This design comes from an exercise in tuning for small area on the open sky130 flow, not from production work. At most, simulation tests tie the RTL to the original design; equivalence was not proved. Some runs may be left out. An edit can pass the tests and still lose a function that they never use. For run 8, only the layout was checked, not whether the RTL still works.

**Run 1: the metal 1 layer**

Drawn at 4 px/um. Cells faint in the background.
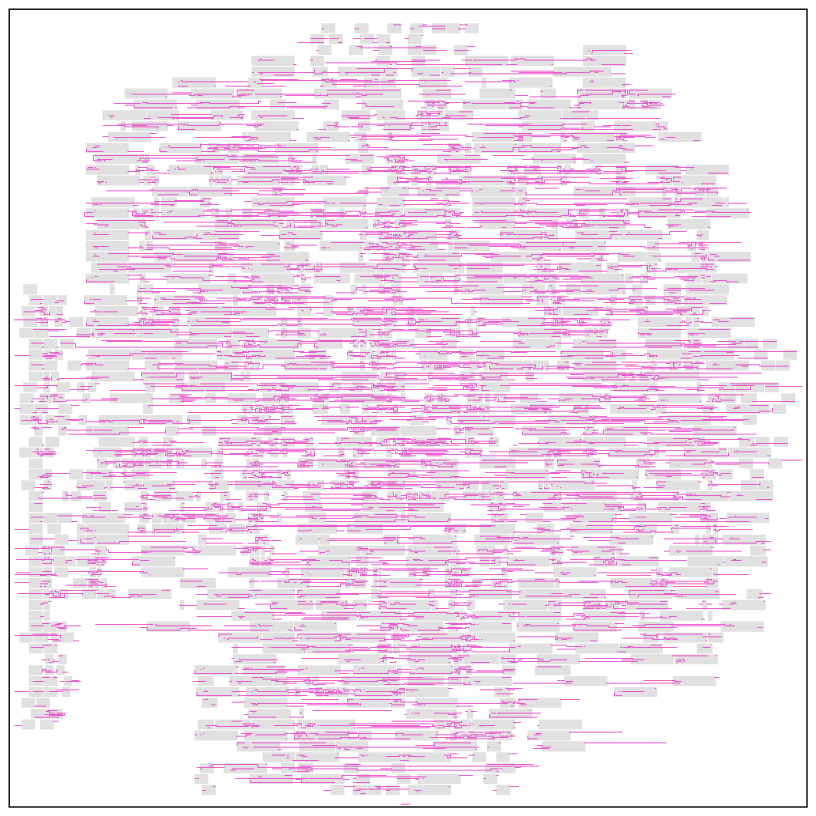
**Run 1: signal wires on met2**

Drawn at 4 px/um.
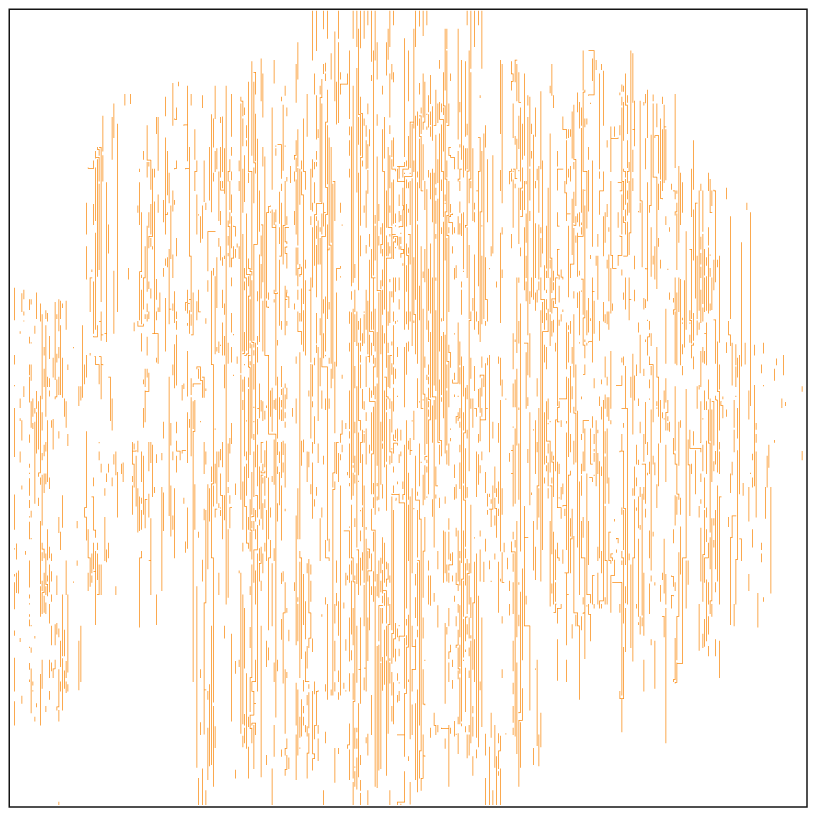
**Run 1: M3 wires**

Drawn at 2 px/um. Cells faint in the background.
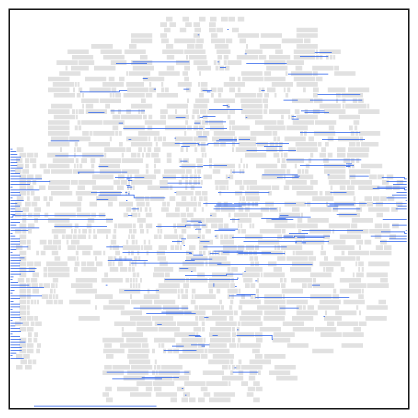
==> flow/design.v <==
module AXI_LITE_PROJ #(
    parameter   ADDRESS     =   32,
    parameter   DATA_WIDTH  =   32
)
(
    input                   clk,
    input                   reset_n,
    input      [31:0]       C_ADRR,
    input      [31:0]       C_DATA,
    input                   C_VALID,
    input                   C_VALID_R,
    input      [31:0]       C_ADRR_R,
    output reg [31:0]       C_DATA_READ,
    input      [3:0 ]       C_STRB,
    output reg              READY_S
);
    reg  [31:0] mem [0:7];
    reg  [2:0]  w_cnt;       
    reg  [4:0]  w_addr;      
    reg  [3:0]  w_en;        
    reg  [31:0] w_data;      
    wire        w_hi_zero = ~|C_ADRR[31:5];
    wire        w_hi_ones = &C_ADRR[31:5];
    wire [3:0]  w_ovf;
    assign w_ovf[0] = 1'b0;
    assign w_ovf[1] = &C_ADRR[4:0];
    assign w_ovf[2] = &C_ADRR[4:1];
    assign w_ovf[3] = &C_ADRR[4:2] & (C_ADRR[1] | C_ADRR[0]);
    wire [3:0]  w_inr = ({4{w_hi_zero}} & ~w_ovf) | ({4{w_hi_ones}} & w_ovf);
    wire        w_load   = C_VALID & reset_n;
    wire        w_rotate = (w_cnt != 3'd0) & (w_cnt <= {1'b0, w_addr[1:0]});
    always @(posedge clk) begin
        if (!reset_n)
            w_cnt <= 3'd0;
        else if (C_VALID)
            w_cnt <= 3'd1;
        else if (w_cnt == 3'd6)
            w_cnt <= 3'd0;
        else if (w_cnt != 3'd0)
            w_cnt <= w_cnt + 3'd1;
    end
    always @(posedge clk) begin
        if (C_VALID) begin
            w_addr <= C_ADRR[4:0];
            w_en   <= C_STRB & w_inr;
        end
    end
    always @(posedge clk) begin
        if (C_VALID)
            w_data <= C_DATA;
        else if (w_rotate)
            w_data <= {w_data[23:0], w_data[31:24]};
    end
    wire        w_commit = (w_cnt == 3'd6);
    wire [2:0]  w_word   = w_addr[4:2];
    wire [2:0]  w_word1  = w_addr[4:2] + 3'd1;
    genvar k, l;
    generate
        for (l = 0; l < 4; l = l + 1) begin : wlane
            wire       lo    = (l < w_addr[1:0]);
            wire [2:0] word  = lo ? w_word1 : w_word;
            wire       en    = w_commit & w_en[(l - w_addr[1:0]) & 2'd3];
            for (k = 0; k < 8; k = k + 1) begin : wword
                always @(posedge clk)
                    if (en && word == k)
                        mem[k][8*l +: 8] <= w_data[8*l +: 8];
            end
        end
    endgenerate
    always @(posedge clk) begin
        if (!reset_n)
            READY_S <= 1'b0;
        else if (w_cnt == 3'd5)
            READY_S <= 1'b1;
    end
    reg  [2:0]  r_cnt;       
    reg  [4:0]  r_addr;      
    reg         r_wrap;      
    wire        r_hi_zero = ~|C_ADRR_R[31:5];
    wire        r_hi_ones = &C_ADRR_R[31:5];
    always @(posedge clk) begin
        if (!reset_n)
            r_cnt <= 3'd0;
        else if (C_VALID_R)
            r_cnt <= 3'd1;
        else if (r_cnt == 3'd5)
            r_cnt <= 3'd0;
        else if (r_cnt != 3'd0)
            r_cnt <= r_cnt + 3'd1;
    end
    always @(posedge clk) begin
        if (C_VALID_R) begin
            r_addr <= (r_hi_zero | r_hi_ones) ? C_ADRR_R[4:0] : 5'd0;
            r_wrap <= ~r_hi_zero;
        end
    end
    wire [3:0]  r_ovf;
    assign r_ovf[0] = 1'b0;
    assign r_ovf[1] = &r_addr[4:0];
    assign r_ovf[2] = &r_addr[4:1];
    assign r_ovf[3] = &r_addr[4:2] & (r_addr[1] | r_addr[0]);
    wire [3:0]  r_inr = r_wrap ? r_ovf : ~r_ovf;
    wire [2:0]  r_word  = r_addr[4:2];
    wire [2:0]  r_word1 = r_addr[4:2] + 3'd1;
    wire [31:0] r_lane;
    generate
        for (l = 0; l < 4; l = l + 1) begin : rlane
            wire       lo   = (l < r_addr[1:0]);
            wire [2:0] word = lo ? r_word1 : r_word;
            wire [31:0] w   = mem[word];
            assign r_lane[8*l +: 8] = w[8*l +: 8];
        end
    endgenerate
    wire [31:0] r_data;
    generate
        for (k = 0; k < 4; k = k + 1) begin : rbyte
            wire [1:0] lane = r_addr[1:0] + k;
            assign r_data[8*k +: 8] = r_inr[k] ? r_lane[8*lane +: 8] : 8'd0;
        end
    endgenerate
    always @(posedge clk) begin
        if (!reset_n)
            C_DATA_READ <= 32'd0;
        else if (r_cnt == 3'd5)
            C_DATA_READ <= r_data;
    end
endmodule
==> flow/run.sh <==
#!/bin/bash
# synth_recipe.tcl (not shown) runs the flow's synth.tcl, then flattens the netlist and writes it again
# the make line also repeats each setting of config.mk as NAME=value (left out here)
make -C /OpenROAD-flow-scripts/flow DESIGN_CONFIG=/design/flow/config.mk WORK_HOME=/design/flow/orfs CLKGATE_MAP_FILE= SYNTH_SCRIPT=/design/flow/synth_recipe.tcl finish
==> flow/config.mk <==
export PLATFORM = sky130hd
export DESIGN_NAME = AXI_LITE_PROJ
export DESIGN_NICKNAME = AXI_LITE_PROJ
export VERILOG_FILES = /design/flow/design.v
export SDC_FILE = /design/flow/constraint.sdc
export NUM_CORES = 4
export LEC_CHECK = 0
export CAP_MARGIN = 20
export CORE_MARGIN = 2
export CORE_UTILIZATION = 40
export PLACE_DENSITY = 0.6
export SLEW_MARGIN = 20
==> flow/constraint.sdc <==
create_clock -name core_clock -period 10.0 [get_ports {clk}]
set_input_delay 2.0000 -clock core_clock [delete_from_list [all_inputs] [get_ports {clk}]]
set_output_delay 2.0000 -clock core_clock [all_outputs]
set_load 0.01 [all_outputs]
==> reports/metrics.yaml, run 1 <==
status:
  status: "complete, no violations"
global_routing:
  grt_overflow: 0
  grt_first_pass_wirelength_um: 61600
  grt_antenna_before_repair: 0
  grt_max_degree: 45
  track_usage: 0.212
cts:
  cts_buffer_depth: 3
  clkTransAtPathRegs_ns: 0.06
  cts_tree: "yes"
  clock_sinks: 342
  cts_resized: 0
  clk_latency_ns: 0.53
  cts_hold_buf: 0
floorplan:
  io_pins: 137
  rows: 71
  die_height_um: 199
  core-area_um2: 37600
  dieWidth_um: 199
routing:
  wl_per_cell_um: 23.4
  drc: 0
  via_per_inst: 5.73
  ant_nets: 0
place:
  dp_hpwl_um: 29300
  port_buffers: 136
  dp_slack_ns: 5.84
worst_hold_path:
  worstHoldPathType: "reg -> reg"
  holdPathStages: 2
layout:
  layout_common_cells: "303 x edfxtp_1, 135 x clkdlybuf4s50_1, 75 x nand2_1"
  regArea_um2: 9880
  nFillCells: 3327
  final_nets: 1388
  diodes: 0
  multi_input_area_um2: 4980
  areaGrowthSynthToFinish_pct: 20.2
  final_common_cell: "edfxtp_1"
yosys:
  synth_edf_count: 303
  synth.distinct_cells: 82
  yosysWarningCount: 2
  ys_async_sr_fraction: 0
  synthCells: 1122
  synth_top_area_frac: 0.598
  yosysSeqAreaShare: 0.649
  ys_ff_latch: 342
critical_path:
  critPathMaxStageDelay_ns: 0.78
  cp_data_arrival_time_ns: 4.28
  worstSetupPathType: "reg -> reg"
  path_max_fanout: 18
  worstPathRequired_ns: 10.39
  reg2reg_depth: 9
  end_kind: "register"
  crit_top_cell: "o21ai_0"
  cp.depth: 9
  start_kind: "register"
run:
  max_cap_viol_count: 0
sta:
  timing.fmax_ghz: 0.257
  finalHoldViolCount: 0
  setup_viol: 0
  rsz0062_at_grt: "false"
  final.period_utilization: 0.388
  maxSlewViolCount: 0
Back to the opening pictures, 'the metal 1 layer':
share of all routed wire: 44%
wire length on this layer: 18,400 um
nets with wire on the layer: 1,254
main direction: horizontal

Back to the opening pictures, 'signal wires on met2':
share of all routed wire: 46%
longest straight run: 130 um
main direction: vertical
nets with wire on the layer: 1,175
wire length on this layer: 19,500 um

Back to the opening pictures, 'M3 wires':
main direction: horizontal
longest straight run: 61.0 um
grt met3 use: 0.0303
via count: 10,300
routed wire length: 42,000 um

[run 1: layer usage]
layer	global-route usage	wire length, um	vias up
li1	-	-	4707
met4	0.0755	1380	0
met5	0	0	-
met1	0.298	18400	5088
met2	0.335	19500	417
met3	0.0303	2780	72
[run 1: through the flow]
stage                     cell area (um2)  cells  utilization  hold WS, ns
after detailed placement            17000   1728        0.454        0.480
after global routing                18300   1796        0.487        0.514
final                               18300   1796        0.487        0.490
after floorplan                     15200   1122            -        0.463
after CTS                           18300   1796        0.487        0.500
after global placement              17000   1728        0.454        0.490
[run 1: cell usage after synthesis (22+ instances only)]
cell	instances
clkbuf_1	25
edfxtp_1	303
nand3_1	30
nor3_1	22
nand4_1	23
nand2_1	75
a21oi_1	47
mux2_2	53
nor2_1	67
mux2i_1	37
o21ai_0	63
dfxtp_1	39
a22oi_1	23
ha_1	27
[run 1: cells by family (layout without fill, tap and decap cells)]
group / after synthesis / in the layout / synth area share
xor+xnor: 7 / 7 / 0.00625
flops: 342 / 342 / 0.649
compound gates: 260 / 260 / 0.117
simple gates: 311 / 311 / 0.104
buf+inv: 76 / 239 / 0.0241
mux: 99 / 99 / 0.0769
fa+ha+maj: 27 / 27 / 0.0222
[run 1: registers in the layout, indices dropped and copies added (netlist names), 3 cells and up]
signal	cells
w_cnt	3
mem	256
r_addr	5
w_en	4
w_addr	5
w_data	32
r_cnt	3
C_DATA_READ	32
[run 1: layout make-up]
| cell class | instances | share of cell area |
|---|---|---|
| inverters | 20 | 0.00411 |
| clock inverters | 16 | 0.00972 |
| clock buffers | 52 | 0.0584 |
| flip-flops and latches | 342 | 0.540 |
| repair buffers | 151 | 0.0803 |
| multi-input cells | 704 | 0.272 |
| well taps | 511 | 0.0350 |
[run 1: path summary, 6_finish.rpt]
kind / startpoint / end
worst max-delay path: r_addr[1] / C_DATA_READ[17]
worst max register to register: r_addr[1] / C_DATA_READ[17]
worst min register to register: READY_S / READY_S
worst min-delay path: READY_S / READY_S
==> run 2: a larger rewrite; changed files in full <==
==> flow/design.v <==
module AXI_AO8 (
    input  [7:0] a,
    input  [7:0] s,
    output       y
);
    assign y = |(a & s);
endmodule
module AXI_AO4 (
    input  [3:0] a,
    input  [3:0] s,
    output       y
);
    assign y = |(a & s);
endmodule
module AXI_LITE_PROJ #(
    parameter   ADDRESS     =   32,
    parameter   DATA_WIDTH  =   32
)
(
    input                   clk,
    input                   reset_n,
    input      [31:0]       C_ADRR,
    input      [31:0]       C_DATA,
    input                   C_VALID,
    input                   C_VALID_R,
    input      [31:0]       C_ADRR_R,
    output reg [31:0]       C_DATA_READ,
    input      [3:0 ]       C_STRB,
    output reg              READY_S
);
    genvar k, l, b;
    reg  [31:0] mem [0:7];
    reg  [2:0]  w_cnt;       
    reg  [4:0]  w_addr;      
    reg  [3:0]  w_en;        
    reg  [31:0] w_data;      
    wire        w_hi_zero = ~|C_ADRR[31:5];
    wire        w_hi_ones = &C_ADRR[31:5];
    wire [3:0]  w_ovf;
    assign w_ovf[0] = 1'b0;
    assign w_ovf[1] = &C_ADRR[4:0];
    assign w_ovf[2] = &C_ADRR[4:1];
    assign w_ovf[3] = &C_ADRR[4:2] & (C_ADRR[1] | C_ADRR[0]);
    wire [3:0]  w_inr = ({4{w_hi_zero}} & ~w_ovf) | ({4{w_hi_ones}} & w_ovf);
    wire        w_rotate = (w_cnt != 3'd0) & (w_cnt <= {1'b0, w_addr[1:0]});
    always @(posedge clk) begin
        if (!reset_n)
            w_cnt <= 3'd0;
        else if (C_VALID)
            w_cnt <= 3'd1;
        else if (w_cnt == 3'd6)
            w_cnt <= 3'd0;
        else if (w_cnt != 3'd0)
            w_cnt <= w_cnt + 3'd1;
    end
    always @(posedge clk)
        if (C_VALID)
            w_addr <= C_ADRR[4:0];
    always @(posedge clk) begin
        if (C_VALID) begin
            w_data <= C_DATA;
            w_en   <= C_STRB & w_inr;
        end else if (w_rotate) begin
            w_data <= {w_data[23:0], w_data[31:24]};
            w_en   <= {w_en[2:0], w_en[3]};
        end
    end
    wire        w_commit = (w_cnt == 3'd6);
    wire [7:0]  w_dec;
    generate
        for (k = 0; k < 8; k = k + 1) begin : wdec
            assign w_dec[k] = (w_addr[4:2] == k);
        end
        for (l = 0; l < 4; l = l + 1) begin : wlane
            wire       lo = (l < w_addr[1:0]);
            wire       go = w_commit & w_en[l];
            for (k = 0; k < 8; k = k + 1) begin : wword
                wire we = go & (lo ? w_dec[(k + 7) % 8] : w_dec[k]);
                always @(posedge clk)
                    if (we)
                        mem[k][8*l +: 8] <= w_data[8*l +: 8];
            end
        end
    endgenerate
    always @(posedge clk) begin
        if (!reset_n)
            READY_S <= 1'b0;
        else if (w_cnt == 3'd5)
            READY_S <= 1'b1;
    end
    reg  [2:0]  r_cnt;       
    reg  [4:0]  r_addr;      
    reg         r_wrap;      
    wire        r_hi_zero = ~|C_ADRR_R[31:5];
    wire        r_hi_ones = &C_ADRR_R[31:5];
    always @(posedge clk) begin
        if (!reset_n)
            r_cnt <= 3'd0;
        else if (C_VALID_R)
            r_cnt <= 3'd1;
        else if (r_cnt == 3'd5)
            r_cnt <= 3'd0;
        else if (r_cnt != 3'd0)
            r_cnt <= r_cnt + 3'd1;
    end
    always @(posedge clk) begin
        if (C_VALID_R) begin
            r_addr <= (r_hi_zero | r_hi_ones) ? C_ADRR_R[4:0] : 5'd0;
            r_wrap <= ~r_hi_zero;
        end
    end
    wire [3:0]  r_ovf;
    assign r_ovf[0] = 1'b0;
    assign r_ovf[1] = &r_addr[4:0];
    assign r_ovf[2] = &r_addr[4:1];
    assign r_ovf[3] = &r_addr[4:2] & (r_addr[1] | r_addr[0]);
    wire [3:0]  r_inr = r_wrap ? r_ovf : ~r_ovf;
    wire [7:0]  r_dec;
    wire [31:0] r_lane;
    generate
        for (k = 0; k < 8; k = k + 1) begin : rdec
            assign r_dec[k] = (r_addr[4:2] == k);
        end
        for (l = 0; l < 4; l = l + 1) begin : rlane
            wire       lo = (l < r_addr[1:0]);
            wire [7:0] sel = lo ? {r_dec[6:0], r_dec[7]} : r_dec;
            for (b = 0; b < 8; b = b + 1) begin : rbit
                AXI_AO8 mux (
                    .a ({mem[7][8*l+b], mem[6][8*l+b], mem[5][8*l+b], mem[4][8*l+b],
                         mem[3][8*l+b], mem[2][8*l+b], mem[1][8*l+b], mem[0][8*l+b]}),
                    .s (sel),
                    .y (r_lane[8*l+b])
                );
            end
        end
    endgenerate
    wire [31:0] r_data;
    generate
        for (k = 0; k < 4; k = k + 1) begin : rbyte
            wire [1:0] lane = r_addr[1:0] + k;
            wire [3:0] sel;
            for (l = 0; l < 4; l = l + 1) begin : rrot
                assign sel[l] = reset_n & r_inr[k] & (lane == l);
            end
            for (b = 0; b < 8; b = b + 1) begin : obit
                AXI_AO4 mux (
                    .a ({r_lane[24+b], r_lane[16+b], r_lane[8+b], r_lane[b]}),
                    .s (sel),
                    .y (r_data[8*k+b])
                );
            end
        end
    endgenerate
    always @(posedge clk)
        if (!reset_n || r_cnt == 3'd5)
            C_DATA_READ <= r_data;
endmodule
==> flow/config.mk <==
export PLATFORM = sky130hd
export DESIGN_NAME = AXI_LITE_PROJ
export DESIGN_NICKNAME = AXI_LITE_PROJ
export VERILOG_FILES = /design/flow/design.v
export SDC_FILE = /design/flow/constraint.sdc
export NUM_CORES = 4
export LEC_CHECK = 0
export CAP_MARGIN = 20
export CORE_MARGIN = 2
export CORE_UTILIZATION = 65
export CTS_BUF_LIST = sky130_fd_sc_hd__clkbuf_4
export PLACE_DENSITY = 0.75
export SLEW_MARGIN = 20
export SYNTH_HIERARCHICAL = 1
**Run 2: M3 wires**

Drawn at 2 px/um. Cells faint in the background.
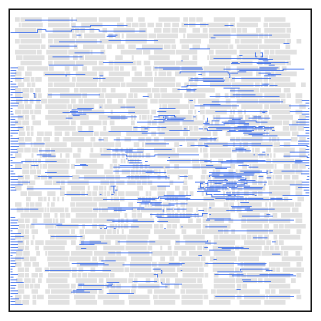
nets with wire on the layer: 297
longest straight run: 63.5 um
share of all routed wire: 12%
wire length on this layer: 4,200 um
via count: 9,699
routed wire length: 35,900 um
grt met3 use: 0.0700

**Run 2: the whole layout, all layers**

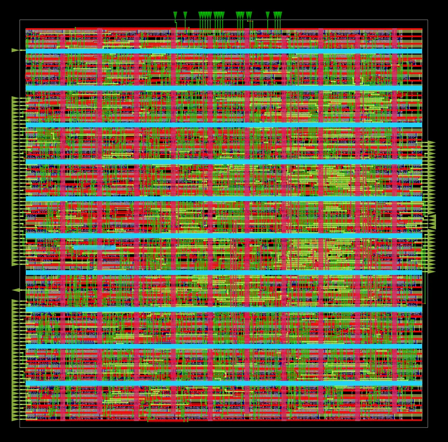
die height: 150 um
final instance area: 16,800 um2
I/O pin cnt: 137

==> run 2 against run 1 <==
  * Global-route usage is 11 points higher
  * Cell count down 18%
  * Synthesized cell count fell by 19%
  * Wire length fell by 14%
  * Worst hold slack gained 0.052 ns
  * Die area down 43%
  * Non-clock buffer count grew 6
  * Critical path type is now in -> reg
  * Critical endpoint is now C_DATA_READ[27]
==> reports/metrics.yaml, run 2 <==
status:
  status: "complete, no violations"
cts:
  cts_buffer_depth: 3
  cts_hold_buf: 0
  cts_tree: "yes"
  cts_resized: 0
  clk_latency_ns: 0.72
  clkTransAtPathRegs_ns: 0.06
layout:
  layout_common_cells: "335 x edfxtp_1, 193 x a22oi_1, 135 x clkdlybuf4s50_1"
  final_common_cell: "edfxtp_1"
  final_cells: 1465
  final_nets: 1242
  reg_top3: "mem (256), C_DATA_READ (32), w_data (32)"
  largest_register_ffs: 256
  areaGrowthSynthToFinish_pct: 20.5
yosys:
  ys_async_sr_fraction: 0
  synth_common_cells: "335 x edfxtp_1, 193 x a22oi_1, 61 x nand2_1, 54 x nor2_1, 48 x nand4_1"
  synth_edf_count: 335
  synth.distinct_cells: 39
  synthCells: 908
  ys_ff_latch: 342
  synth.area.top_cells: "edfxtp_1 72%, a22oi_1 10%, mux2_2 2.9%, nand4_1 2.2%, nand2_1 1.6%"
  synth_most_common_cell: "edfxtp_1"
  yosysSeqAreaShare: 0.733
sta:
  maxSlewViolCount: 0
  final.period_utilization: 0.376
  timing.fmax_ghz: 0.266
  rsz0062_at_grt: "false"
  setup_viol: 0
  hold-worst-slack_ns: 0.542
  finalHoldViolCount: 0
place:
  dp_hpwl_um: 24600
  dp_slack_ns: 5.77
critical_path:
  start_kind: "input port"
  r2r_start: "r_addr[1]"
  path_max_fanout: 10
  worstSetupPathType: "in -> reg"
  cp_data_arrival_time_ns: 4.31
  crit_start: "reset_n"
  end_kind: "register"
global_routing:
  grt_first_pass_wirelength_um: 53500
  grt_antenna_before_repair: 2
routing:
  ant_nets: 0
  drc: 0
  wl_met2_um: 16900
  via_per_inst: 6.62
  wl_per_cell_um: 24.5
floorplan:
  core-area_um2: 21000
run:
  max_cap_viol_count: 0
**Run 2: routing view**

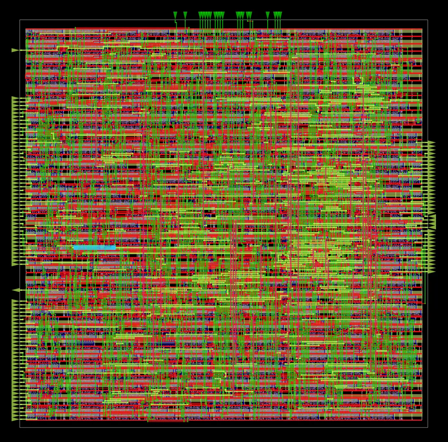
Top Layer Used: met5
total track usage: 0.325
wire length on met3: 4200 um
met1 WL: 13,700 um

**Run 2: the metal 1 layer**

Drawn at 4 px/um. Cells faint in the background.
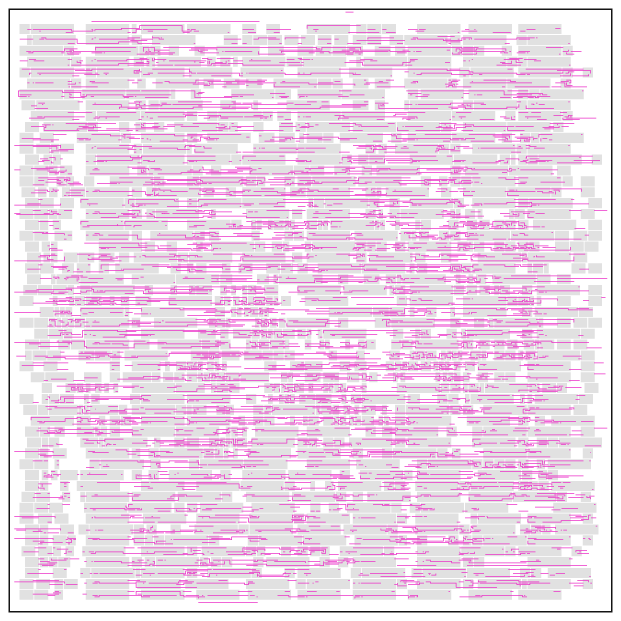
wire length on this layer: 13,700 um
nets with wire on the layer: 1,124

run 2: cell types whose count changed after synthesis, moves of 15 or more:
cell and delta:
nand4_1 +25, mux2_2 -17, dfxtp_1 -32, and2_1 -15, clkbuf_1 -23, and3_1 -17, mux2i_1 -31, o21ai_0 -52
a21oi_1 -37, nand3_1 -18, edfxtp_1 +32, ha_1 -18, a22oi_1 +170
run 2: worst paths after layout:
path                                        end  slack, ns  depth (start not counted)
worst max register to register  C_DATA_READ[27]       6.93                          7
worst max-delay path            C_DATA_READ[27]       6.24                          5
worst min-delay path                   r_cnt[1]       0.54                          2
worst min register to register         r_cnt[1]       0.54                          2
run 2: metal layers:
metal,up-vias,GRT usage
li1,4238,-
met1,4609,0.451
met2,757,0.506
met3,93,0.0700
met4,2,0.140
met5,-,0
run 2: cell families after synthesis:
kind of cell               after synthesis  synth area share
DFF                                    342             0.733
and+or+nand+nor                        246            0.0892
AOI/OAI and AO/OA                      228             0.120
muxes                                   42            0.0335
buffers and inverters                   34            0.0116
adders and majority gates                9           0.00810
xor gates and xnor gates                 7           0.00441
run 2: per-stage QoR:
stage / area, um2 / utilization
after floorplan: 13900 / -
after global placement: 15700 / 0.746
after detailed placement: 15700 / 0.746
after CTS: 16700 / 0.797
after global routing: 16800 / 0.797
final: 16800 / 0.797
run 2: area by class of cell:
cell class	instances	area, um2
Clock inverter	28	201
Inverter	14	52.6
Fill cell	1205	4270
Tap cell	275	344
Sequential cell	342	10200
Clock buffer	116	871
Timing Repair Buffer	157	1510
Multi-Input combinational cell	532	3570
Antenna cell	1	2.50
run 2: worst max-delay path, stage by stage:
cell             delay [ns]
clkdlybuf4s50_1        0.67
nand2b_1               0.29
nor3_1                 1.02
a22oi_1                0.19
nand2_1                0.14
run 2: per-module statistics from Yosys, one instance, submodules excluded:
module / flops+latches / cells / copies in the design
AXI_AO8: 0 / 5 / 32
AXI_AO4: 0 / 3 / 32
AXI_LITE_PROJ: 342 / 652 / 1
==> run 2 -> run 3 <==
--- a/flow/config.mk
+++ b/flow/config.mk
@@ -8,7 +8,9 @@
 export CAP_MARGIN = 20
 export CORE_MARGIN = 2
 export CORE_UTILIZATION = 65
-export CTS_BUF_LIST = sky130_fd_sc_hd__clkbuf_4
+export CTS_BUF_LIST = sky130_fd_sc_hd__clkbuf_16
+export CTS_CLUSTER_DIAMETER = 100
+export CTS_CLUSTER_SIZE = 30
 export PLACE_DENSITY = 0.75
 export SLEW_MARGIN = 20
 export SYNTH_HIERARCHICAL = 1
**Run 3: the whole layout, all layers**

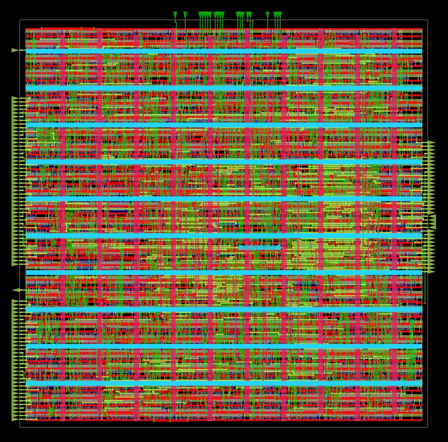
Die ar.: 22,600 um2
routed wire length: 34,600 um

**Run 3: routing view**

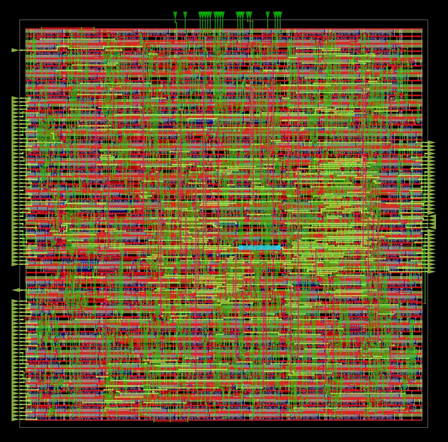
metal2 WL: 15,900 um
met1 WL: 13,200 um

==> run 3 against run 2 <==
  * Wire length is 3.6% lower
  * Area after synthesis stayed put
  * Via count fell by 4.7%
  * Design area down 3.8%
  * First-iteration DRC count shrank 8.9%
  * Critical path depth is the same
  * Setup slack improved by 0.042 ns
  * Critical path type unchanged
==> reports/metrics.yaml, run 3 <==
run:
  max_cap_viol_count: 0
routing:
  drc: 0
  drtIter0Drc: 1063
  ant_nets: 0
  via_per_inst: 6.87
  wl_per_cell_um: 25.7
yosys:
  synth_top_area_frac: 0.723
  synth_xor_area_frac: 0.00441
  synthCells: 908
  synth.distinct_cells: 39
  synth_compound_area_frac: 0.120
  synth-adder-area-share: 0.00810
  yosysWarningCount: 8
  synth_edf_count: 335
  ys_ff_latch: 342
  synth_common_cells: "335 x edfxtp_1, 193 x a22oi_1, 61 x nand2_1, 54 x nor2_1, 48 x nand4_1"
  synth_top_family_by_area: "compound AO/OA/AOI/OAI gates"
  synth-simple-area-share: 0.0892
  synth_most_common_cell: "edfxtp_1"
  yosysSeqAreaShare: 0.733
  synthesis.nets: 1021
floorplan:
  core-area_um2: 21000
  dieWidth_um: 150
  die_height_um: 150
  io_pins: 137
layout:
  areaGrowthSynthToFinish_pct: 15.9
  diodes: 0
  largest_register_ffs: 256
  final_common_cell: "edfxtp_1"
  layout_common_cells: "335 x edfxtp_1, 193 x a22oi_1, 135 x clkdlybuf4s50_1"
  final_nets: 1176
  final_cells: 1346
critical_path:
  r2r_slack_ns: 6.94
  end_kind: "register"
  r2r_end: "C_DATA_READ[16]"
  crit_start: "reset_n"
  critPathMaxStageDelay_ns: 0.82
  start_kind: "input port"
  endpoint: "C_DATA_READ[8]"
  worstSetupPathType: "in -> reg"
  r2r_start: "r_addr[1]"
  reg2reg_depth: 7
  worstPathRequired_ns: 10.36
  worstPathCellList: "clkdlybuf4s50_1 -> nand2b_1 -> nor3_1 -> a22oi_1 -> nand2_1"
  crit_family: "simple AND/OR/NAND/NOR gates"
  path_max_fanout: 10
  crit_buf_inv: 1
  cp.depth: 5
global_routing:
  met3_usage: 0.0585
  grt_antenna_before_repair: 1
  grt_use_met2: 0.483
  grt_overflow: 0
  grt_first_pass_wirelength_um: 51300
  grt_busiest_layer: "met2"
  grt_max_degree: 52
  track_usage: 0.311
worst_hold_path:
  worstHoldPathType: "reg -> reg"
cts:
  cts_tree: "yes"
  cts_hold_buf: 0
  clkTransAtPathRegs_ns: 0.11
  cts_buffer_depth: 3
  cts_resized: 0
  cts-root-buf: "clkbuf_16"
  clock_sinks: 342
sta:
  maxSlewViolCount: 0
  setup_tns_ns: 0
  timing.fmax_ghz: 0.269
  setup_viol: 0
  final.period_utilization: 0.372
  finalHoldViolCount: 0
  hold-worst-slack_ns: 0.553
  rsz0062_at_grt: "false"
place:
  dp_slack_ns: 5.77
  port_buffers: 136
  dp_cells: 1320
  gp_congestion: 0.945
  dp_hpwl_um: 24600
status:
  status: "complete, no violations"
**Run 3: signal wires on met4**

Drawn at 3 px/um. Cells faint in the background.
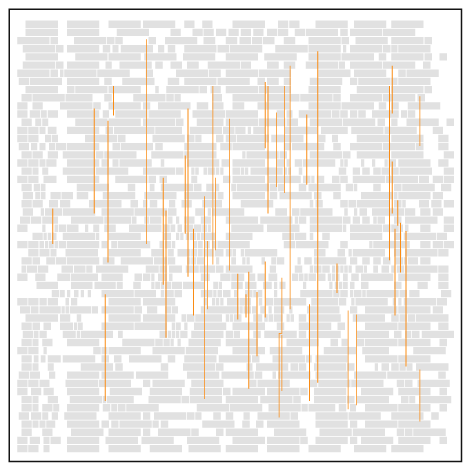
share of all routed wire: 4.2%
nets with wire on the layer: 37
main direction: vertical
wire length on this layer: 1,450 um
longest straight run: 110 um

**Run 3: the metal 1 layer**

Drawn at 4 px/um. Cells faint in the background.
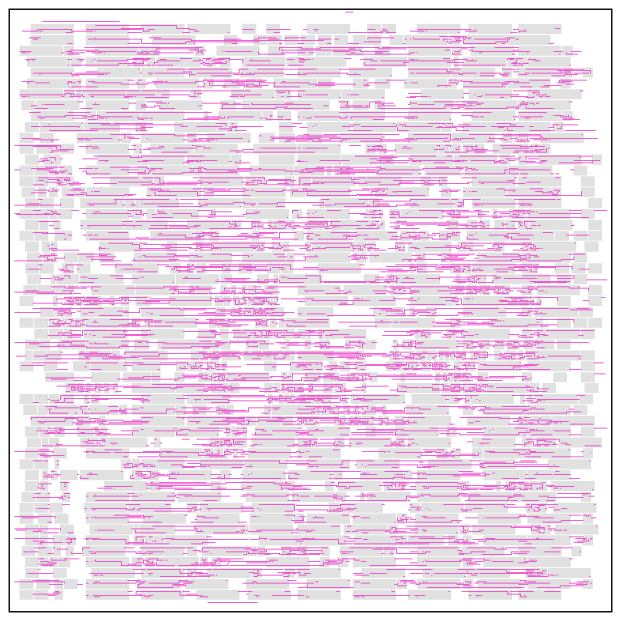
share of all routed wire: 38%
main direction: horizontal
nets with wire on the layer: 1,057
longest straight run: 37.9 um
via count: 9,241
met1 Resource Use GR: 0.444

==> run 3: cell types whose count changed in the layout (fill, tap and decap cells not counted), sizes merged <==
cell	change
clkbuf	-100
clkinv	-24
inv	+9
bufinv	-3
diode	-1
==> run 3: cell type report <==
cell class,instances,area (um2)
repair buffers,158,1520
flip-flops and latches,342,10200
fillers,1251,4910
inverters,14,52.6
clock inverters,10,53.8
multi-input cells,532,3570
clock buffers,15,375
well taps,275,344
==> run 3: modules after synthesis (local to each module, per instance) <==
| module | copies in the design | flops+latches |
|---|---|---|
| AXI_AO4 | 32 | 0 |
| AXI_AO8 | 32 | 0 |
| AXI_LITE_PROJ | 1 | 342 |
==> run 3: cell families (layout without fill, tap and decap cells) <==
logic type | count (synthesis) | after routing
AO/OA/AOI/OAI | 228 | 228
multiplexers | 42 | 42
adder cells (fa/ha/maj) | 9 | 9
AND/OR/NAND/NOR | 246 | 246
XOR/XNOR | 7 | 7
flip-flops | 342 | 342
buffers and inverters | 34 | 197
==> run 3: per-stage QoR <==
step	cell area [um2]	util
6_report	16100	0.767
5_1_grt	16100	0.767
4_1_cts	16100	0.766
3_5_place_dp	15700	0.746
3_3_place_gp	15700	0.746
2_1_floorplan	13900	-
==> run 3: worst min-delay path by stage <==
stage                    end  slack (ns)  depth (start not counted)
floorplan           r_cnt[1]        0.49                          2
global placement    r_cnt[1]        0.52                          2
detailed placement  r_cnt[1]        0.53                          2
CTS                 r_cnt[1]        0.55                          2
global route        r_cnt[1]        0.59                          2
finish              r_cnt[1]        0.55                          2
==> run 3: metal layers <==
| layer | wire, um | up-vias |
|---|---|---|
| li1 | - | 4024 |
| met1 | 13200 | 4424 |
| met2 | 15900 | 698 |
| met3 | 4160 | 93 |
| met4 | 1450 | 2 |
| met5 | 13 | - |
==> run 3: tightest hold or removal path, cell delays in order, from the launching register on <==
cell     delay [ns]
dfxtp_1        0.34
mux2i_1        0.13
nor2_1         0.05
==> run 4: a larger rewrite; changed files in full <==
removed: flow/run.sh
==> flow/design.v <==
module AXI_AOI222 (
    input  [2:0] a,
    input  [2:0] b,
    output       y
);
    assign y = ~|(a & b);
endmodule
module AXI_AOI22 (
    input  [1:0] a,
    input  [1:0] b,
    output       y
);
    assign y = ~|(a & b);
endmodule
module AXI_NAND3 (
    input  [2:0] a,
    output       y
);
    assign y = ~&a;
endmodule
module AXI_NAND2 (
    input  [1:0] a,
    output       y
);
    assign y = ~&a;
endmodule
module AXI_AO8 (
    input  [7:0] a,
    input  [7:0] s,
    output       y
);
    wire [2:0] n;
    AXI_AOI222 g0 (.a(a[2:0]), .b(s[2:0]), .y(n[0]));
    AXI_AOI222 g1 (.a(a[5:3]), .b(s[5:3]), .y(n[1]));
    AXI_AOI22  g2 (.a(a[7:6]), .b(s[7:6]), .y(n[2]));
    AXI_NAND3  g3 (.a(n), .y(y));
endmodule
module AXI_AO4 (
    input  [3:0] a,
    input  [3:0] s,
    output       y
);
    wire [1:0] n;
    AXI_AOI22 g0 (.a(a[1:0]), .b(s[1:0]), .y(n[0]));
    AXI_AOI22 g1 (.a(a[3:2]), .b(s[3:2]), .y(n[1]));
    AXI_NAND2 g2 (.a(n), .y(y));
endmodule
module AXI_LITE_PROJ #(
    parameter   ADDRESS     =   32,
    parameter   DATA_WIDTH  =   32
)
(
    input                   clk,
    input                   reset_n,
    input      [31:0]       C_ADRR,
    input      [31:0]       C_DATA,
    input                   C_VALID,
    input                   C_VALID_R,
    input      [31:0]       C_ADRR_R,
    output reg [31:0]       C_DATA_READ,
    input      [3:0 ]       C_STRB,
    output reg              READY_S
);
    genvar k, l, b;
    reg  [31:0] mem [0:7];
    reg  [2:0]  w_cnt;       
    reg  [4:0]  w_addr;      
    reg  [3:0]  w_en;        
    reg  [31:0] w_data;      
    wire        w_hi_zero = ~|C_ADRR[31:5];
    wire        w_hi_ones = &C_ADRR[31:5];
    wire [3:0]  w_ovf;
    assign w_ovf[0] = 1'b0;
    assign w_ovf[1] = &C_ADRR[4:0];
    assign w_ovf[2] = &C_ADRR[4:1];
    assign w_ovf[3] = &C_ADRR[4:2] & (C_ADRR[1] | C_ADRR[0]);
    wire [3:0]  w_inr = ({4{w_hi_zero}} & ~w_ovf) | ({4{w_hi_ones}} & w_ovf);
    wire        w_rotate = (w_cnt == 3'd1 && w_addr[1:0] != 2'd0) ||
                           (w_cnt == 3'd2 && w_addr[1]) ||
                           (w_cnt == 3'd3 && w_addr[1:0] == 2'd3);
    always @(posedge clk) begin
        if (!reset_n)
            w_cnt <= 3'd0;
        else if (C_VALID)
            w_cnt <= 3'd1;
        else
            case (w_cnt)
                3'd1:    w_cnt <= 3'd2;
                3'd2:    w_cnt <= 3'd3;
                3'd3:    w_cnt <= 3'd4;
                3'd4:    w_cnt <= 3'd5;
                3'd5:    w_cnt <= 3'd6;
                default: w_cnt <= 3'd0;
            endcase
    end
    always @(posedge clk)
        if (C_VALID)
            w_addr <= C_ADRR[4:0];
    always @(posedge clk) begin
        if (C_VALID) begin
            w_data <= C_DATA;
            w_en   <= C_STRB & w_inr;
        end else if (w_rotate) begin
            w_data <= {w_data[23:0], w_data[31:24]};
            w_en   <= {w_en[2:0], w_en[3]};
        end
    end
    wire        w_commit = (w_cnt == 3'd6);
    wire [7:0]  w_dec;
    generate
        for (k = 0; k < 8; k = k + 1) begin : wdec
            assign w_dec[k] = (w_addr[4:2] == k);
        end
        for (l = 0; l < 4; l = l + 1) begin : wlane
            wire       lo = (l < w_addr[1:0]);
            wire       go = w_commit & w_en[l];
            for (k = 0; k < 8; k = k + 1) begin : wword
                wire we = go & (lo ? w_dec[(k + 7) % 8] : w_dec[k]);
                always @(posedge clk)
                    if (we)
                        mem[k][8*l +: 8] <= w_data[8*l +: 8];
            end
        end
    endgenerate
    always @(posedge clk) begin
        if (!reset_n)
            READY_S <= 1'b0;
        else if (w_cnt == 3'd5)
            READY_S <= 1'b1;
    end
    reg  [2:0]  r_cnt;       
    reg  [4:0]  r_addr;      
    reg         r_wrap;      
    wire        r_hi_zero = ~|C_ADRR_R[31:5];
    wire        r_hi_ones = &C_ADRR_R[31:5];
    always @(posedge clk) begin
        if (!reset_n)
            r_cnt <= 3'd0;
        else if (C_VALID_R)
            r_cnt <= 3'd1;
        else
            case (r_cnt)
                3'd1:    r_cnt <= 3'd2;
                3'd2:    r_cnt <= 3'd3;
                3'd3:    r_cnt <= 3'd4;
                3'd4:    r_cnt <= 3'd5;
                default: r_cnt <= 3'd0;
            endcase
    end
    always @(posedge clk) begin
        if (C_VALID_R) begin
            r_addr <= (r_hi_zero | r_hi_ones) ? C_ADRR_R[4:0] : 5'd0;
            r_wrap <= ~r_hi_zero;
        end
    end
    wire [3:0]  r_ovf;
    assign r_ovf[0] = 1'b0;
    assign r_ovf[1] = &r_addr[4:0];
    assign r_ovf[2] = &r_addr[4:1];
    assign r_ovf[3] = &r_addr[4:2] & (r_addr[1] | r_addr[0]);
    wire [3:0]  r_inr = r_wrap ? r_ovf : ~r_ovf;
    wire [7:0]  r_dec;
    wire [31:0] r_lane;
    generate
        for (k = 0; k < 8; k = k + 1) begin : rdec
            assign r_dec[k] = (r_addr[4:2] == k);
        end
        for (l = 0; l < 4; l = l + 1) begin : rlane
            wire       lo = (l < r_addr[1:0]);
            wire [7:0] sel = lo ? {r_dec[6:0], r_dec[7]} : r_dec;
            for (b = 0; b < 8; b = b + 1) begin : rbit
                AXI_AO8 mux (
                    .a ({mem[7][8*l+b], mem[6][8*l+b], mem[5][8*l+b], mem[4][8*l+b],
                         mem[3][8*l+b], mem[2][8*l+b], mem[1][8*l+b], mem[0][8*l+b]}),
                    .s (sel),
                    .y (r_lane[8*l+b])
                );
            end
        end
    endgenerate
    wire [31:0] r_data;
    generate
        for (k = 0; k < 4; k = k + 1) begin : rbyte
            wire [3:0] sel;
            for (l = 0; l < 4; l = l + 1) begin : rrot
                assign sel[l] = reset_n & r_inr[k] & (r_addr[1:0] == ((l - k) & 3));
            end
            for (b = 0; b < 8; b = b + 1) begin : obit
                AXI_AO4 mux (
                    .a ({r_lane[24+b], r_lane[16+b], r_lane[8+b], r_lane[b]}),
                    .s (sel),
                    .y (r_data[8*k+b])
                );
            end
        end
    endgenerate
    always @(posedge clk)
        if (!reset_n || r_cnt == 3'd5)
            C_DATA_READ <= r_data;
endmodule
==> flow/flow/run.sh <==
#!/bin/bash
# The standard layout (standard.sh), with these changes:
#  - synthesis is the standard flow's (synth_recipe.tcl on ORFS's synth.tcl), except that
#    ABC maps the combinational logic with an area-oriented script
#    (flow/abc_area.script); registers are mapped exactly as before
#  - port buffers use the smallest buffer cell (sky130_fd_sc_hd__buf_1)
#  - the clock tree is built from clkbuf_16 in sink clusters of up to 30,
#    without dummy loads
# Each tool's output goes to the logs under orfs/logs; make's to flow.log.
set -euo pipefail
here=$(pwd)

sed "s#log_cmd abc {\*}\$abc_args#log_cmd abc -script $here/flow/abc_area.script {*}[lrange \$abc_args 2 end]#" \
    "$FLOW_HOME/scripts/synth.tcl" > my_synth.tcl
grep -q "abc_area.script" my_synth.tcl
sed "s#source \$::env(SCRIPTS_DIR)/synth.tcl#source $here/my_synth.tcl#" synth_recipe.tcl > my_synth_recipe.tcl
grep -q "my_synth.tcl" my_synth_recipe.tcl
sed "s#SYNTH_SCRIPT=$here/synth_recipe.tcl#SYNTH_SCRIPT=$here/my_synth_recipe.tcl#" standard.sh > my_standard.sh
grep -q "my_synth_recipe.tcl" my_standard.sh

export BUFFER_PORTS_ARGS="-buffer_cell sky130_fd_sc_hd__buf_1"
export CTS_ARGS="-sink_clustering_enable -repair_clock_nets -buf_list sky130_fd_sc_hd__clkbuf_16 -dont_use_dummy_load -sink_clustering_size 30 -sink_clustering_max_diameter 100"
bash my_standard.sh > flow.log 2>&1
==> flow/flow/abc_area.script <==
strash
dch
amap
topo
==> flow/standard.sh <==
#!/bin/bash
# synth_recipe.tcl (not shown) runs the flow's synth.tcl, then flattens the netlist and writes it again
# the make line also repeats each setting of config.mk as NAME=value (left out here)
make -C /OpenROAD-flow-scripts/flow DESIGN_CONFIG=/design/flow/config.mk WORK_HOME=/design/flow/orfs CLKGATE_MAP_FILE= SYNTH_SCRIPT=/design/flow/synth_recipe.tcl "${@:-finish}"
==> flow/config.mk <==
export PLATFORM = sky130hd
export DESIGN_NAME = AXI_LITE_PROJ
export DESIGN_NICKNAME = AXI_LITE_PROJ
export VERILOG_FILES = /design/flow/design.v
export SDC_FILE = /design/flow/constraint.sdc
export NUM_CORES = 4
export LEC_CHECK = 0
export CAP_MARGIN = 20
export CORE_MARGIN = 2
export CORE_UTILIZATION = 65
export PLACE_DENSITY = 0.75
export SLEW_MARGIN = 20
export SYNTH_HIERARCHICAL = 1
**Run 4: signal wires on met2**

Drawn at 4 px/um.
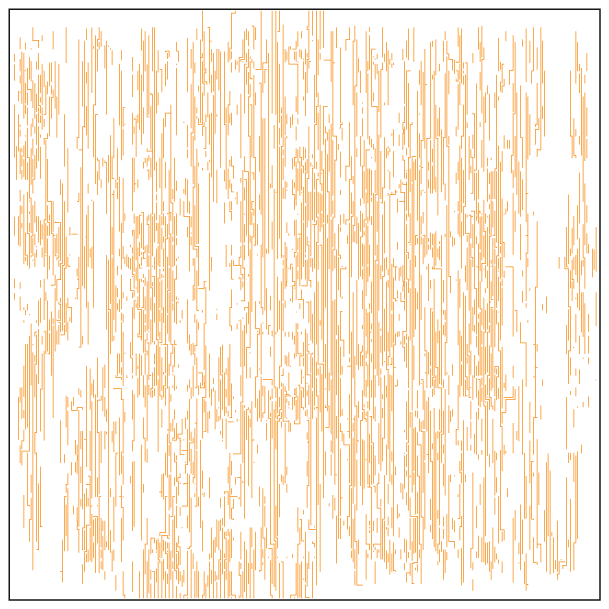
wire length on this layer: 16,600 um
nets with wire on the layer: 1,000
share of all routed wire: 48%
main direction: vertical
longest straight run: 59.5 um
via count: 9,104
met2 usage: 0.510
routed wire length: 34,500 um

**Run 4: the metal 1 layer**

Drawn at 4 px/um. Cells faint in the background.
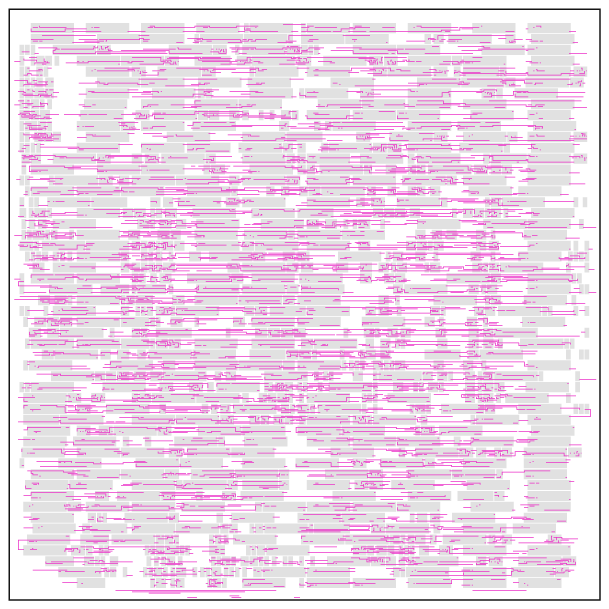
met1 Resource Use GR: 0.446

==> run 4 against run 3 <==
  * Fmax is 5.0% lower
  * Non-clock buffer count is 12 higher
  * Cell count is 6.1% lower
  * Via count is 1.5% lower
  * Register-to-register slack worse by 0.80 ns
  * Die area is 3.9% lower
  * First-iteration DRC count is 33% higher
  * Worst hold slack worse by 0.0080 ns
  * Setup slack worse by 0.19 ns
==> reports/metrics.yaml, run 4 <==
status:
  status: "complete, no violations"
routing:
  ant_nets: 0
  via_per_inst: 7.20
  drc: 0
  drtIter0Drc: 1414
  wl_per_cell_um: 27.3
yosys:
  synth.area.top_cells: "edfxtp_1 75%, a22oi_1 5.4%, a222oi_1 4.9%, a22o_1 2.1%, nand3_1 1.6%"
  synthesis.nets: 923
  synth_common_cells: "335 x edfxtp_1, 96 x a22oi_1, 65 x a222oi_1, 45 x nand2_1, 44 x nand3_1"
  yosysSeqAreaShare: 0.764
  yosysWarningCount: 8
  synth_most_common_cell: "edfxtp_1"
  synth.distinct_cells: 30
  ys_ff_latch: 342
  ys_async_sr_fraction: 0
  synthCells: 818
  synth_top_area_frac: 0.753
critical_path:
  path_max_fanout: 41
  worstSetupPathType: "in -> reg"
  cp_data_arrival_time_ns: 4.08
  r2r_slack_ns: 6.14
  start_kind: "input port"
  r2r_end: "C_DATA_READ[0]"
  r2r_start: "r_addr[1]"
  reg2reg_depth: 8
  crit_start: "C_VALID"
layout:
  diodes: 0
  final_nets: 1101
  final_cells: 1264
  multi_input_area_um2: 3000
  areaGrowthSynthToFinish_pct: 10.7
  largest_register_ffs: 256
  regArea_um2: 10200
  nFillCells: 1302
  layout_common_cells: "335 x edfxtp_1, 135 x buf_1, 96 x a22oi_1"
global_routing:
  grt_antenna_before_repair: 0
  met3_usage: 0.0413
  grt_max_degree: 42
  track_usage: 0.316
  grt_busiest_layer: "met2"
  grt_first_pass_wirelength_um: 50900
  grt_overflow: 0
sta:
  finalHoldViolCount: 0
  timing.fmax_ghz: 0.255
  rsz0062_at_grt: "false"
  final.period_utilization: 0.392
  clock_skew_ns: 0.0555
  setup_viol: 0
  setup_tns_ns: 0
floorplan:
  rows: 52
  io_pins: 137
  core-area_um2: 20200
run:
  max_cap_viol_count: 0
place:
  dp_cells: 1249
  port_buffers: 136
  dp_hpwl_um: 24900
  gp_congestion: 0.961
cts:
  cts_hold_buf: 0
  cts_tree: "yes"
  clock_sinks: 342
  clk_latency_ns: 0.52
  clkTransAtPathRegs_ns: 0.11
  cts_resized: 0
  cts-root-buf: "clkbuf_16"
worst_hold_path:
  hold_start: "READY_S"
  holdPathStages: 2
  holdPathEnd: "READY_S"
**Run 4: M3 wires**

Drawn at 2 px/um. Cells faint in the background.
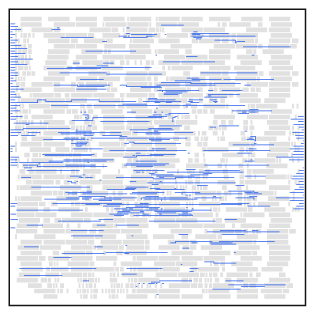
longest straight run: 96.8 um
wire length on this layer: 3,810 um
share of all routed wire: 11%
nets with wire on the layer: 272

**Run 4: the whole layout, all layers**

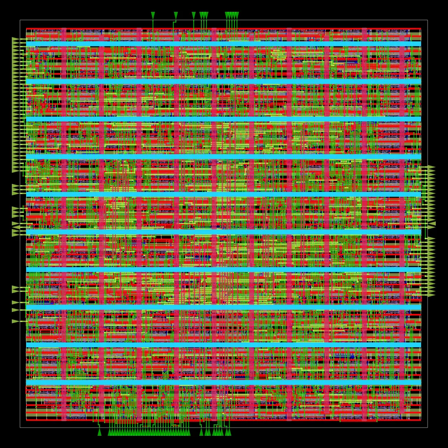
Die X: 147 um
die height: 147 um
final core utilization: 0.733
Die ar.: 21,700 um2
final instance area: 14,800 um2

run 4: layout make-up:
cell class,count,area share
tap,270,0.0229
timing repair buffer,170,0.0505
sequential,342,0.690
inverter,32,0.00812
multi-input combinational,435,0.203
clock buffer,15,0.0254
run 4: worst max path at each step:
stage                           end  slack [ns]
after floorplan           w_data[0]        5.99
after global placement      w_en[0]        5.07
after detailed placement    w_en[1]        4.79
after CTS                   w_en[1]        5.32
after global routing        w_en[1]        5.92
final                       w_en[1]        6.08
run 4: layer usage:
metal | part of all wire | wire (um)
met1 | 0.36 | 12500
met5 | 0 | 0
met4 | 0.047 | 1630
met2 | 0.48 | 16600
met3 | 0.11 | 3810
run 4: cells by family after synthesis:
kind of cell	share of synthesized area
AOI/OAI and AO/OA	0.159
adders and majority gates	0.000937
buffers and inverters	0.0115
DFF	0.764
and+or+nand+nor	0.0648
run 4: modules after synthesis (local to each module, per instance), a selection:
module / area [um2] / cells inside / copies in the design
AXI_AOI22: 7.51 / 1 / 96
AXI_AOI222: 10.0 / 1 / 64
AXI_LITE_PROJ: 11700 / 594 / 1
AXI_NAND2: 3.75 / 1 / 32
AXI_NAND3: 5.00 / 1 / 32
run 4: worst max-delay path, stage by stage:
cell and delay (ns):
clkbuf_2 0.62, inv_2 0.51, nand2_1 0.50, buf_4 0.42
run 4: stage by stage:
step	cell area, um2	worst slack [ns]	util	hold WS, ns
6_report	14800	6.08	0.733	0.545
5_1_grt	14800	5.92	0.733	0.586
4_1_cts	14800	5.32	0.733	0.535
3_5_place_dp	14400	4.79	0.714	0.492
3_3_place_gp	14400	5.07	0.712	0.486
2_1_floorplan	13400	5.99	-	0.505
==> run 4 -> run 5 <==
--- a/flow/design.v
+++ b/flow/design.v
@@ -23,6 +23,34 @@
     output       y
 );
     assign y = ~&a;
+endmodule
+module AXI_AO5 (
+    input        h,
+    input        q,
+    input  [3:0] a,
+    input  [3:0] s,
+    output       y
+);
+    wire [1:0] n;
+    AXI_AOI222 g0 (.a({q, a[1:0]}), .b({h, s[1:0]}), .y(n[0]));
+    AXI_AOI22  g1 (.a(a[3:2]), .b(s[3:2]), .y(n[1]));
+    AXI_NAND2  g2 (.a(n), .y(y));
+endmodule
+module AXI_AO222 (
+    input  [2:0] a,
+    input  [2:0] b,
+    output       y
+);
+    wire n;
+    AXI_AOI222 g0 (.a(a), .b(b), .y(n));
+    assign y = ~n;
+endmodule
+module AXI_AO22 (
+    input  [1:0] a,
+    input  [1:0] b,
+    output       y
+);
+    assign y = |(a & b);
 endmodule
 module AXI_AO8 (
     input  [7:0] a,
@@ -34,16 +62,6 @@
     AXI_AOI222 g1 (.a(a[5:3]), .b(s[5:3]), .y(n[1]));
     AXI_AOI22  g2 (.a(a[7:6]), .b(s[7:6]), .y(n[2]));
     AXI_NAND3  g3 (.a(n), .y(y));
-endmodule
-module AXI_AO4 (
-    input  [3:0] a,
-    input  [3:0] s,
-    output       y
-);
-    wire [1:0] n;
-    AXI_AOI22 g0 (.a(a[1:0]), .b(s[1:0]), .y(n[0]));
-    AXI_AOI22 g1 (.a(a[3:2]), .b(s[3:2]), .y(n[1]));
-    AXI_NAND2 g2 (.a(n), .y(y));
 endmodule
 module AXI_LITE_PROJ #(
     parameter   ADDRESS     =   32,
@@ -97,14 +115,22 @@
         if (C_VALID)
             w_addr <= C_ADRR[4:0];
     always @(posedge clk) begin
-        if (C_VALID) begin
-            w_data <= C_DATA;
-            w_en   <= C_STRB & w_inr;
-        end else if (w_rotate) begin
-            w_data <= {w_data[23:0], w_data[31:24]};
-            w_en   <= {w_en[2:0], w_en[3]};
-        end
-    end
+        if (C_VALID)
+            w_en <= C_STRB & w_inr;
+        else if (w_rotate)
+            w_en <= {w_en[2:0], w_en[3]};
+    end
+    wire        w_hold = ~C_VALID & ~w_rotate;
+    wire        w_rot  = ~C_VALID & w_rotate;
+    wire [31:0] w_prev = {w_data[23:0], w_data[31:24]};
+    wire [31:0] w_next;
+    generate
+        for (b = 0; b < 32; b = b + 1) begin : wd
+            AXI_AO222 g (.a({w_data[b], w_prev[b], C_DATA[b]}), .b({w_hold, w_rot, C_VALID}), .y(w_next[b]));
+        end
+    endgenerate
+    always @(posedge clk)
+        w_data <= w_next;
     wire        w_commit = (w_cnt == 3'd6);
     wire [7:0]  w_dec;
     generate
@@ -115,10 +141,14 @@
             wire       lo = (l < w_addr[1:0]);
             wire       go = w_commit & w_en[l];
             for (k = 0; k < 8; k = k + 1) begin : wword
-                wire we = go & (lo ? w_dec[(k + 7) % 8] : w_dec[k]);
+                wire we  = go & (lo ? w_dec[(k + 7) % 8] : w_dec[k]);
+                wire nwe = ~we;
+                wire [7:0] next;
+                for (b = 0; b < 8; b = b + 1) begin : mb
+                    AXI_AO22 g (.a({mem[k][8*l+b], w_data[8*l+b]}), .b({nwe, we}), .y(next[b]));
+                end
                 always @(posedge clk)
-                    if (we)
-                        mem[k][8*l +: 8] <= w_data[8*l +: 8];
+                    mem[k][8*l +: 8] <= next;
             end
         end
     endgenerate
@@ -178,15 +208,19 @@
             end
         end
     endgenerate
+    wire        r_take = reset_n & (r_cnt == 3'd5);
+    wire        r_hold = reset_n & (r_cnt != 3'd5);
     wire [31:0] r_data;
     generate
         for (k = 0; k < 4; k = k + 1) begin : rbyte
             wire [3:0] sel;
             for (l = 0; l < 4; l = l + 1) begin : rrot
-                assign sel[l] = reset_n & r_inr[k] & (r_addr[1:0] == ((l - k) & 3));
+                assign sel[l] = r_take & r_inr[k] & (r_addr[1:0] == ((l - k) & 3));
             end
             for (b = 0; b < 8; b = b + 1) begin : obit
-                AXI_AO4 mux (
+                AXI_AO5 mux (
+                    .h (r_hold),
+                    .q (C_DATA_READ[8*k+b]),
                     .a ({r_lane[24+b], r_lane[16+b], r_lane[8+b], r_lane[b]}),
                     .s (sel),
                     .y (r_data[8*k+b])
@@ -195,6 +229,5 @@
         end
     endgenerate
     always @(posedge clk)
-        if (!reset_n || r_cnt == 3'd5)
-            C_DATA_READ <= r_data;
-endmodule
+        C_DATA_READ <= r_data;
+endmodule
**Run 5: signal wires on met2**

Drawn at 6 px/um.
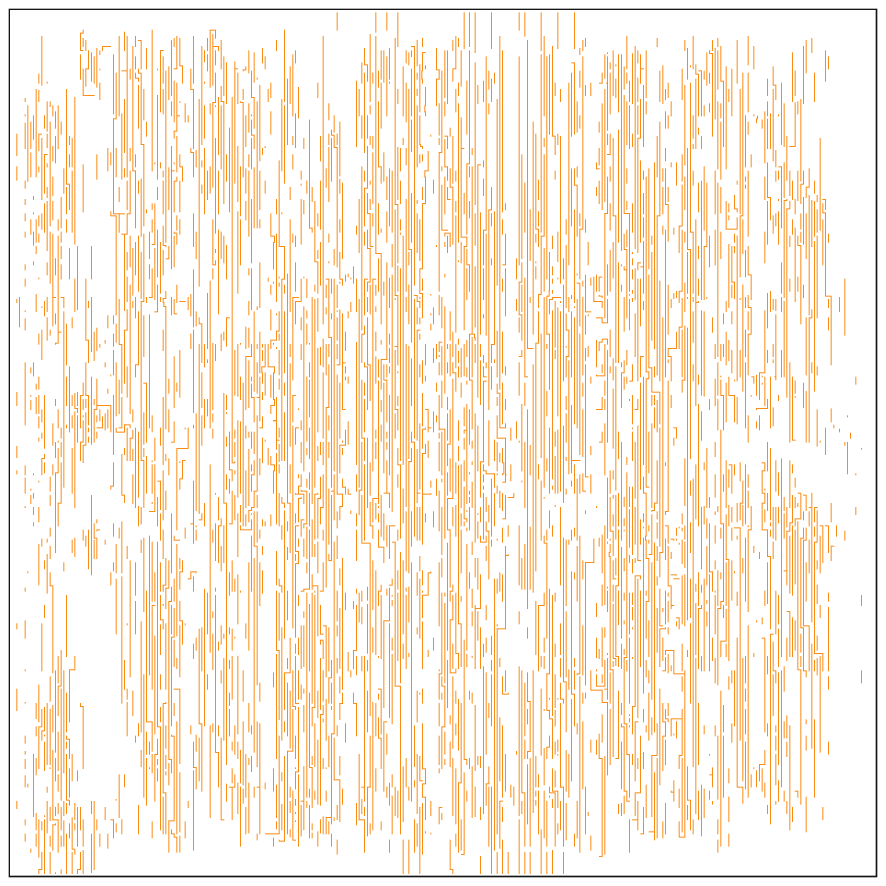
main direction: vertical
share of all routed wire: 44%
routed wire length: 40,000 um
met2 usage: 0.561

**Run 5: the metal 1 layer**

Drawn at 6 px/um. Cells faint in the background.
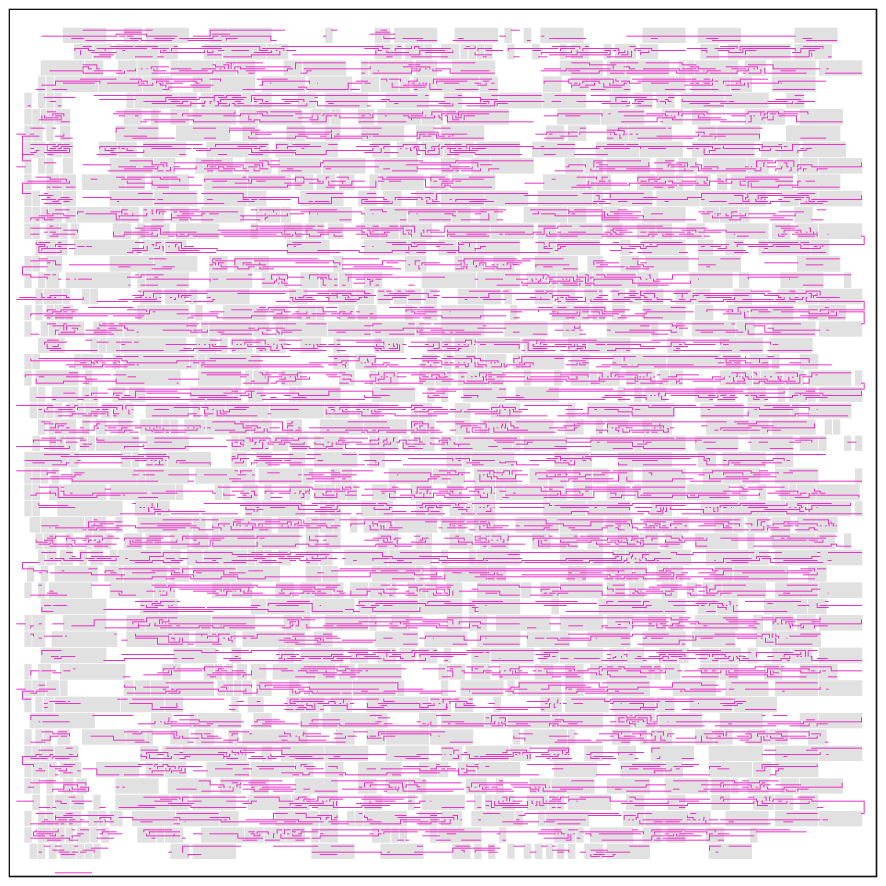
wire length on this layer: 16,000 um
nets with wire on the layer: 1,308

==> run 5 against run 4 <==
  * Still clean on timing, DRC and antenna
  * Core utilization shrank 0.37 points
  * Wire length is 16% higher
  * Cell count up 25%
  * Die area is 4.1% lower
  * Sequential cell count unchanged
  * Area after synthesis shrank 4.2%
  * Sequential share of layout area fell by 20 points
  * Clock skew is 0.0099 ns lower
  * Critical path depth rose by 2
==> reports/metrics.yaml, run 5 <==
place:
  port_buffers: 136
  place_area_um2: 13800
cts:
  clk_latency_ns: 0.51
  cts_hold_buf: 0
  clkTransAtPathRegs_ns: 0.12
routing:
  drt-met1-wl_um: 16000
  drtIter0Drc: 2033
  via_per_inst: 7.41
  wl_per_cell_um: 25.4
  wl_met3_um: 5000
critical_path:
  worstSetupPathType: "in -> reg"
  r2r_slack_ns: 6.05
  reg2reg_depth: 8
  critPathMaxStageDelay_ns: 0.85
  crit_start: "C_VALID"
  cp_data_arrival_time_ns: 5.09
  start_kind: "input port"
  r2r_start: "r_addr[3]"
  worstPathCellList: "clkbuf_2 -> clkinv_1 -> nand2_1 -> clkinv_1 -> a222oi_1 -> clkinv_1"
  worstPathRequired_ns: 10.39
layout:
  reg_top3: "mem (256), C_DATA_READ (32), w_data (32)"
  areaGrowthSynthToFinish_pct: 10.6
  nFillCells: 1480
  layout_common_cells: "327 x dfxtp_1, 256 x a22o_1, 135 x buf_1"
  final_nets: 1418
  postLayoutCellArea_um2: 14100
  final_core_util: 0.729
  largest_register_ffs: 256
  final_common_cell: "dfxtp_1"
worst_hold_path:
  hold_start: "READY_S"
  holdPathEnd: "READY_S"
  holdPathStages: 2
sta:
  final.period_utilization: 0.470
  hold-worst-slack_ns: 0.485
  rsz0062_at_grt: "false"
floorplan:
  die_height_um: 144
  dieArea_um2: 20800
  core-area_um2: 19400
  io_pins: 137
  rows: 51
global_routing:
  grt_first_pass_wirelength_um: 59100
  grt_max_degree: 47
  grt_antenna_before_repair: 0
status:
  status: "complete, no violations"
yosys:
  synth_top_area_frac: 0.512
  synth.distinct_cells: 26
  yosysSeqAreaShare: 0.547
  synth_edf_count: 15
  synth_common_cells: "327 x dfxtp_1, 256 x a22o_1, 129 x a222oi_1, 103 x clkinv_1, 64 x a22oi_1"
  synthCells: 1149
  synth_most_common_cell: "dfxtp_1"
  synthesis.nets: 1254
  ys_ff_latch: 342
  ys_async_sr_fraction: 0
**Run 5: signal wires on met4**

Drawn at 3 px/um. Cells faint in the background.
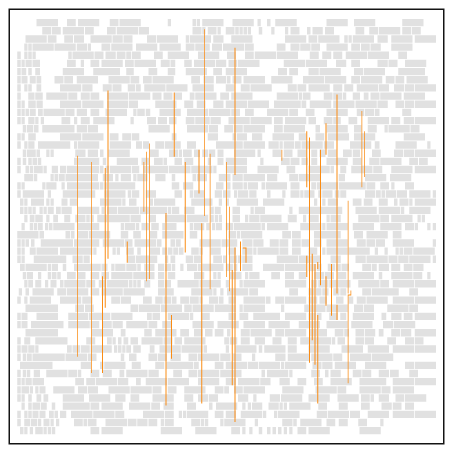
wire length on this layer: 1,360 um
longest straight run: 74.8 um
main direction: vertical
via count: 11,700

**Run 5: M3 wires**

Drawn at 2 px/um. Cells faint in the background.
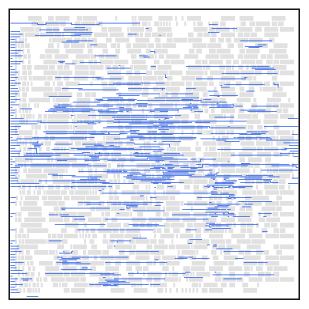
wire length on this layer: 5,000 um
main direction: horizontal
nets with wire on the layer: 326
share of all routed wire: 13%
longest straight run: 84.4 um
grt met3 use: 0.0752

-- run 5: cell count changes in the layout (fill, tap and decap cells not counted), sizes merged, moves of 6 or more --
cell / before / now
a22o: 32 / 256
a22oi: 96 / 64
nor3: 12 / 23
buf: 169 / 155
a222oi: 65 / 129
nand3: 44 / 38
o221ai: 4 / 28
nor4: 6 / 14
edfxtp: 335 / 15
a221oi: 24 / 0
clkinv: 31 / 103
dfxtp: 7 / 327
-- run 5: cells by family after synthesis --
group,synth area share
simple gates,0.0681
buf+inv,0.0329
compound gates,0.351
flops,0.547
fa+ha+maj,0.000978
-- run 5: layout make-up --
class	instances	area, um2	share of cell area
repair buffers	156	662	0.0468
well taps	265	332	0.0234
flip-flops and latches	342	7000	0.495
inverters	103	387	0.0273
multi-input cells	695	5400	0.381
clock buffers	15	375	0.0265
-- run 5: worst max path at each step --
stage,slack [ns],to,cells after the start
finish,5.30,w_data[12],6
global placement,5.19,w_data[19],6
floorplan,6.35,C_DATA_READ[0],4
global route,5.14,w_data[12],6
detailed placement,4.99,w_data[24],6
CTS,5.51,w_data[13],6
-- run 5: critical path: cells and delay by family --
family / cells / cell delay, ns
buffers and inverters: 4 / 2.10
AO/OA/AOI/OAI: 1 / 0.69
AND/OR/NAND/NOR: 1 / 0.26
-- run 5: stage by stage --
step                std cells  worst slack, ns
finish                   1576             5.30
global route             1576             5.14
CTS                      1575             5.51
detailed placement       1560             4.99
global placement         1560             5.19
floorplan                1149             6.35
-- run 5: layer usage --
metal	up-vias	track usage
met1	5572	0.536
li1	5173	-
met4	0	0.112
met3	100	0.0752
met2	834	0.561
met5	-	0
-- run 5: Yosys stat by module (local to each module, per instance), excerpt --
module         cells  area (um2)  flops+latches  copies in the design
AXI_LITE_PROJ    605        8390            342                     1
AXI_AOI222         1        10.0              0                   128
AXI_AO22           1        8.76              0                   256
AXI_AOI22          1        7.51              0                    64
AXI_NAND3          1        5.00              0                    32
AXI_AO222          1        3.75              0                    32
AXI_NAND2          1        3.75              0                    32
==> run 5 -> run 6 <==
--- a/flow/design.v
+++ b/flow/design.v
@@ -111,17 +111,24 @@
                 default: w_cnt <= 3'd0;
             endcase
     end
-    always @(posedge clk)
-        if (C_VALID)
-            w_addr <= C_ADRR[4:0];
-    always @(posedge clk) begin
-        if (C_VALID)
-            w_en <= C_STRB & w_inr;
-        else if (w_rotate)
-            w_en <= {w_en[2:0], w_en[3]};
-    end
     wire        w_hold = ~C_VALID & ~w_rotate;
     wire        w_rot  = ~C_VALID & w_rotate;
+    wire        w_keep = ~C_VALID;
+    wire [4:0]  w_addr_next;
+    wire [3:0]  w_en_next;
+    wire [3:0]  w_en_in = C_STRB & w_inr;
+    generate
+        for (b = 0; b < 5; b = b + 1) begin : wa
+            AXI_AO22 g (.a({w_addr[b], C_ADRR[b]}), .b({w_keep, C_VALID}), .y(w_addr_next[b]));
+        end
+        for (b = 0; b < 4; b = b + 1) begin : wenb
+            AXI_AO222 g (.a({w_en[b], w_en[(b + 3) % 4], w_en_in[b]}), .b({w_hold, w_rot, C_VALID}), .y(w_en_next[b]));
+        end
+    endgenerate
+    always @(posedge clk) begin
+        w_addr <= w_addr_next;
+        w_en   <= w_en_next;
+    end
     wire [31:0] w_prev = {w_data[23:0], w_data[31:24]};
     wire [31:0] w_next;
     generate
@@ -138,11 +145,17 @@
             assign w_dec[k] = (w_addr[4:2] == k);
         end
         for (l = 0; l < 4; l = l + 1) begin : wlane
-            wire       lo = (l < w_addr[1:0]);
-            wire       go = w_commit & w_en[l];
+            wire       lo    = (l < w_addr[1:0]);
+            wire       go_hi = w_commit & w_en[l] & ~lo;
+            wire       go_lo = w_commit & w_en[l] & lo;
             for (k = 0; k < 8; k = k + 1) begin : wword
-                wire we  = go & (lo ? w_dec[(k + 7) % 8] : w_dec[k]);
-                wire nwe = ~we;
+                wire nwe;
+                if (l == 3) begin : hi
+                    AXI_NAND2 g (.a({go_hi, w_dec[k]}), .y(nwe));
+                end else begin : both
+                    AXI_AOI22 g (.a({go_lo, go_hi}), .b({w_dec[(k + 7) % 8], w_dec[k]}), .y(nwe));
+                end
+                wire we = ~nwe;
                 wire [7:0] next;
                 for (b = 0; b < 8; b = b + 1) begin : mb
                     AXI_AO22 g (.a({mem[k][8*l+b], w_data[8*l+b]}), .b({nwe, we}), .y(next[b]));
@@ -177,11 +190,19 @@
                 default: r_cnt <= 3'd0;
             endcase
     end
-    always @(posedge clk) begin
-        if (C_VALID_R) begin
-            r_addr <= (r_hi_zero | r_hi_ones) ? C_ADRR_R[4:0] : 5'd0;
-            r_wrap <= ~r_hi_zero;
-        end
+    wire        r_keep = ~C_VALID_R;
+    wire        r_load = C_VALID_R & (r_hi_zero | r_hi_ones);
+    wire [4:0]  r_addr_next;
+    wire        r_wrap_next;
+    generate
+        for (b = 0; b < 5; b = b + 1) begin : ra
+            AXI_AO22 g (.a({r_addr[b], C_ADRR_R[b]}), .b({r_keep, r_load}), .y(r_addr_next[b]));
+        end
+    endgenerate
+    AXI_AO22 r_wrap_g (.a({r_wrap, ~r_hi_zero}), .b({r_keep, C_VALID_R}), .y(r_wrap_next));
+    always @(posedge clk) begin
+        r_addr <= r_addr_next;
+        r_wrap <= r_wrap_next;
     end
     wire [3:0]  r_ovf;
     assign r_ovf[0] = 1'b0;
**Run 6: the metal 1 layer**

Drawn at 6 px/um. Cells faint in the background.
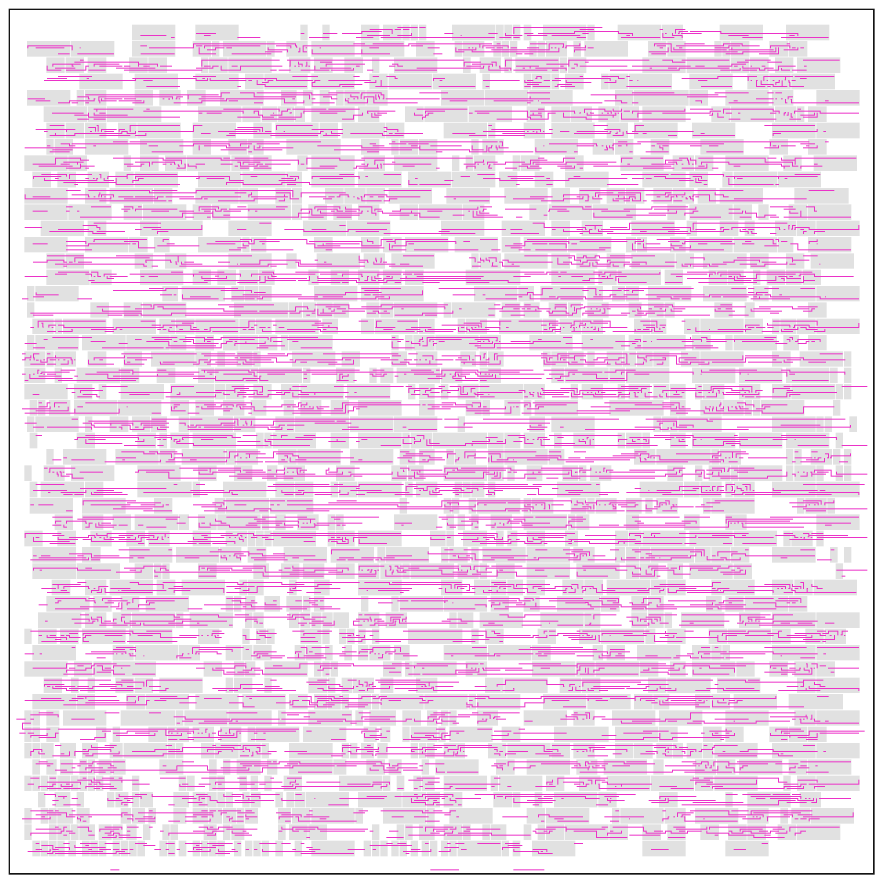
routed wire length: 39,200 um
met1 Resource Use GR: 0.498

**Run 6: signal wires on met4**

Drawn at 3 px/um. Cells faint in the background.
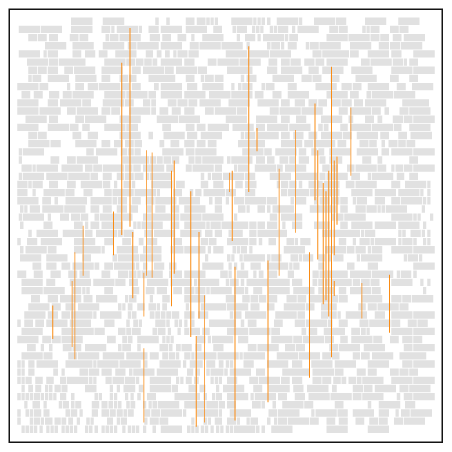
wire length on this layer: 1,290 um
main direction: vertical
longest straight run: 96.6 um
nets with wire on the layer: 33

==> run 6 against run 5 <==
  * Area after synthesis fell by 0.65%
  * First-iteration DRC count fell by 12%
  * Critical path type unchanged
==> reports/metrics.yaml, run 6 <==
sta:
  rsz0062_at_grt: "false"
  clock_skew_ns: 0.0489
  hold-worst-slack_ns: 0.496
  finalHoldViolCount: 0
  final.period_utilization: 0.394
  maxSlewViolCount: 0
  timing.fmax_ghz: 0.254
  setup_tns_ns: 0
layout:
  layout_common_cells: "342 x dfxtp_1, 267 x a22o_1, 135 x buf_1"
  reg_top3: "mem (256), C_DATA_READ (32), w_data (32)"
  final_nets: 1423
  areaGrowthSynthToFinish_pct: 10.6
  final_common_cell: "dfxtp_1"
  diodes: 0
  final_cells: 1581
  largest_register_ffs: 256
cts:
  clkTransAtPathRegs_ns: 0.10
  cts_resized: 0
  cts_tree: "yes"
  cts_buffer_depth: 3
  clock_sinks: 342
  clk_latency_ns: 0.51
  cts_hold_buf: 0
place:
  gp_congestion: 0.961
  dp_cells: 1565
  place_area_um2: 13700
global_routing:
  grt_overflow: 0
  grt_first_pass_wirelength_um: 59500
  grt_max_degree: 46
  grt_antenna_before_repair: 0
  track_usage: 0.370
critical_path:
  r2r_start: "r_addr[2]"
  start_kind: "input port"
  cp_data_arrival_time_ns: 4.34
  critPathMaxStageDelay_ns: 0.54
  cp_slowest_cell: "nor4_1"
  crit_start: "C_ADRR[25]"
  worstPathRequired_ns: 10.40
  path_max_fanout: 4
  end_kind: "register"
  worstSetupPathType: "in -> reg"
  worstPathCellList: "buf_1 -> or4_1 -> or4_1 -> or3_1 -> nor4_1 -> o221a_1 -> a222oi_1 -> clkinv_1"
  crit_top_cell: "or4_1"
yosys:
  synth_most_common_cell: "dfxtp_1"
  synthesis.nets: 1262
  synth_compound_area_frac: 0.361
  synth.area.mux_share: 0
  yosysSeqAreaShare: 0.539
  yosysWarningCount: 8
  synth_top_area_frac: 0.539
  synth_xor_area_frac: 0
  synth.area.top_cells: "dfxtp_1 54%, a22o_1 18%, a222oi_1 10%, a22oi_1 5.2%, clkinv_1 3.0%"
  synth_common_cells: "342 x dfxtp_1, 267 x a22o_1, 133 x a222oi_1, 100 x clkinv_1, 88 x a22oi_1"
  synth.distinct_cells: 28
  synth-adder-area-share: 0.000984
  synthCells: 1157
  synth_edf_count: 0
  synth_top_family_by_area: "compound AO/OA/AOI/OAI gates"
  synth-simple-area-share: 0.0671
  ys_ff_latch: 342
routing:
  via_per_inst: 7.31
  wl_per_cell_um: 24.8
  ant_nets: 0
  drtIter0Drc: 1796
floorplan:
  dieWidth_um: 144
  die_height_um: 144
  rows: 51
  core-area_um2: 19300
worst_hold_path:
  hold_start: "mem[6][10]"
status:
  status: "complete, no violations"
**Run 6: signal wires on met2**

Drawn at 6 px/um.
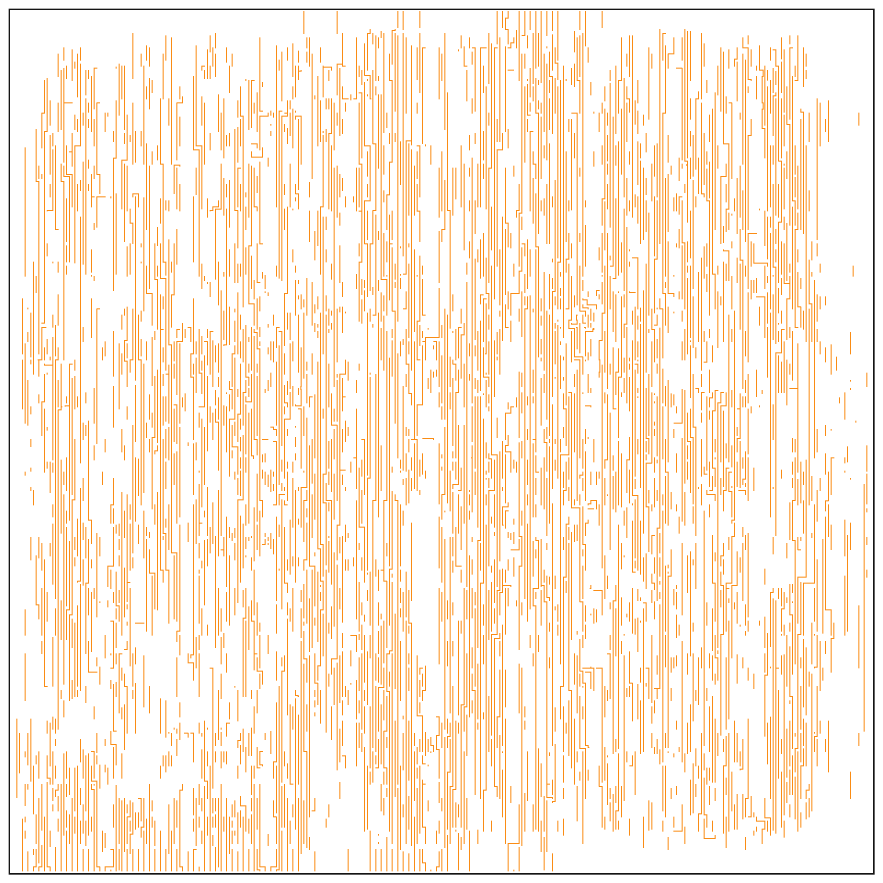
met2 usage: 0.595
via count: 11,600

**Run 6: the whole layout, all layers**

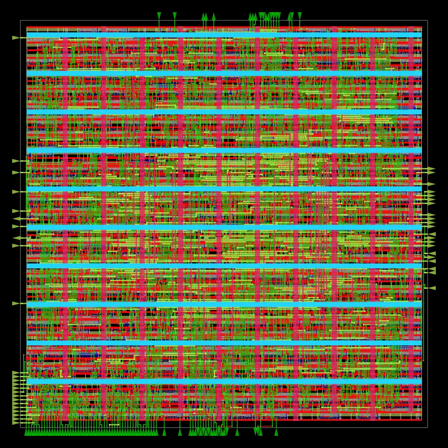
final instance area: 14,100 um2
Die ar.: 20,700 um2

## run 6: changes by cell type after synthesis, sizes merged, moves of 3 or more
cell | previous run | this run
a222oi | 129 | 133
a22o | 256 | 267
a22oi | 64 | 88
clkinv | 103 | 100
dfxtp | 327 | 342
edfxtp | 15 | 0
nand2 | 45 | 48
nor2 | 30 | 35
nor2b | 6 | 3
nor3 | 23 | 20
nor4 | 14 | 8
o221a | 0 | 3
o221ai | 28 | 1
o22ai | 27 | 24
## run 6: cell type report
cell class	instances	area [um2]
flip-flops and latches	342	6850
multi-input cells	706	5490
fillers	1467	5280
repair buffers	153	639
clock buffers	15	375
inverters	100	375
well taps	265	332
## run 6: final timing paths
check / slack, ns / end / depth (start not counted)
worst max-delay path: 6.06 / w_en[3] / 8
worst min-delay path: 0.50 / mem[6][10] / 1
worst max register to register: 6.23 / C_DATA_READ[8] / 8
worst min register to register: 0.50 / mem[6][10] / 1
## run 6: metal layers
metal  GRT usage  wire length, um  vias to the layer above
li1            -                -                     5194
met1       0.498            15700                     5579
met2       0.595            18200                      694
met3      0.0743             4090                       85
met4       0.127             1290                        0
met5           0                0                        -
## run 6: modules after synthesis, one instance, submodules excluded, a selection
module         area, um2  cells  flip-flops and latches
AXI_AOI22           7.51      1                       0
AXI_AO22            8.76      1                       0
AXI_NAND3           5.00      1                       0
AXI_AOI222          10.0      1                       0
AXI_AO222           3.75      1                       0
AXI_LITE_PROJ       7950    562                     342
AXI_NAND2           3.75      1                       0
## run 6: per-stage QoR
stage	setup slack, ns	utilization
2_1_floorplan	5.99	-
5_1_grt	5.92	0.727
3_3_place_gp	5.68	0.707
4_1_cts	6.10	0.726
3_5_place_dp	5.62	0.707
6_report	6.06	0.727
## run 6: worst max-delay path, delay by kind of cell
family	cells	cell delay (ns)
buffers and inverters	2	0.17
and+or+nand+nor	4	1.78
AOI/OAI and AO/OA	2	0.39
## run 6: kinds of logic after synthesis
group,count (synthesis)
DFF,342
and+or+nand+nor,179
buffers and inverters,109
AOI/OAI and AO/OA,526
adders and majority gates,1
==> run 6 -> run 7 <==
--- a/flow/design.v
+++ b/flow/design.v
@@ -51,6 +51,12 @@
     output       y
 );
     assign y = |(a & b);
+endmodule
+module AXI_AND3 (
+    input  [2:0] a,
+    output       y
+);
+    assign y = &a;
 endmodule
 module AXI_AO8 (
     input  [7:0] a,
@@ -142,7 +148,7 @@
     wire [7:0]  w_dec;
     generate
         for (k = 0; k < 8; k = k + 1) begin : wdec
-            assign w_dec[k] = (w_addr[4:2] == k);
+            AXI_AND3 g (.a({w_addr[4] ~^ k[2], w_addr[3] ~^ k[1], w_addr[2] ~^ k[0]}), .y(w_dec[k]));
         end
         for (l = 0; l < 4; l = l + 1) begin : wlane
             wire       lo    = (l < w_addr[1:0]);
@@ -214,7 +220,7 @@
     wire [31:0] r_lane;
     generate
         for (k = 0; k < 8; k = k + 1) begin : rdec
-            assign r_dec[k] = (r_addr[4:2] == k);
+            AXI_AND3 g (.a({r_addr[4] ~^ k[2], r_addr[3] ~^ k[1], r_addr[2] ~^ k[0]}), .y(r_dec[k]));
         end
         for (l = 0; l < 4; l = l + 1) begin : rlane
             wire       lo = (l < r_addr[1:0]);
--- a/flow/flow/run.sh
+++ b/flow/flow/run.sh
@@ -4,7 +4,7 @@
 #    ABC maps the combinational logic with an area-oriented script
 #    (flow/abc_area.script); registers are mapped exactly as before
 #  - port buffers use the smallest buffer cell (sky130_fd_sc_hd__buf_1)
-#  - the clock tree is built from clkbuf_16 in sink clusters of up to 30,
+#  - the clock tree is built from clkbuf_16 in sink clusters of up to 30 within 80 um,
 #    without dummy loads
 # Each tool's output goes to the logs under orfs/logs; make's to flow.log.
 set -euo pipefail
@@ -19,5 +19,5 @@
 grep -q "my_synth_recipe.tcl" my_standard.sh
 
 export BUFFER_PORTS_ARGS="-buffer_cell sky130_fd_sc_hd__buf_1"
-export CTS_ARGS="-sink_clustering_enable -repair_clock_nets -buf_list sky130_fd_sc_hd__clkbuf_16 -dont_use_dummy_load -sink_clustering_size 30 -sink_clustering_max_diameter 100"
+export CTS_ARGS="-sink_clustering_enable -repair_clock_nets -buf_list sky130_fd_sc_hd__clkbuf_16 -dont_use_dummy_load -sink_clustering_size 30 -sink_clustering_max_diameter 80"
 bash my_standard.sh > flow.log 2>&1
**Run 7: M3 wires**

Drawn at 2 px/um. Cells faint in the background.
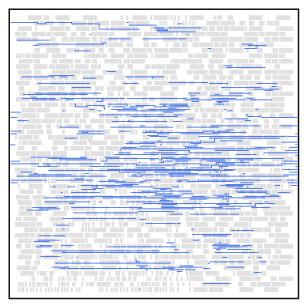
share of all routed wire: 11%
longest straight run: 63.5 um

**Run 7: the whole layout, all layers**

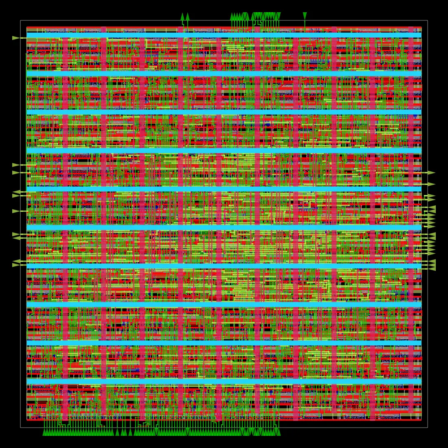
Die ar.: 20,700 um2
Core Rows: 51
Final Non-Filler Cells: 1,571

==> run 7 against run 6 <==
  * Non-clock buffer count shrank 7
  * First-iteration DRC count decreased by 5.9%
  * Critical path type is now reg -> reg
  * Sequential share of layout area is 0.17 points higher
==> reports/metrics.yaml, run 7 <==
critical_path:
  end_kind: "register"
  crit_buf_inv: 2
  cp_slowest_cell: "o22ai_1"
  path_max_fanout: 12
  r2r_start: "r_addr[1]"
  start_kind: "register"
  crit_start: "r_addr[1]"
place:
  dp_slack_ns: 6.03
  dp_hpwl_um: 27800
  port_buffers: 136
  place_area_um2: 13600
status:
  status: "complete, no violations"
run:
  max_cap_viol_count: 0
yosys:
  yosysWarningCount: 8
  synth-adder-area-share: 0.000983
  synthCells: 1154
  synth_common_cells: "342 x dfxtp_1, 267 x a22o_1, 133 x a222oi_1, 102 x clkinv_1, 88 x a22oi_1"
  ys_ff_latch: 342
  ys_async_sr_fraction: 0
  synth-simple-area-share: 0.0679
  synth_xor_area_frac: 0
  synth.distinct_cells: 27
  synth_most_common_cell: "dfxtp_1"
sta:
  rsz0062_at_grt: "false"
  maxSlewViolCount: 0
  final.period_utilization: 0.377
  clock_skew_ns: 0.0703
layout:
  nFillCells: 1483
  multi_input_area_um2: 5480
  postLayoutCellArea_um2: 14000
  diodes: 0
  final_common_cell: "dfxtp_1"
  final_core_util: 0.724
  reg_top3: "mem (256), C_DATA_READ (32), w_data (32)"
  final_nets: 1413
floorplan:
  die_height_um: 144
  core-area_um2: 19300
global_routing:
  grt_overflow: 0
  grt_max_degree: 47
  grt_first_pass_wirelength_um: 59800
cts:
  cts-root-buf: "clkbuf_16"
  clk_latency_ns: 0.53
routing:
  ant_nets: 0
  wl_per_cell_um: 25.2
**Run 7: routing view**

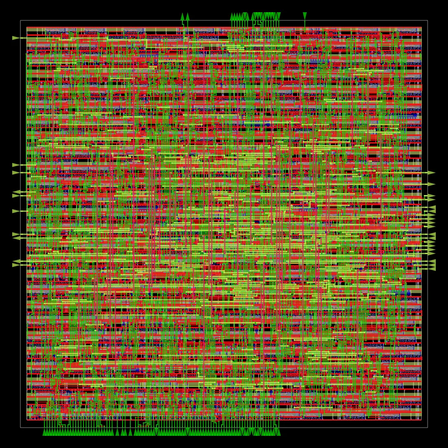
total track usage: 0.374
met1 WL: 15,800 um
routed wire length: 39,700 um

**Run 7: the metal 1 layer**

Drawn at 6 px/um. Cells faint in the background.
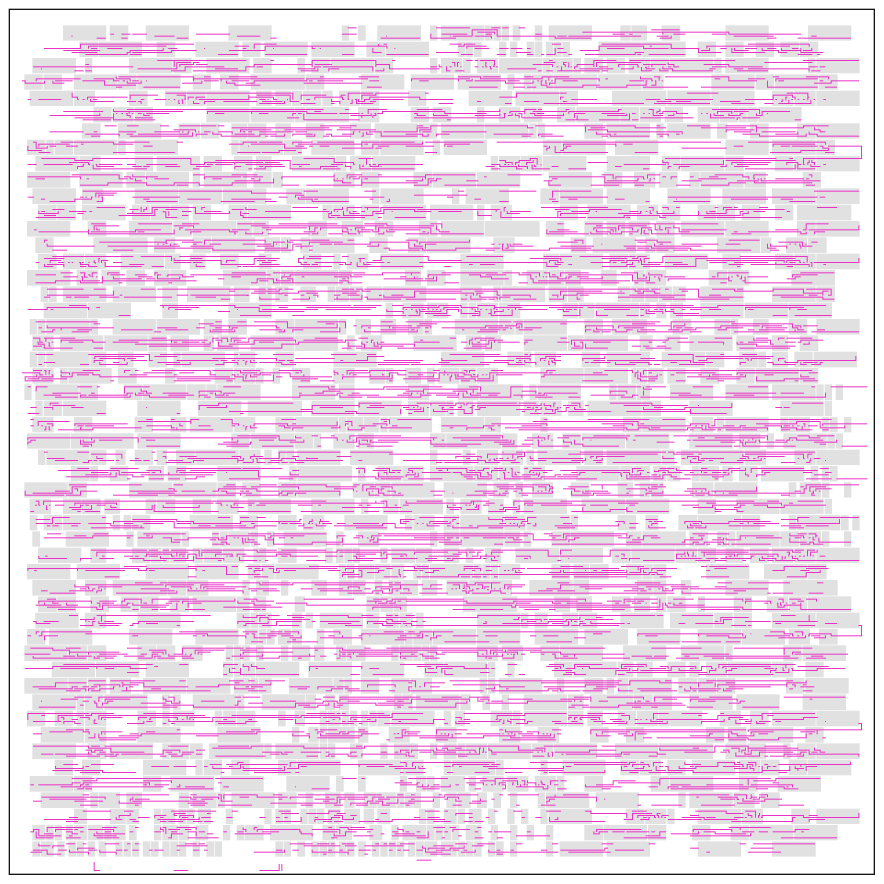
share of all routed wire: 40%
longest straight run: 47.1 um
wire length on this layer: 15,800 um
via count: 11,500
met1 Resource Use GR: 0.514

==> run 7: cell types whose count changed after synthesis, moves of 3 or more <==
cell,delta
a21oi_1,+3
and3_1,+18
nand3_1,+3
nand4_1,-3
nor2_1,-12
nor3_1,-11
==> run 7: cell families (layout without fill, tap and decap cells) <==
family / Yosys count / in the layout
adder cells (fa/ha/maj): 1 / 1
buffers and inverters: 111 / 263
flip-flops: 342 / 342
AND/OR/NAND/NOR: 173 / 173
AO/OA/AOI/OAI: 527 / 527
==> run 7: path summary, 6_finish.rpt <==
check / to / slack, ns / cells past startpoint
worst max-delay path: C_DATA_READ[17] / 6.23 / 8
worst min-delay path: w_en[1] / 0.49 / 2
worst max register to register: C_DATA_READ[17] / 6.23 / 8
worst min register to register: w_en[1] / 0.49 / 2
==> run 7: worst register-to-register path, delay by kind of cell, from the launching register on <==
family	cells	cell delay, ns
buffers and inverters	2	0.96
AND/OR/NAND/NOR	3	0.96
flip-flops	1	0.69
AO/OA/AOI/OAI	3	1.14
==> run 7: layout make-up <==
type                       instances  share of cell area
tap                              265              0.0237
multi-input combinational        701               0.392
sequential                       342               0.489
timing repair buffer             146              0.0419
clock buffer                      15              0.0268
inverter                         102              0.0273
==> run 7: per-module statistics from Yosys, one instance, submodules excluded, a selection <==
module	copies in the design	cells	cell area [um2]
AXI_AOI222	132	1	10.0
AXI_LITE_PROJ	1	543	7860
AXI_AND3	16	1	6.26
AXI_AOI22	88	1	7.51
AXI_AO222	36	1	3.75
AXI_NAND2	40	1	3.75
AXI_AO22	267	1	8.76
AXI_NAND3	32	1	5.00
==> run 7: per-layer routing <==
layer / GRT usage / wire length [um] / up-vias
met1: 0.514 / 15800 / 5569
met3: 0.0693 / 4270 / 120
li1: - / - / 5165
met5: 0 / 0 / -
met4: 0.146 / 1870 / 0
met2: 0.588 / 17700 / 666
==> run 8: too many edits to list; what changed since run 7 <==
flow/design.v: 260 -> 554 lines; modules unchanged: 0
  AXI_MASTER: new, 230 lines
  AXI_SLAVE: new, 241 lines
  AXI_LITE_PROJ: edited, 189 -> 83 lines
  removed: AXI_AOI222, AXI_AOI22, AXI_NAND3, AXI_NAND2, AXI_AO5, AXI_AO222, AXI_AO22, AXI_AND3, AXI_AO8
==> module AXI_MASTER as of run 8 <==
module AXI_MASTER(
    input ACLK,
    input ARESETN,
    input              AWREADY,
    output reg         AWVALID,
    output reg [31:0]  AWADDR,
    input              WREADY,
    output reg         WVALID,
    output reg [31:0]  WDATA,
    output reg [3:0 ]  WSTRB,
    input              BVALID,
    input      [1:0]   BRESP,
    output reg         BREADY,
    output reg         READY,
    input              ARREADY,
    output reg         ARVALID,
    output reg [31:0]  ARADDR,
    input               RREADY,
    output reg          RVALID,
    input      [31:0]   RDATA,
    input      [31:0]  C_ADRR,
    input      [31:0]  C_DATA,
    input              C_VALID,
    input              C_VALID_R,
    input      [31:0]  C_ADRR_R,
    output     [31:0]  C_DATA_READ,
    input      [3:0 ]  C_STRB
    );
    parameter   AW_IDLE     =    2'b01;
    parameter   AW_VALID    =    2'b10;
    reg      [1:0 ]  AW_STATE, AW_NEXT_STATE;
    reg      [31:0]  AW_DATA;
    always @(posedge ACLK or negedge ARESETN) begin
        if (!ARESETN) begin
            AW_STATE <= AW_IDLE;
        end
        else begin
            AW_STATE <= AW_NEXT_STATE;
        end    
    end
    always @(negedge ACLK) begin
        if (!ARESETN) begin
            AW_NEXT_STATE <= AW_IDLE;
            AWVALID       <= 0;
            AWADDR        <= 0;
        end
        else begin
            case (AW_STATE)
                AW_IDLE : begin
                    AWVALID <= 0;
                    if (C_VALID) begin
                        AW_NEXT_STATE <= AW_VALID;
                        AW_DATA <= C_ADRR;
                    end
                end
                AW_VALID : begin
                    AWVALID <= 1;
                    AWADDR <= AW_DATA;
                    if ( AWVALID && AWREADY ) begin
                        AW_NEXT_STATE <= AW_IDLE;
                         AWVALID <= 0;
                    end
                end
            endcase
        end
    end
    parameter   W_IDLE     =    2'b01;
    parameter   W_VALID    =    2'b10;
    reg      [1:0 ] W_STATE, W_NEXT_STATE;
    reg      [31:0] W_DATA;
    reg      [3: 0] W_STRB;
        always @(posedge ACLK or negedge ARESETN) begin
        if (!ARESETN) begin
            W_STATE     <= W_IDLE;
        end
        else begin
            W_STATE     <= W_NEXT_STATE;
        end    
    end
    always @(negedge ACLK) begin
        if (!ARESETN) begin
            W_NEXT_STATE <= W_IDLE;
            WVALID       <= 0;
            WDATA        <= 0;
            WSTRB        <= 0;
        end
        else begin
            case (W_STATE)
                W_IDLE : begin
                    WVALID   <= 0;
                    if (C_VALID) begin
                        W_NEXT_STATE <= W_VALID;
                        W_DATA  <= C_DATA;
                        W_STRB  <= C_STRB;
                    end
                end
                W_VALID : begin
                    WVALID   <= 1;
                    WDATA    <= W_DATA;
                    WSTRB    <= W_STRB;
                    if (WVALID && WREADY) begin
                        W_NEXT_STATE <= W_IDLE;
                        WVALID   <= 0;
                    end
                end
            endcase
        end
    end
    parameter   B_IDLE     =    2'b01;
    parameter   B_VALID    =    2'b10;
    reg      [1:0] B_STATE, B_NEXT_STATE;
    reg      [1:0] B_DATA;
    always @(posedge ACLK or negedge ARESETN) begin
        if (!ARESETN) begin
            B_STATE      <= B_IDLE;
        end
        else begin
            B_STATE      <= B_NEXT_STATE;
        end    
    end
    always @(negedge ACLK) begin
        if (!ARESETN) begin
            B_NEXT_STATE <= B_IDLE;
            BREADY       <= 0;
            READY        <= 0;
        end
        else begin
            case (B_STATE)
                B_IDLE : begin
                    BREADY   <= 0;
                    if (WVALID) begin
                        B_NEXT_STATE <= B_VALID;
                    end
                end
                B_VALID : begin
                    BREADY   <= 1;
                    if (BVALID && BREADY) begin
                        B_NEXT_STATE <= B_IDLE;
                        B_DATA       <= BRESP;
                        READY        <= 1'b1;
                    end
                end
            endcase
        end
    end
    parameter   AR_IDLE     =    2'b01;
    parameter   AR_VALID    =    2'b10;
    reg         [1:0]  AR_STATE, AR_NEXT_STATE;          
    reg         [31:0] AR_ADDR_SAVE_DATA;
    always @(posedge ACLK or negedge ARESETN) begin
        if (!ARESETN) begin
            AR_STATE <= AR_IDLE;
        end
        else begin
            AR_STATE <= AR_NEXT_STATE;
        end
    end
    always @(negedge ACLK) begin
        if (!ARESETN) begin
            AR_NEXT_STATE <= AR_IDLE;
            AR_ADDR_SAVE_DATA <= 0;
            ARVALID <= 0;
        end
        else begin
            case(AR_STATE)
                AR_IDLE : begin
                    ARVALID <= 0;
                    if(C_VALID_R) begin
                        AR_NEXT_STATE <= AR_VALID;
                        AR_ADDR_SAVE_DATA <= C_ADRR_R;
                    end
                end
                AR_VALID : begin
                    ARVALID <= 1;
                    ARADDR <= AR_ADDR_SAVE_DATA;
                    if(ARVALID && ARREADY) begin
                        AR_NEXT_STATE <= AR_IDLE;
                        ARVALID <= 0;
                    end
                end
            endcase
        end
    end
    parameter   R_IDLE      =   3'b001;
    parameter   R_VALID     =   3'b010;
    parameter   R_SAVE      =   3'b100;
    reg             [2:0]  R_STATE, R_NEXT_STATE;
    reg             [31:0] R_SAVE_DATA;
    reg             [31:0] R_MASTER_DATA;
    assign C_DATA_READ = R_MASTER_DATA;
    always @(posedge ACLK or negedge ARESETN) begin
        if(!ARESETN)begin
            R_STATE <= R_IDLE;
        end
        else begin
            R_STATE <= R_NEXT_STATE;
        end
    end
    always @(negedge ACLK) begin
        if(!ARESETN)begin
            R_NEXT_STATE <= R_IDLE;
            R_SAVE_DATA <= 0;
            RVALID <= 0;
        end
        else begin
            case(R_STATE)
                R_IDLE : begin
                    RVALID <= 0;
                    R_MASTER_DATA <= R_SAVE_DATA;
                    if(C_VALID_R) begin
                        R_NEXT_STATE <= R_VALID;
                    end
                end
                R_VALID : begin
                    RVALID <= 1;
                    if(RVALID && RREADY) begin
                        R_NEXT_STATE <= R_SAVE;
                        RVALID <= 0;
                    end
                end
                R_SAVE : begin
                    R_SAVE_DATA <= RDATA;
                    if(!RVALID) begin
                        R_NEXT_STATE <= R_IDLE;
                    end
                end
            endcase
        end
    end
endmodule
==> flow/run.sh (new file) <==
#!/bin/bash
# synth_recipe.tcl (not shown) runs the flow's synth.tcl, then flattens the netlist and writes it again
# the make line also repeats each setting of config.mk as NAME=value (left out here)
make -C /OpenROAD-flow-scripts/flow DESIGN_CONFIG=/design/flow/config.mk WORK_HOME=/design/flow/orfs CLKGATE_MAP_FILE= SYNTH_SCRIPT=/design/flow/synth_recipe.tcl finish
--- a/flow/config.mk
+++ b/flow/config.mk
@@ -8,6 +8,5 @@
 export CAP_MARGIN = 20
 export CORE_MARGIN = 2
-export CORE_UTILIZATION = 65
-export PLACE_DENSITY = 0.75
+export CORE_UTILIZATION = 40
+export PLACE_DENSITY = 0.6
 export SLEW_MARGIN = 20
-export SYNTH_HIERARCHICAL = 1
removed: flow/flow/run.sh
removed: flow/flow/abc_area.script
removed: flow/standard.sh
**Run 8: the metal 1 layer**

Drawn at 2 px/um. Cells faint in the background.
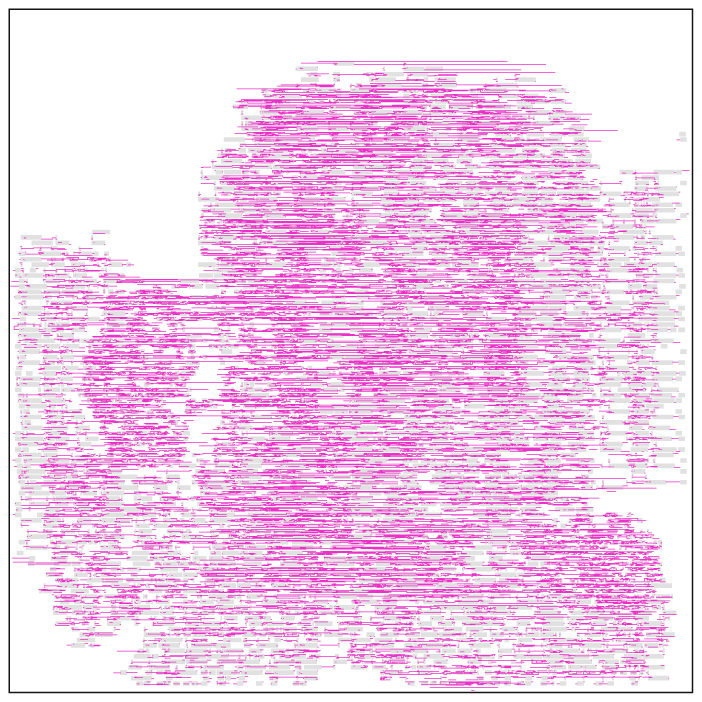
wire length on this layer: 62.0 mm
share of all routed wire: 38%

**Run 8: signal wires on met2**

Drawn at 2 px/um.
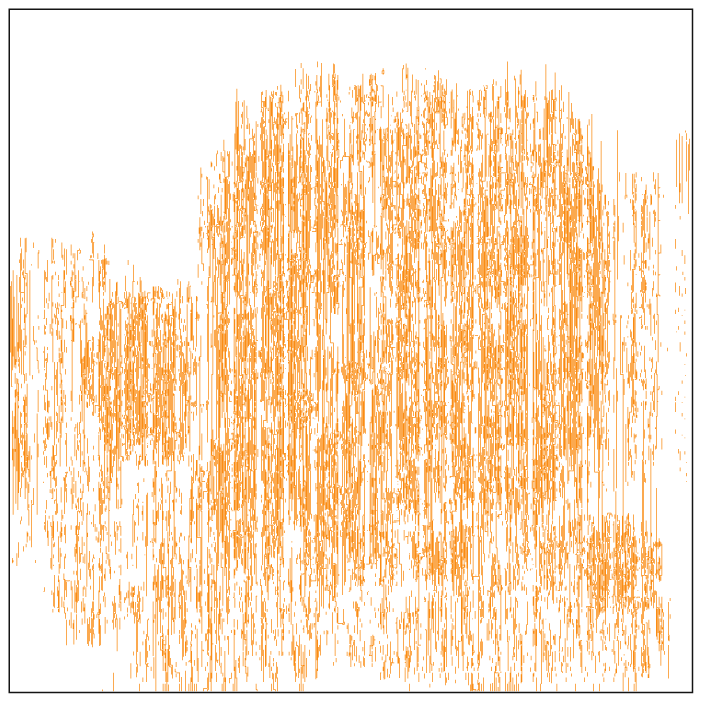
met2 usage: 0.409
via count: 38,900

==> run 8 against run 7 <==
  * Still clean
  * Clock skew fell by 0.0088 ns
  * Design area rose to 4.0 times the previous value
  * Sequential cell count rose by 365
  * Non-clock buffer count rose by 243
  * Setup slack got worse by 5.7 ns
  * Cell count rose to 4.0 times the previous value
  * First-iteration DRC count rose to 3.0 times the previous value
  * Worst hold slack got worse by 0.068 ns
  * Sequential share of layout area fell by 15 points
  * Largest cell class is now multi-input combinational cells
  * Highest routed layer unchanged
==> reports/metrics.yaml, run 8 <==
critical_path:
  cp_slowest_cell: "a2111oi_0"
  worstSetupPathType: "in -> reg"
  reg2reg_depth: 13
  crit_start: "reset_n"
  end_kind: "register"
  cp.depth: 14
  endpoint: "AXI_S.slave_mem[22][1]"
  r2r_end: "AXI_S.slave_mem[22][1]"
  start_kind: "input port"
  worstPathCellList: "buf_6 -> nor4bb_1 -> buf_4 -> o311ai_0 -> a2111oi_0 -> buf_4 -> and4_1 -> nand4b_1 -> buf_4 -> buf_4 -> nor2_1 -> buf_4 -> nand2_1 -> o221a_1"
  cp_data_arrival_time_ns: 4.86
  crit_buf_inv: 6
  r2r_slack_ns: 1.46
  path_max_fanout: 8
  worstPathRequired_ns: 5.43
  crit_family: "buffers and inverters"
  r2r_start: "AXI_S.W_STATE[1]"
  critPathMaxStageDelay_ns: 0.41
  crit_top_cell: "buf_4"
layout:
  final_common_cell: "inv_1"
  final_nets: 4900
  drive_gt1_frac: 0.182
  diodes: 0
  areaGrowthSynthToFinish_pct: 21.9
  nFillCells: 10300
  postLayoutCellArea_um2: 55300
  layout_common_cells: "750 x inv_1, 558 x nand2_1, 446 x mux2i_1"
  largest_register_ffs: 256
sta:
  setup_ws_ns: 0.572
  setup_viol: 0
  clock_skew_ns: 0.0614
  max_slew_margin: 0.216
  rsz0062_at_grt: "false"
  finalHoldViolCount: 0
  setup_tns_ns: 0
  maxSlewViolCount: 0
cts:
  cts_tree: "yes"
  h-tree-depth: 3
  clock_sinks: 707
  cts_hold_buf: 0
  clk_latency_ns: 0.71
  cts-root-buf: "clkbuf_16"
  postCtsSetupRepairBufs: 0
  cts_buffer_depth: 3
  cts_resized: 0
  clkTransAtPathRegs_ns: 0.03
  cts_buffers: 82
global_routing:
  track_usage: 0.277
  grt_antenna_before_repair: 2
  grt_overflow: 0
  grt_first_pass_wirelength_um: 242000
  grt_max_degree: 200
  grt_busiest_layer: "met2"
  grt.met1_usage: 0.351
place:
  dp_hpwl_um: 109000
  port_buffers: 136
  place_area_um2: 50000
  dp_slack_ns: -0.0478
  gp_congestion: 0.978
routing:
  drtIter0Drc: 5004
  wl_per_cell_um: 25.8
  drc: 0
  via_per_inst: 6.14
  firstDrtPassIters: 6
  ant_nets: 0
yosys:
  ys_ff_latch: 707
  synth_top_area_frac: 0.278
  ys_async_sr_fraction: 0.0354
  synth.avg_cell_area_um2: 11.4
  yosysWarningCount: 3
  synth_most_common_cell: "nand2_1"
  yosysTopAreaCell: "edfxtp_1"
  synth.area.top_cells: "edfxtp_1 28%, mux4_2 16%, dfxtp_1 12%, mux2i_1 9.8%, nand2_1 4.6%"
  synthesis.nets: 4123
  synth_area_um2: 45400
  yosysSeqAreaShare: 0.408
  synth_edf_count: 420
  synth.distinct_cells: 94
  synth_common_cells: "558 x nand2_1, 446 x mux2i_1, 420 x edfxtp_1, 320 x mux4_2, 268 x clkbuf_1"
  synthCells: 3997
floorplan:
  rows: 123
  core-area_um2: 112000
  die_height_um: 341
  io_pins: 137
  start_util: 0.403
  dieArea_um2: 116000
  dieWidth_um: 341
status:
  status: "complete, no violations"
worst_hold_path:
  worstHoldPathType: "reg -> reg"
run:
  max_cap_viol_count: 0
**Run 8: M3 wires**

Drawn at 1 px/um. Cells faint in the background.
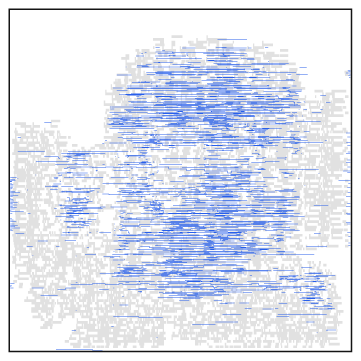
routed wire length: 164,000 um
grt met3 use: 0.106

**Run 8: signal wires on met4**

Drawn at 1.5 px/um. Cells faint in the background.
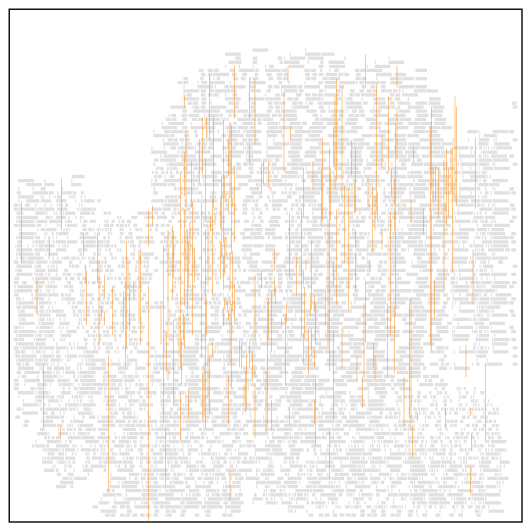
main direction: vertical
share of all routed wire: 5.0%
longest straight run: 156 um

-- run 8: logic make-up (layout without fill, tap and decap cells) --
kind of cell / count (synthesis) / after routing / share of synthesized area
AOI/OAI and AO/OA: 686 / 686 / 0.109
xor gates and xnor gates: 70 / 70 / 0.0135
adders and majority gates: 22 / 22 / 0.00607
buffers and inverters: 429 / 1272 / 0.0375
DFF: 707 / 707 / 0.408
muxes: 848 / 848 / 0.278
and+or+nand+nor: 1235 / 1235 / 0.149
-- run 8: worst min path at each step --
stage	from	endpoint	slack, ns	cells past startpoint
after floorplan	AXI_M.AR_ADDR_SAVE_DATA[0]	AXI_M.ARADDR[0]	0.41	0
after global placement	AXI_M.AR_ADDR_SAVE_DATA[21]	AXI_M.ARADDR[21]	0.41	0
after detailed placement	AXI_M.AR_ADDR_SAVE_DATA[4]	AXI_M.ARADDR[4]	0.41	0
after CTS	AXI_M.AR_ADDR_SAVE_DATA[21]	AXI_M.ARADDR[21]	0.42	0
after global routing	AXI_M.R_SAVE_DATA[21]	AXI_M.R_MASTER_DATA[21]	0.42	0
final	AXI_M.AR_ADDR_SAVE_DATA[21]	AXI_M.ARADDR[21]	0.42	0
-- run 8: stage by stage --
stage | hold WS (ns) | cells | utilization
6_report | 0.418 | 6340 | 0.492
5_1_grt | 0.423 | 6340 | 0.492
4_1_cts | 0.417 | 6340 | 0.492
3_5_place_dp | 0.412 | 5508 | 0.444
3_3_place_gp | 0.413 | 5507 | 0.444
2_1_floorplan | 0.408 | 3997 | -
-- run 8: area by class of cell --
cell class	count	area [um2]	area share
multi-input combinational	2861	25300	0.458
sequential	707	18500	0.335
tap	1500	1880	0.0339
inverter	50	189	0.00341
timing repair buffer	389	4100	0.0740
clock inverter	742	3130	0.0565
clock buffer	91	2210	0.0400
-- run 8: routing by layer --
metal | vias up | share of wire
li1 | 17000 | -
met1 | 18900 | 0.38
met2 | 2541 | 0.44
met3 | 514 | 0.13
met4 | 0 | 0.050
met5 | - | 0

## Gallery

Signal wires on met4.
(a)
Drawn at 3 px/um. Cells faint in the background.
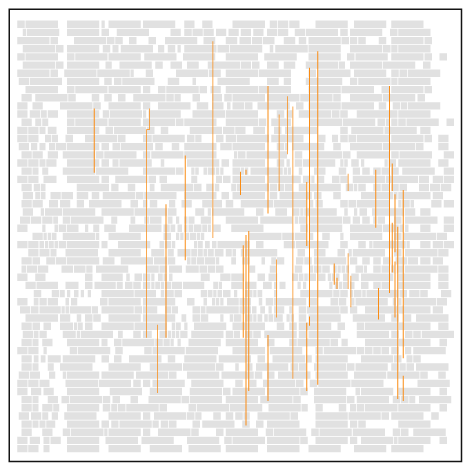
(b)
Drawn at 2 px/um. Cells faint in the background.
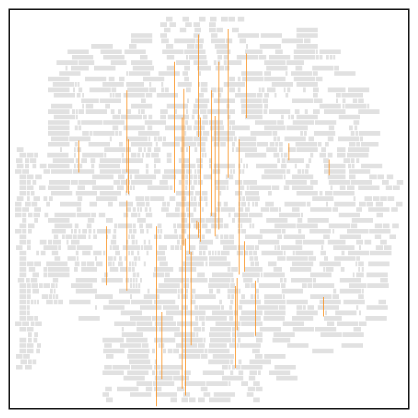
(c)
Drawn at 3 px/um. Cells faint in the background.
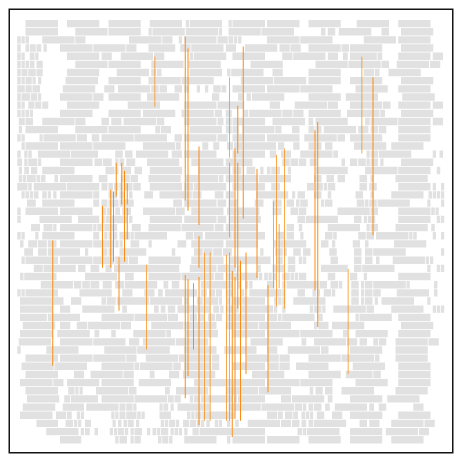
(d)
Drawn at 3 px/um. Cells faint in the background.
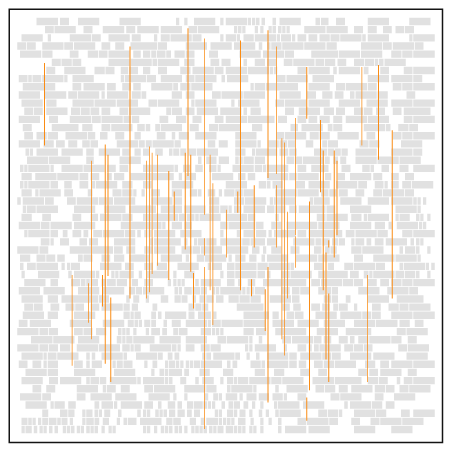
Of these, largest die: (b)
run 1 -> (b)
run 7 -> (d)
run 4 -> (c)
run 2 -> (a)

Key to (b):
longest straight run: 135 um
share of all routed wire: 3.3%
nets with wire on the layer: 23


==> gallery <==
Signal wires on met2.
image #1
Drawn at 4 px/um.
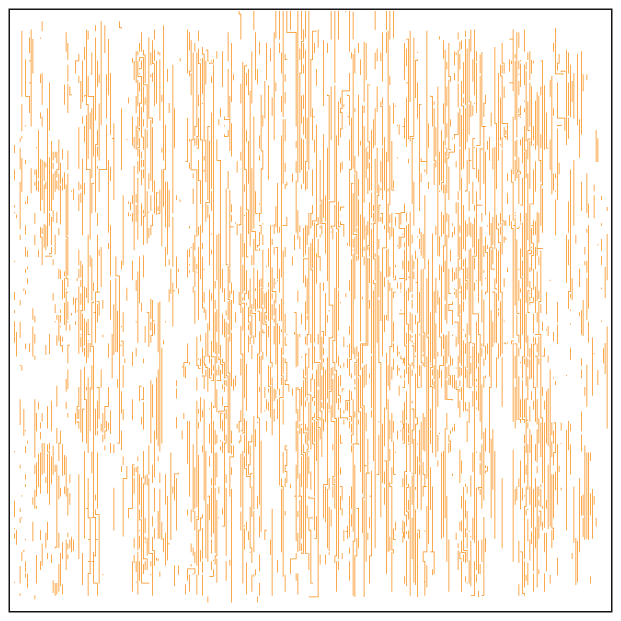
image #2
Drawn at 6 px/um.
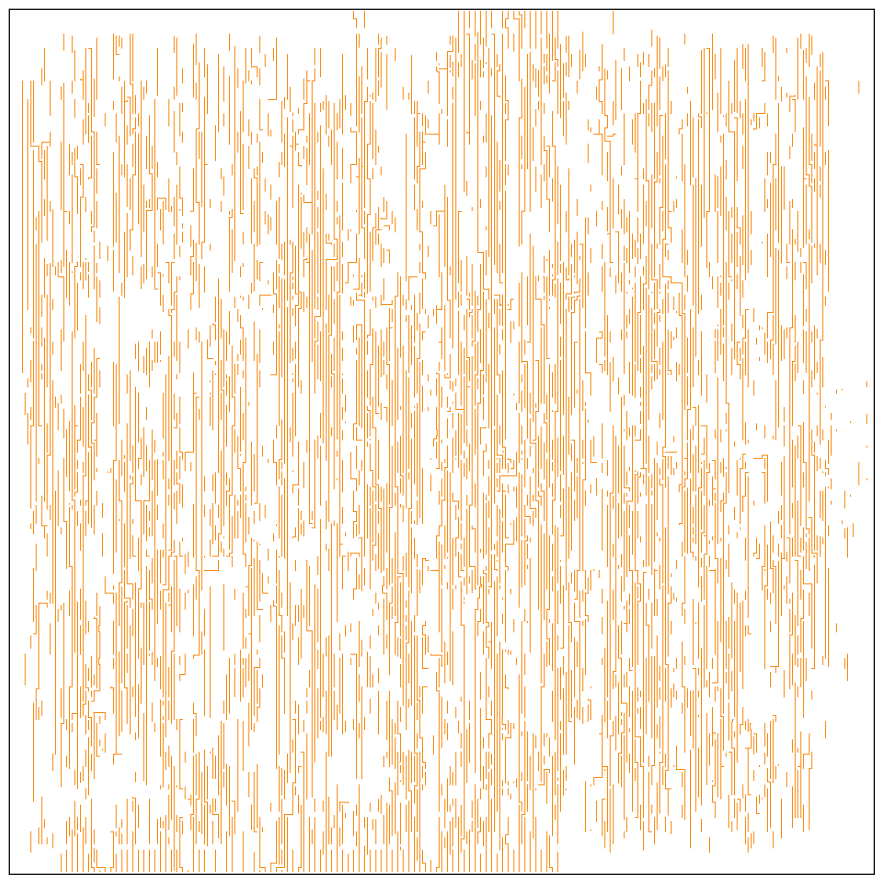
run 7 -> image #2
run 3 -> image #1

## afterwards: timing with drivers on the ports
No port has a modelled driver above. Below, the same layouts with a new extraction and two added sets of constraints. Step 1 assumes that a clkbuf_16 drives the clock port and a buf_2 every other input. Step 2 times the ports against the registers' clock, not the clock port: input delays grow and output delays shrink by t, the midpoint of the rising clock arrivals with the driver on. Three values: ideal ports, drivers, drivers and shift; two values: the first two.
run	t, ns	setup slack, ns	worst setup path after step 2
run 1	0.567	6.116 / 6.116 / 5.798	input to register
run 2	0.724	6.235 / 6.253 / 5.529	input to register
run 3	0.546	6.277 / 6.303 / 5.757	input to register
run 4	0.537	6.083 / 6.102 / 5.565	input to register
run 5	0.539	5.297 / 5.328 / 4.789	input to register
run 6	0.530	6.059 / 6.084 / 5.554	input to register
run 7	0.543	6.225 / 6.225 / 6.034	input to register
After both steps every run listed still meets setup and hold. For run 2, which loses most, drivers alone change the setup slack by +0.018 ns; drivers and shift together by -0.706 ns.
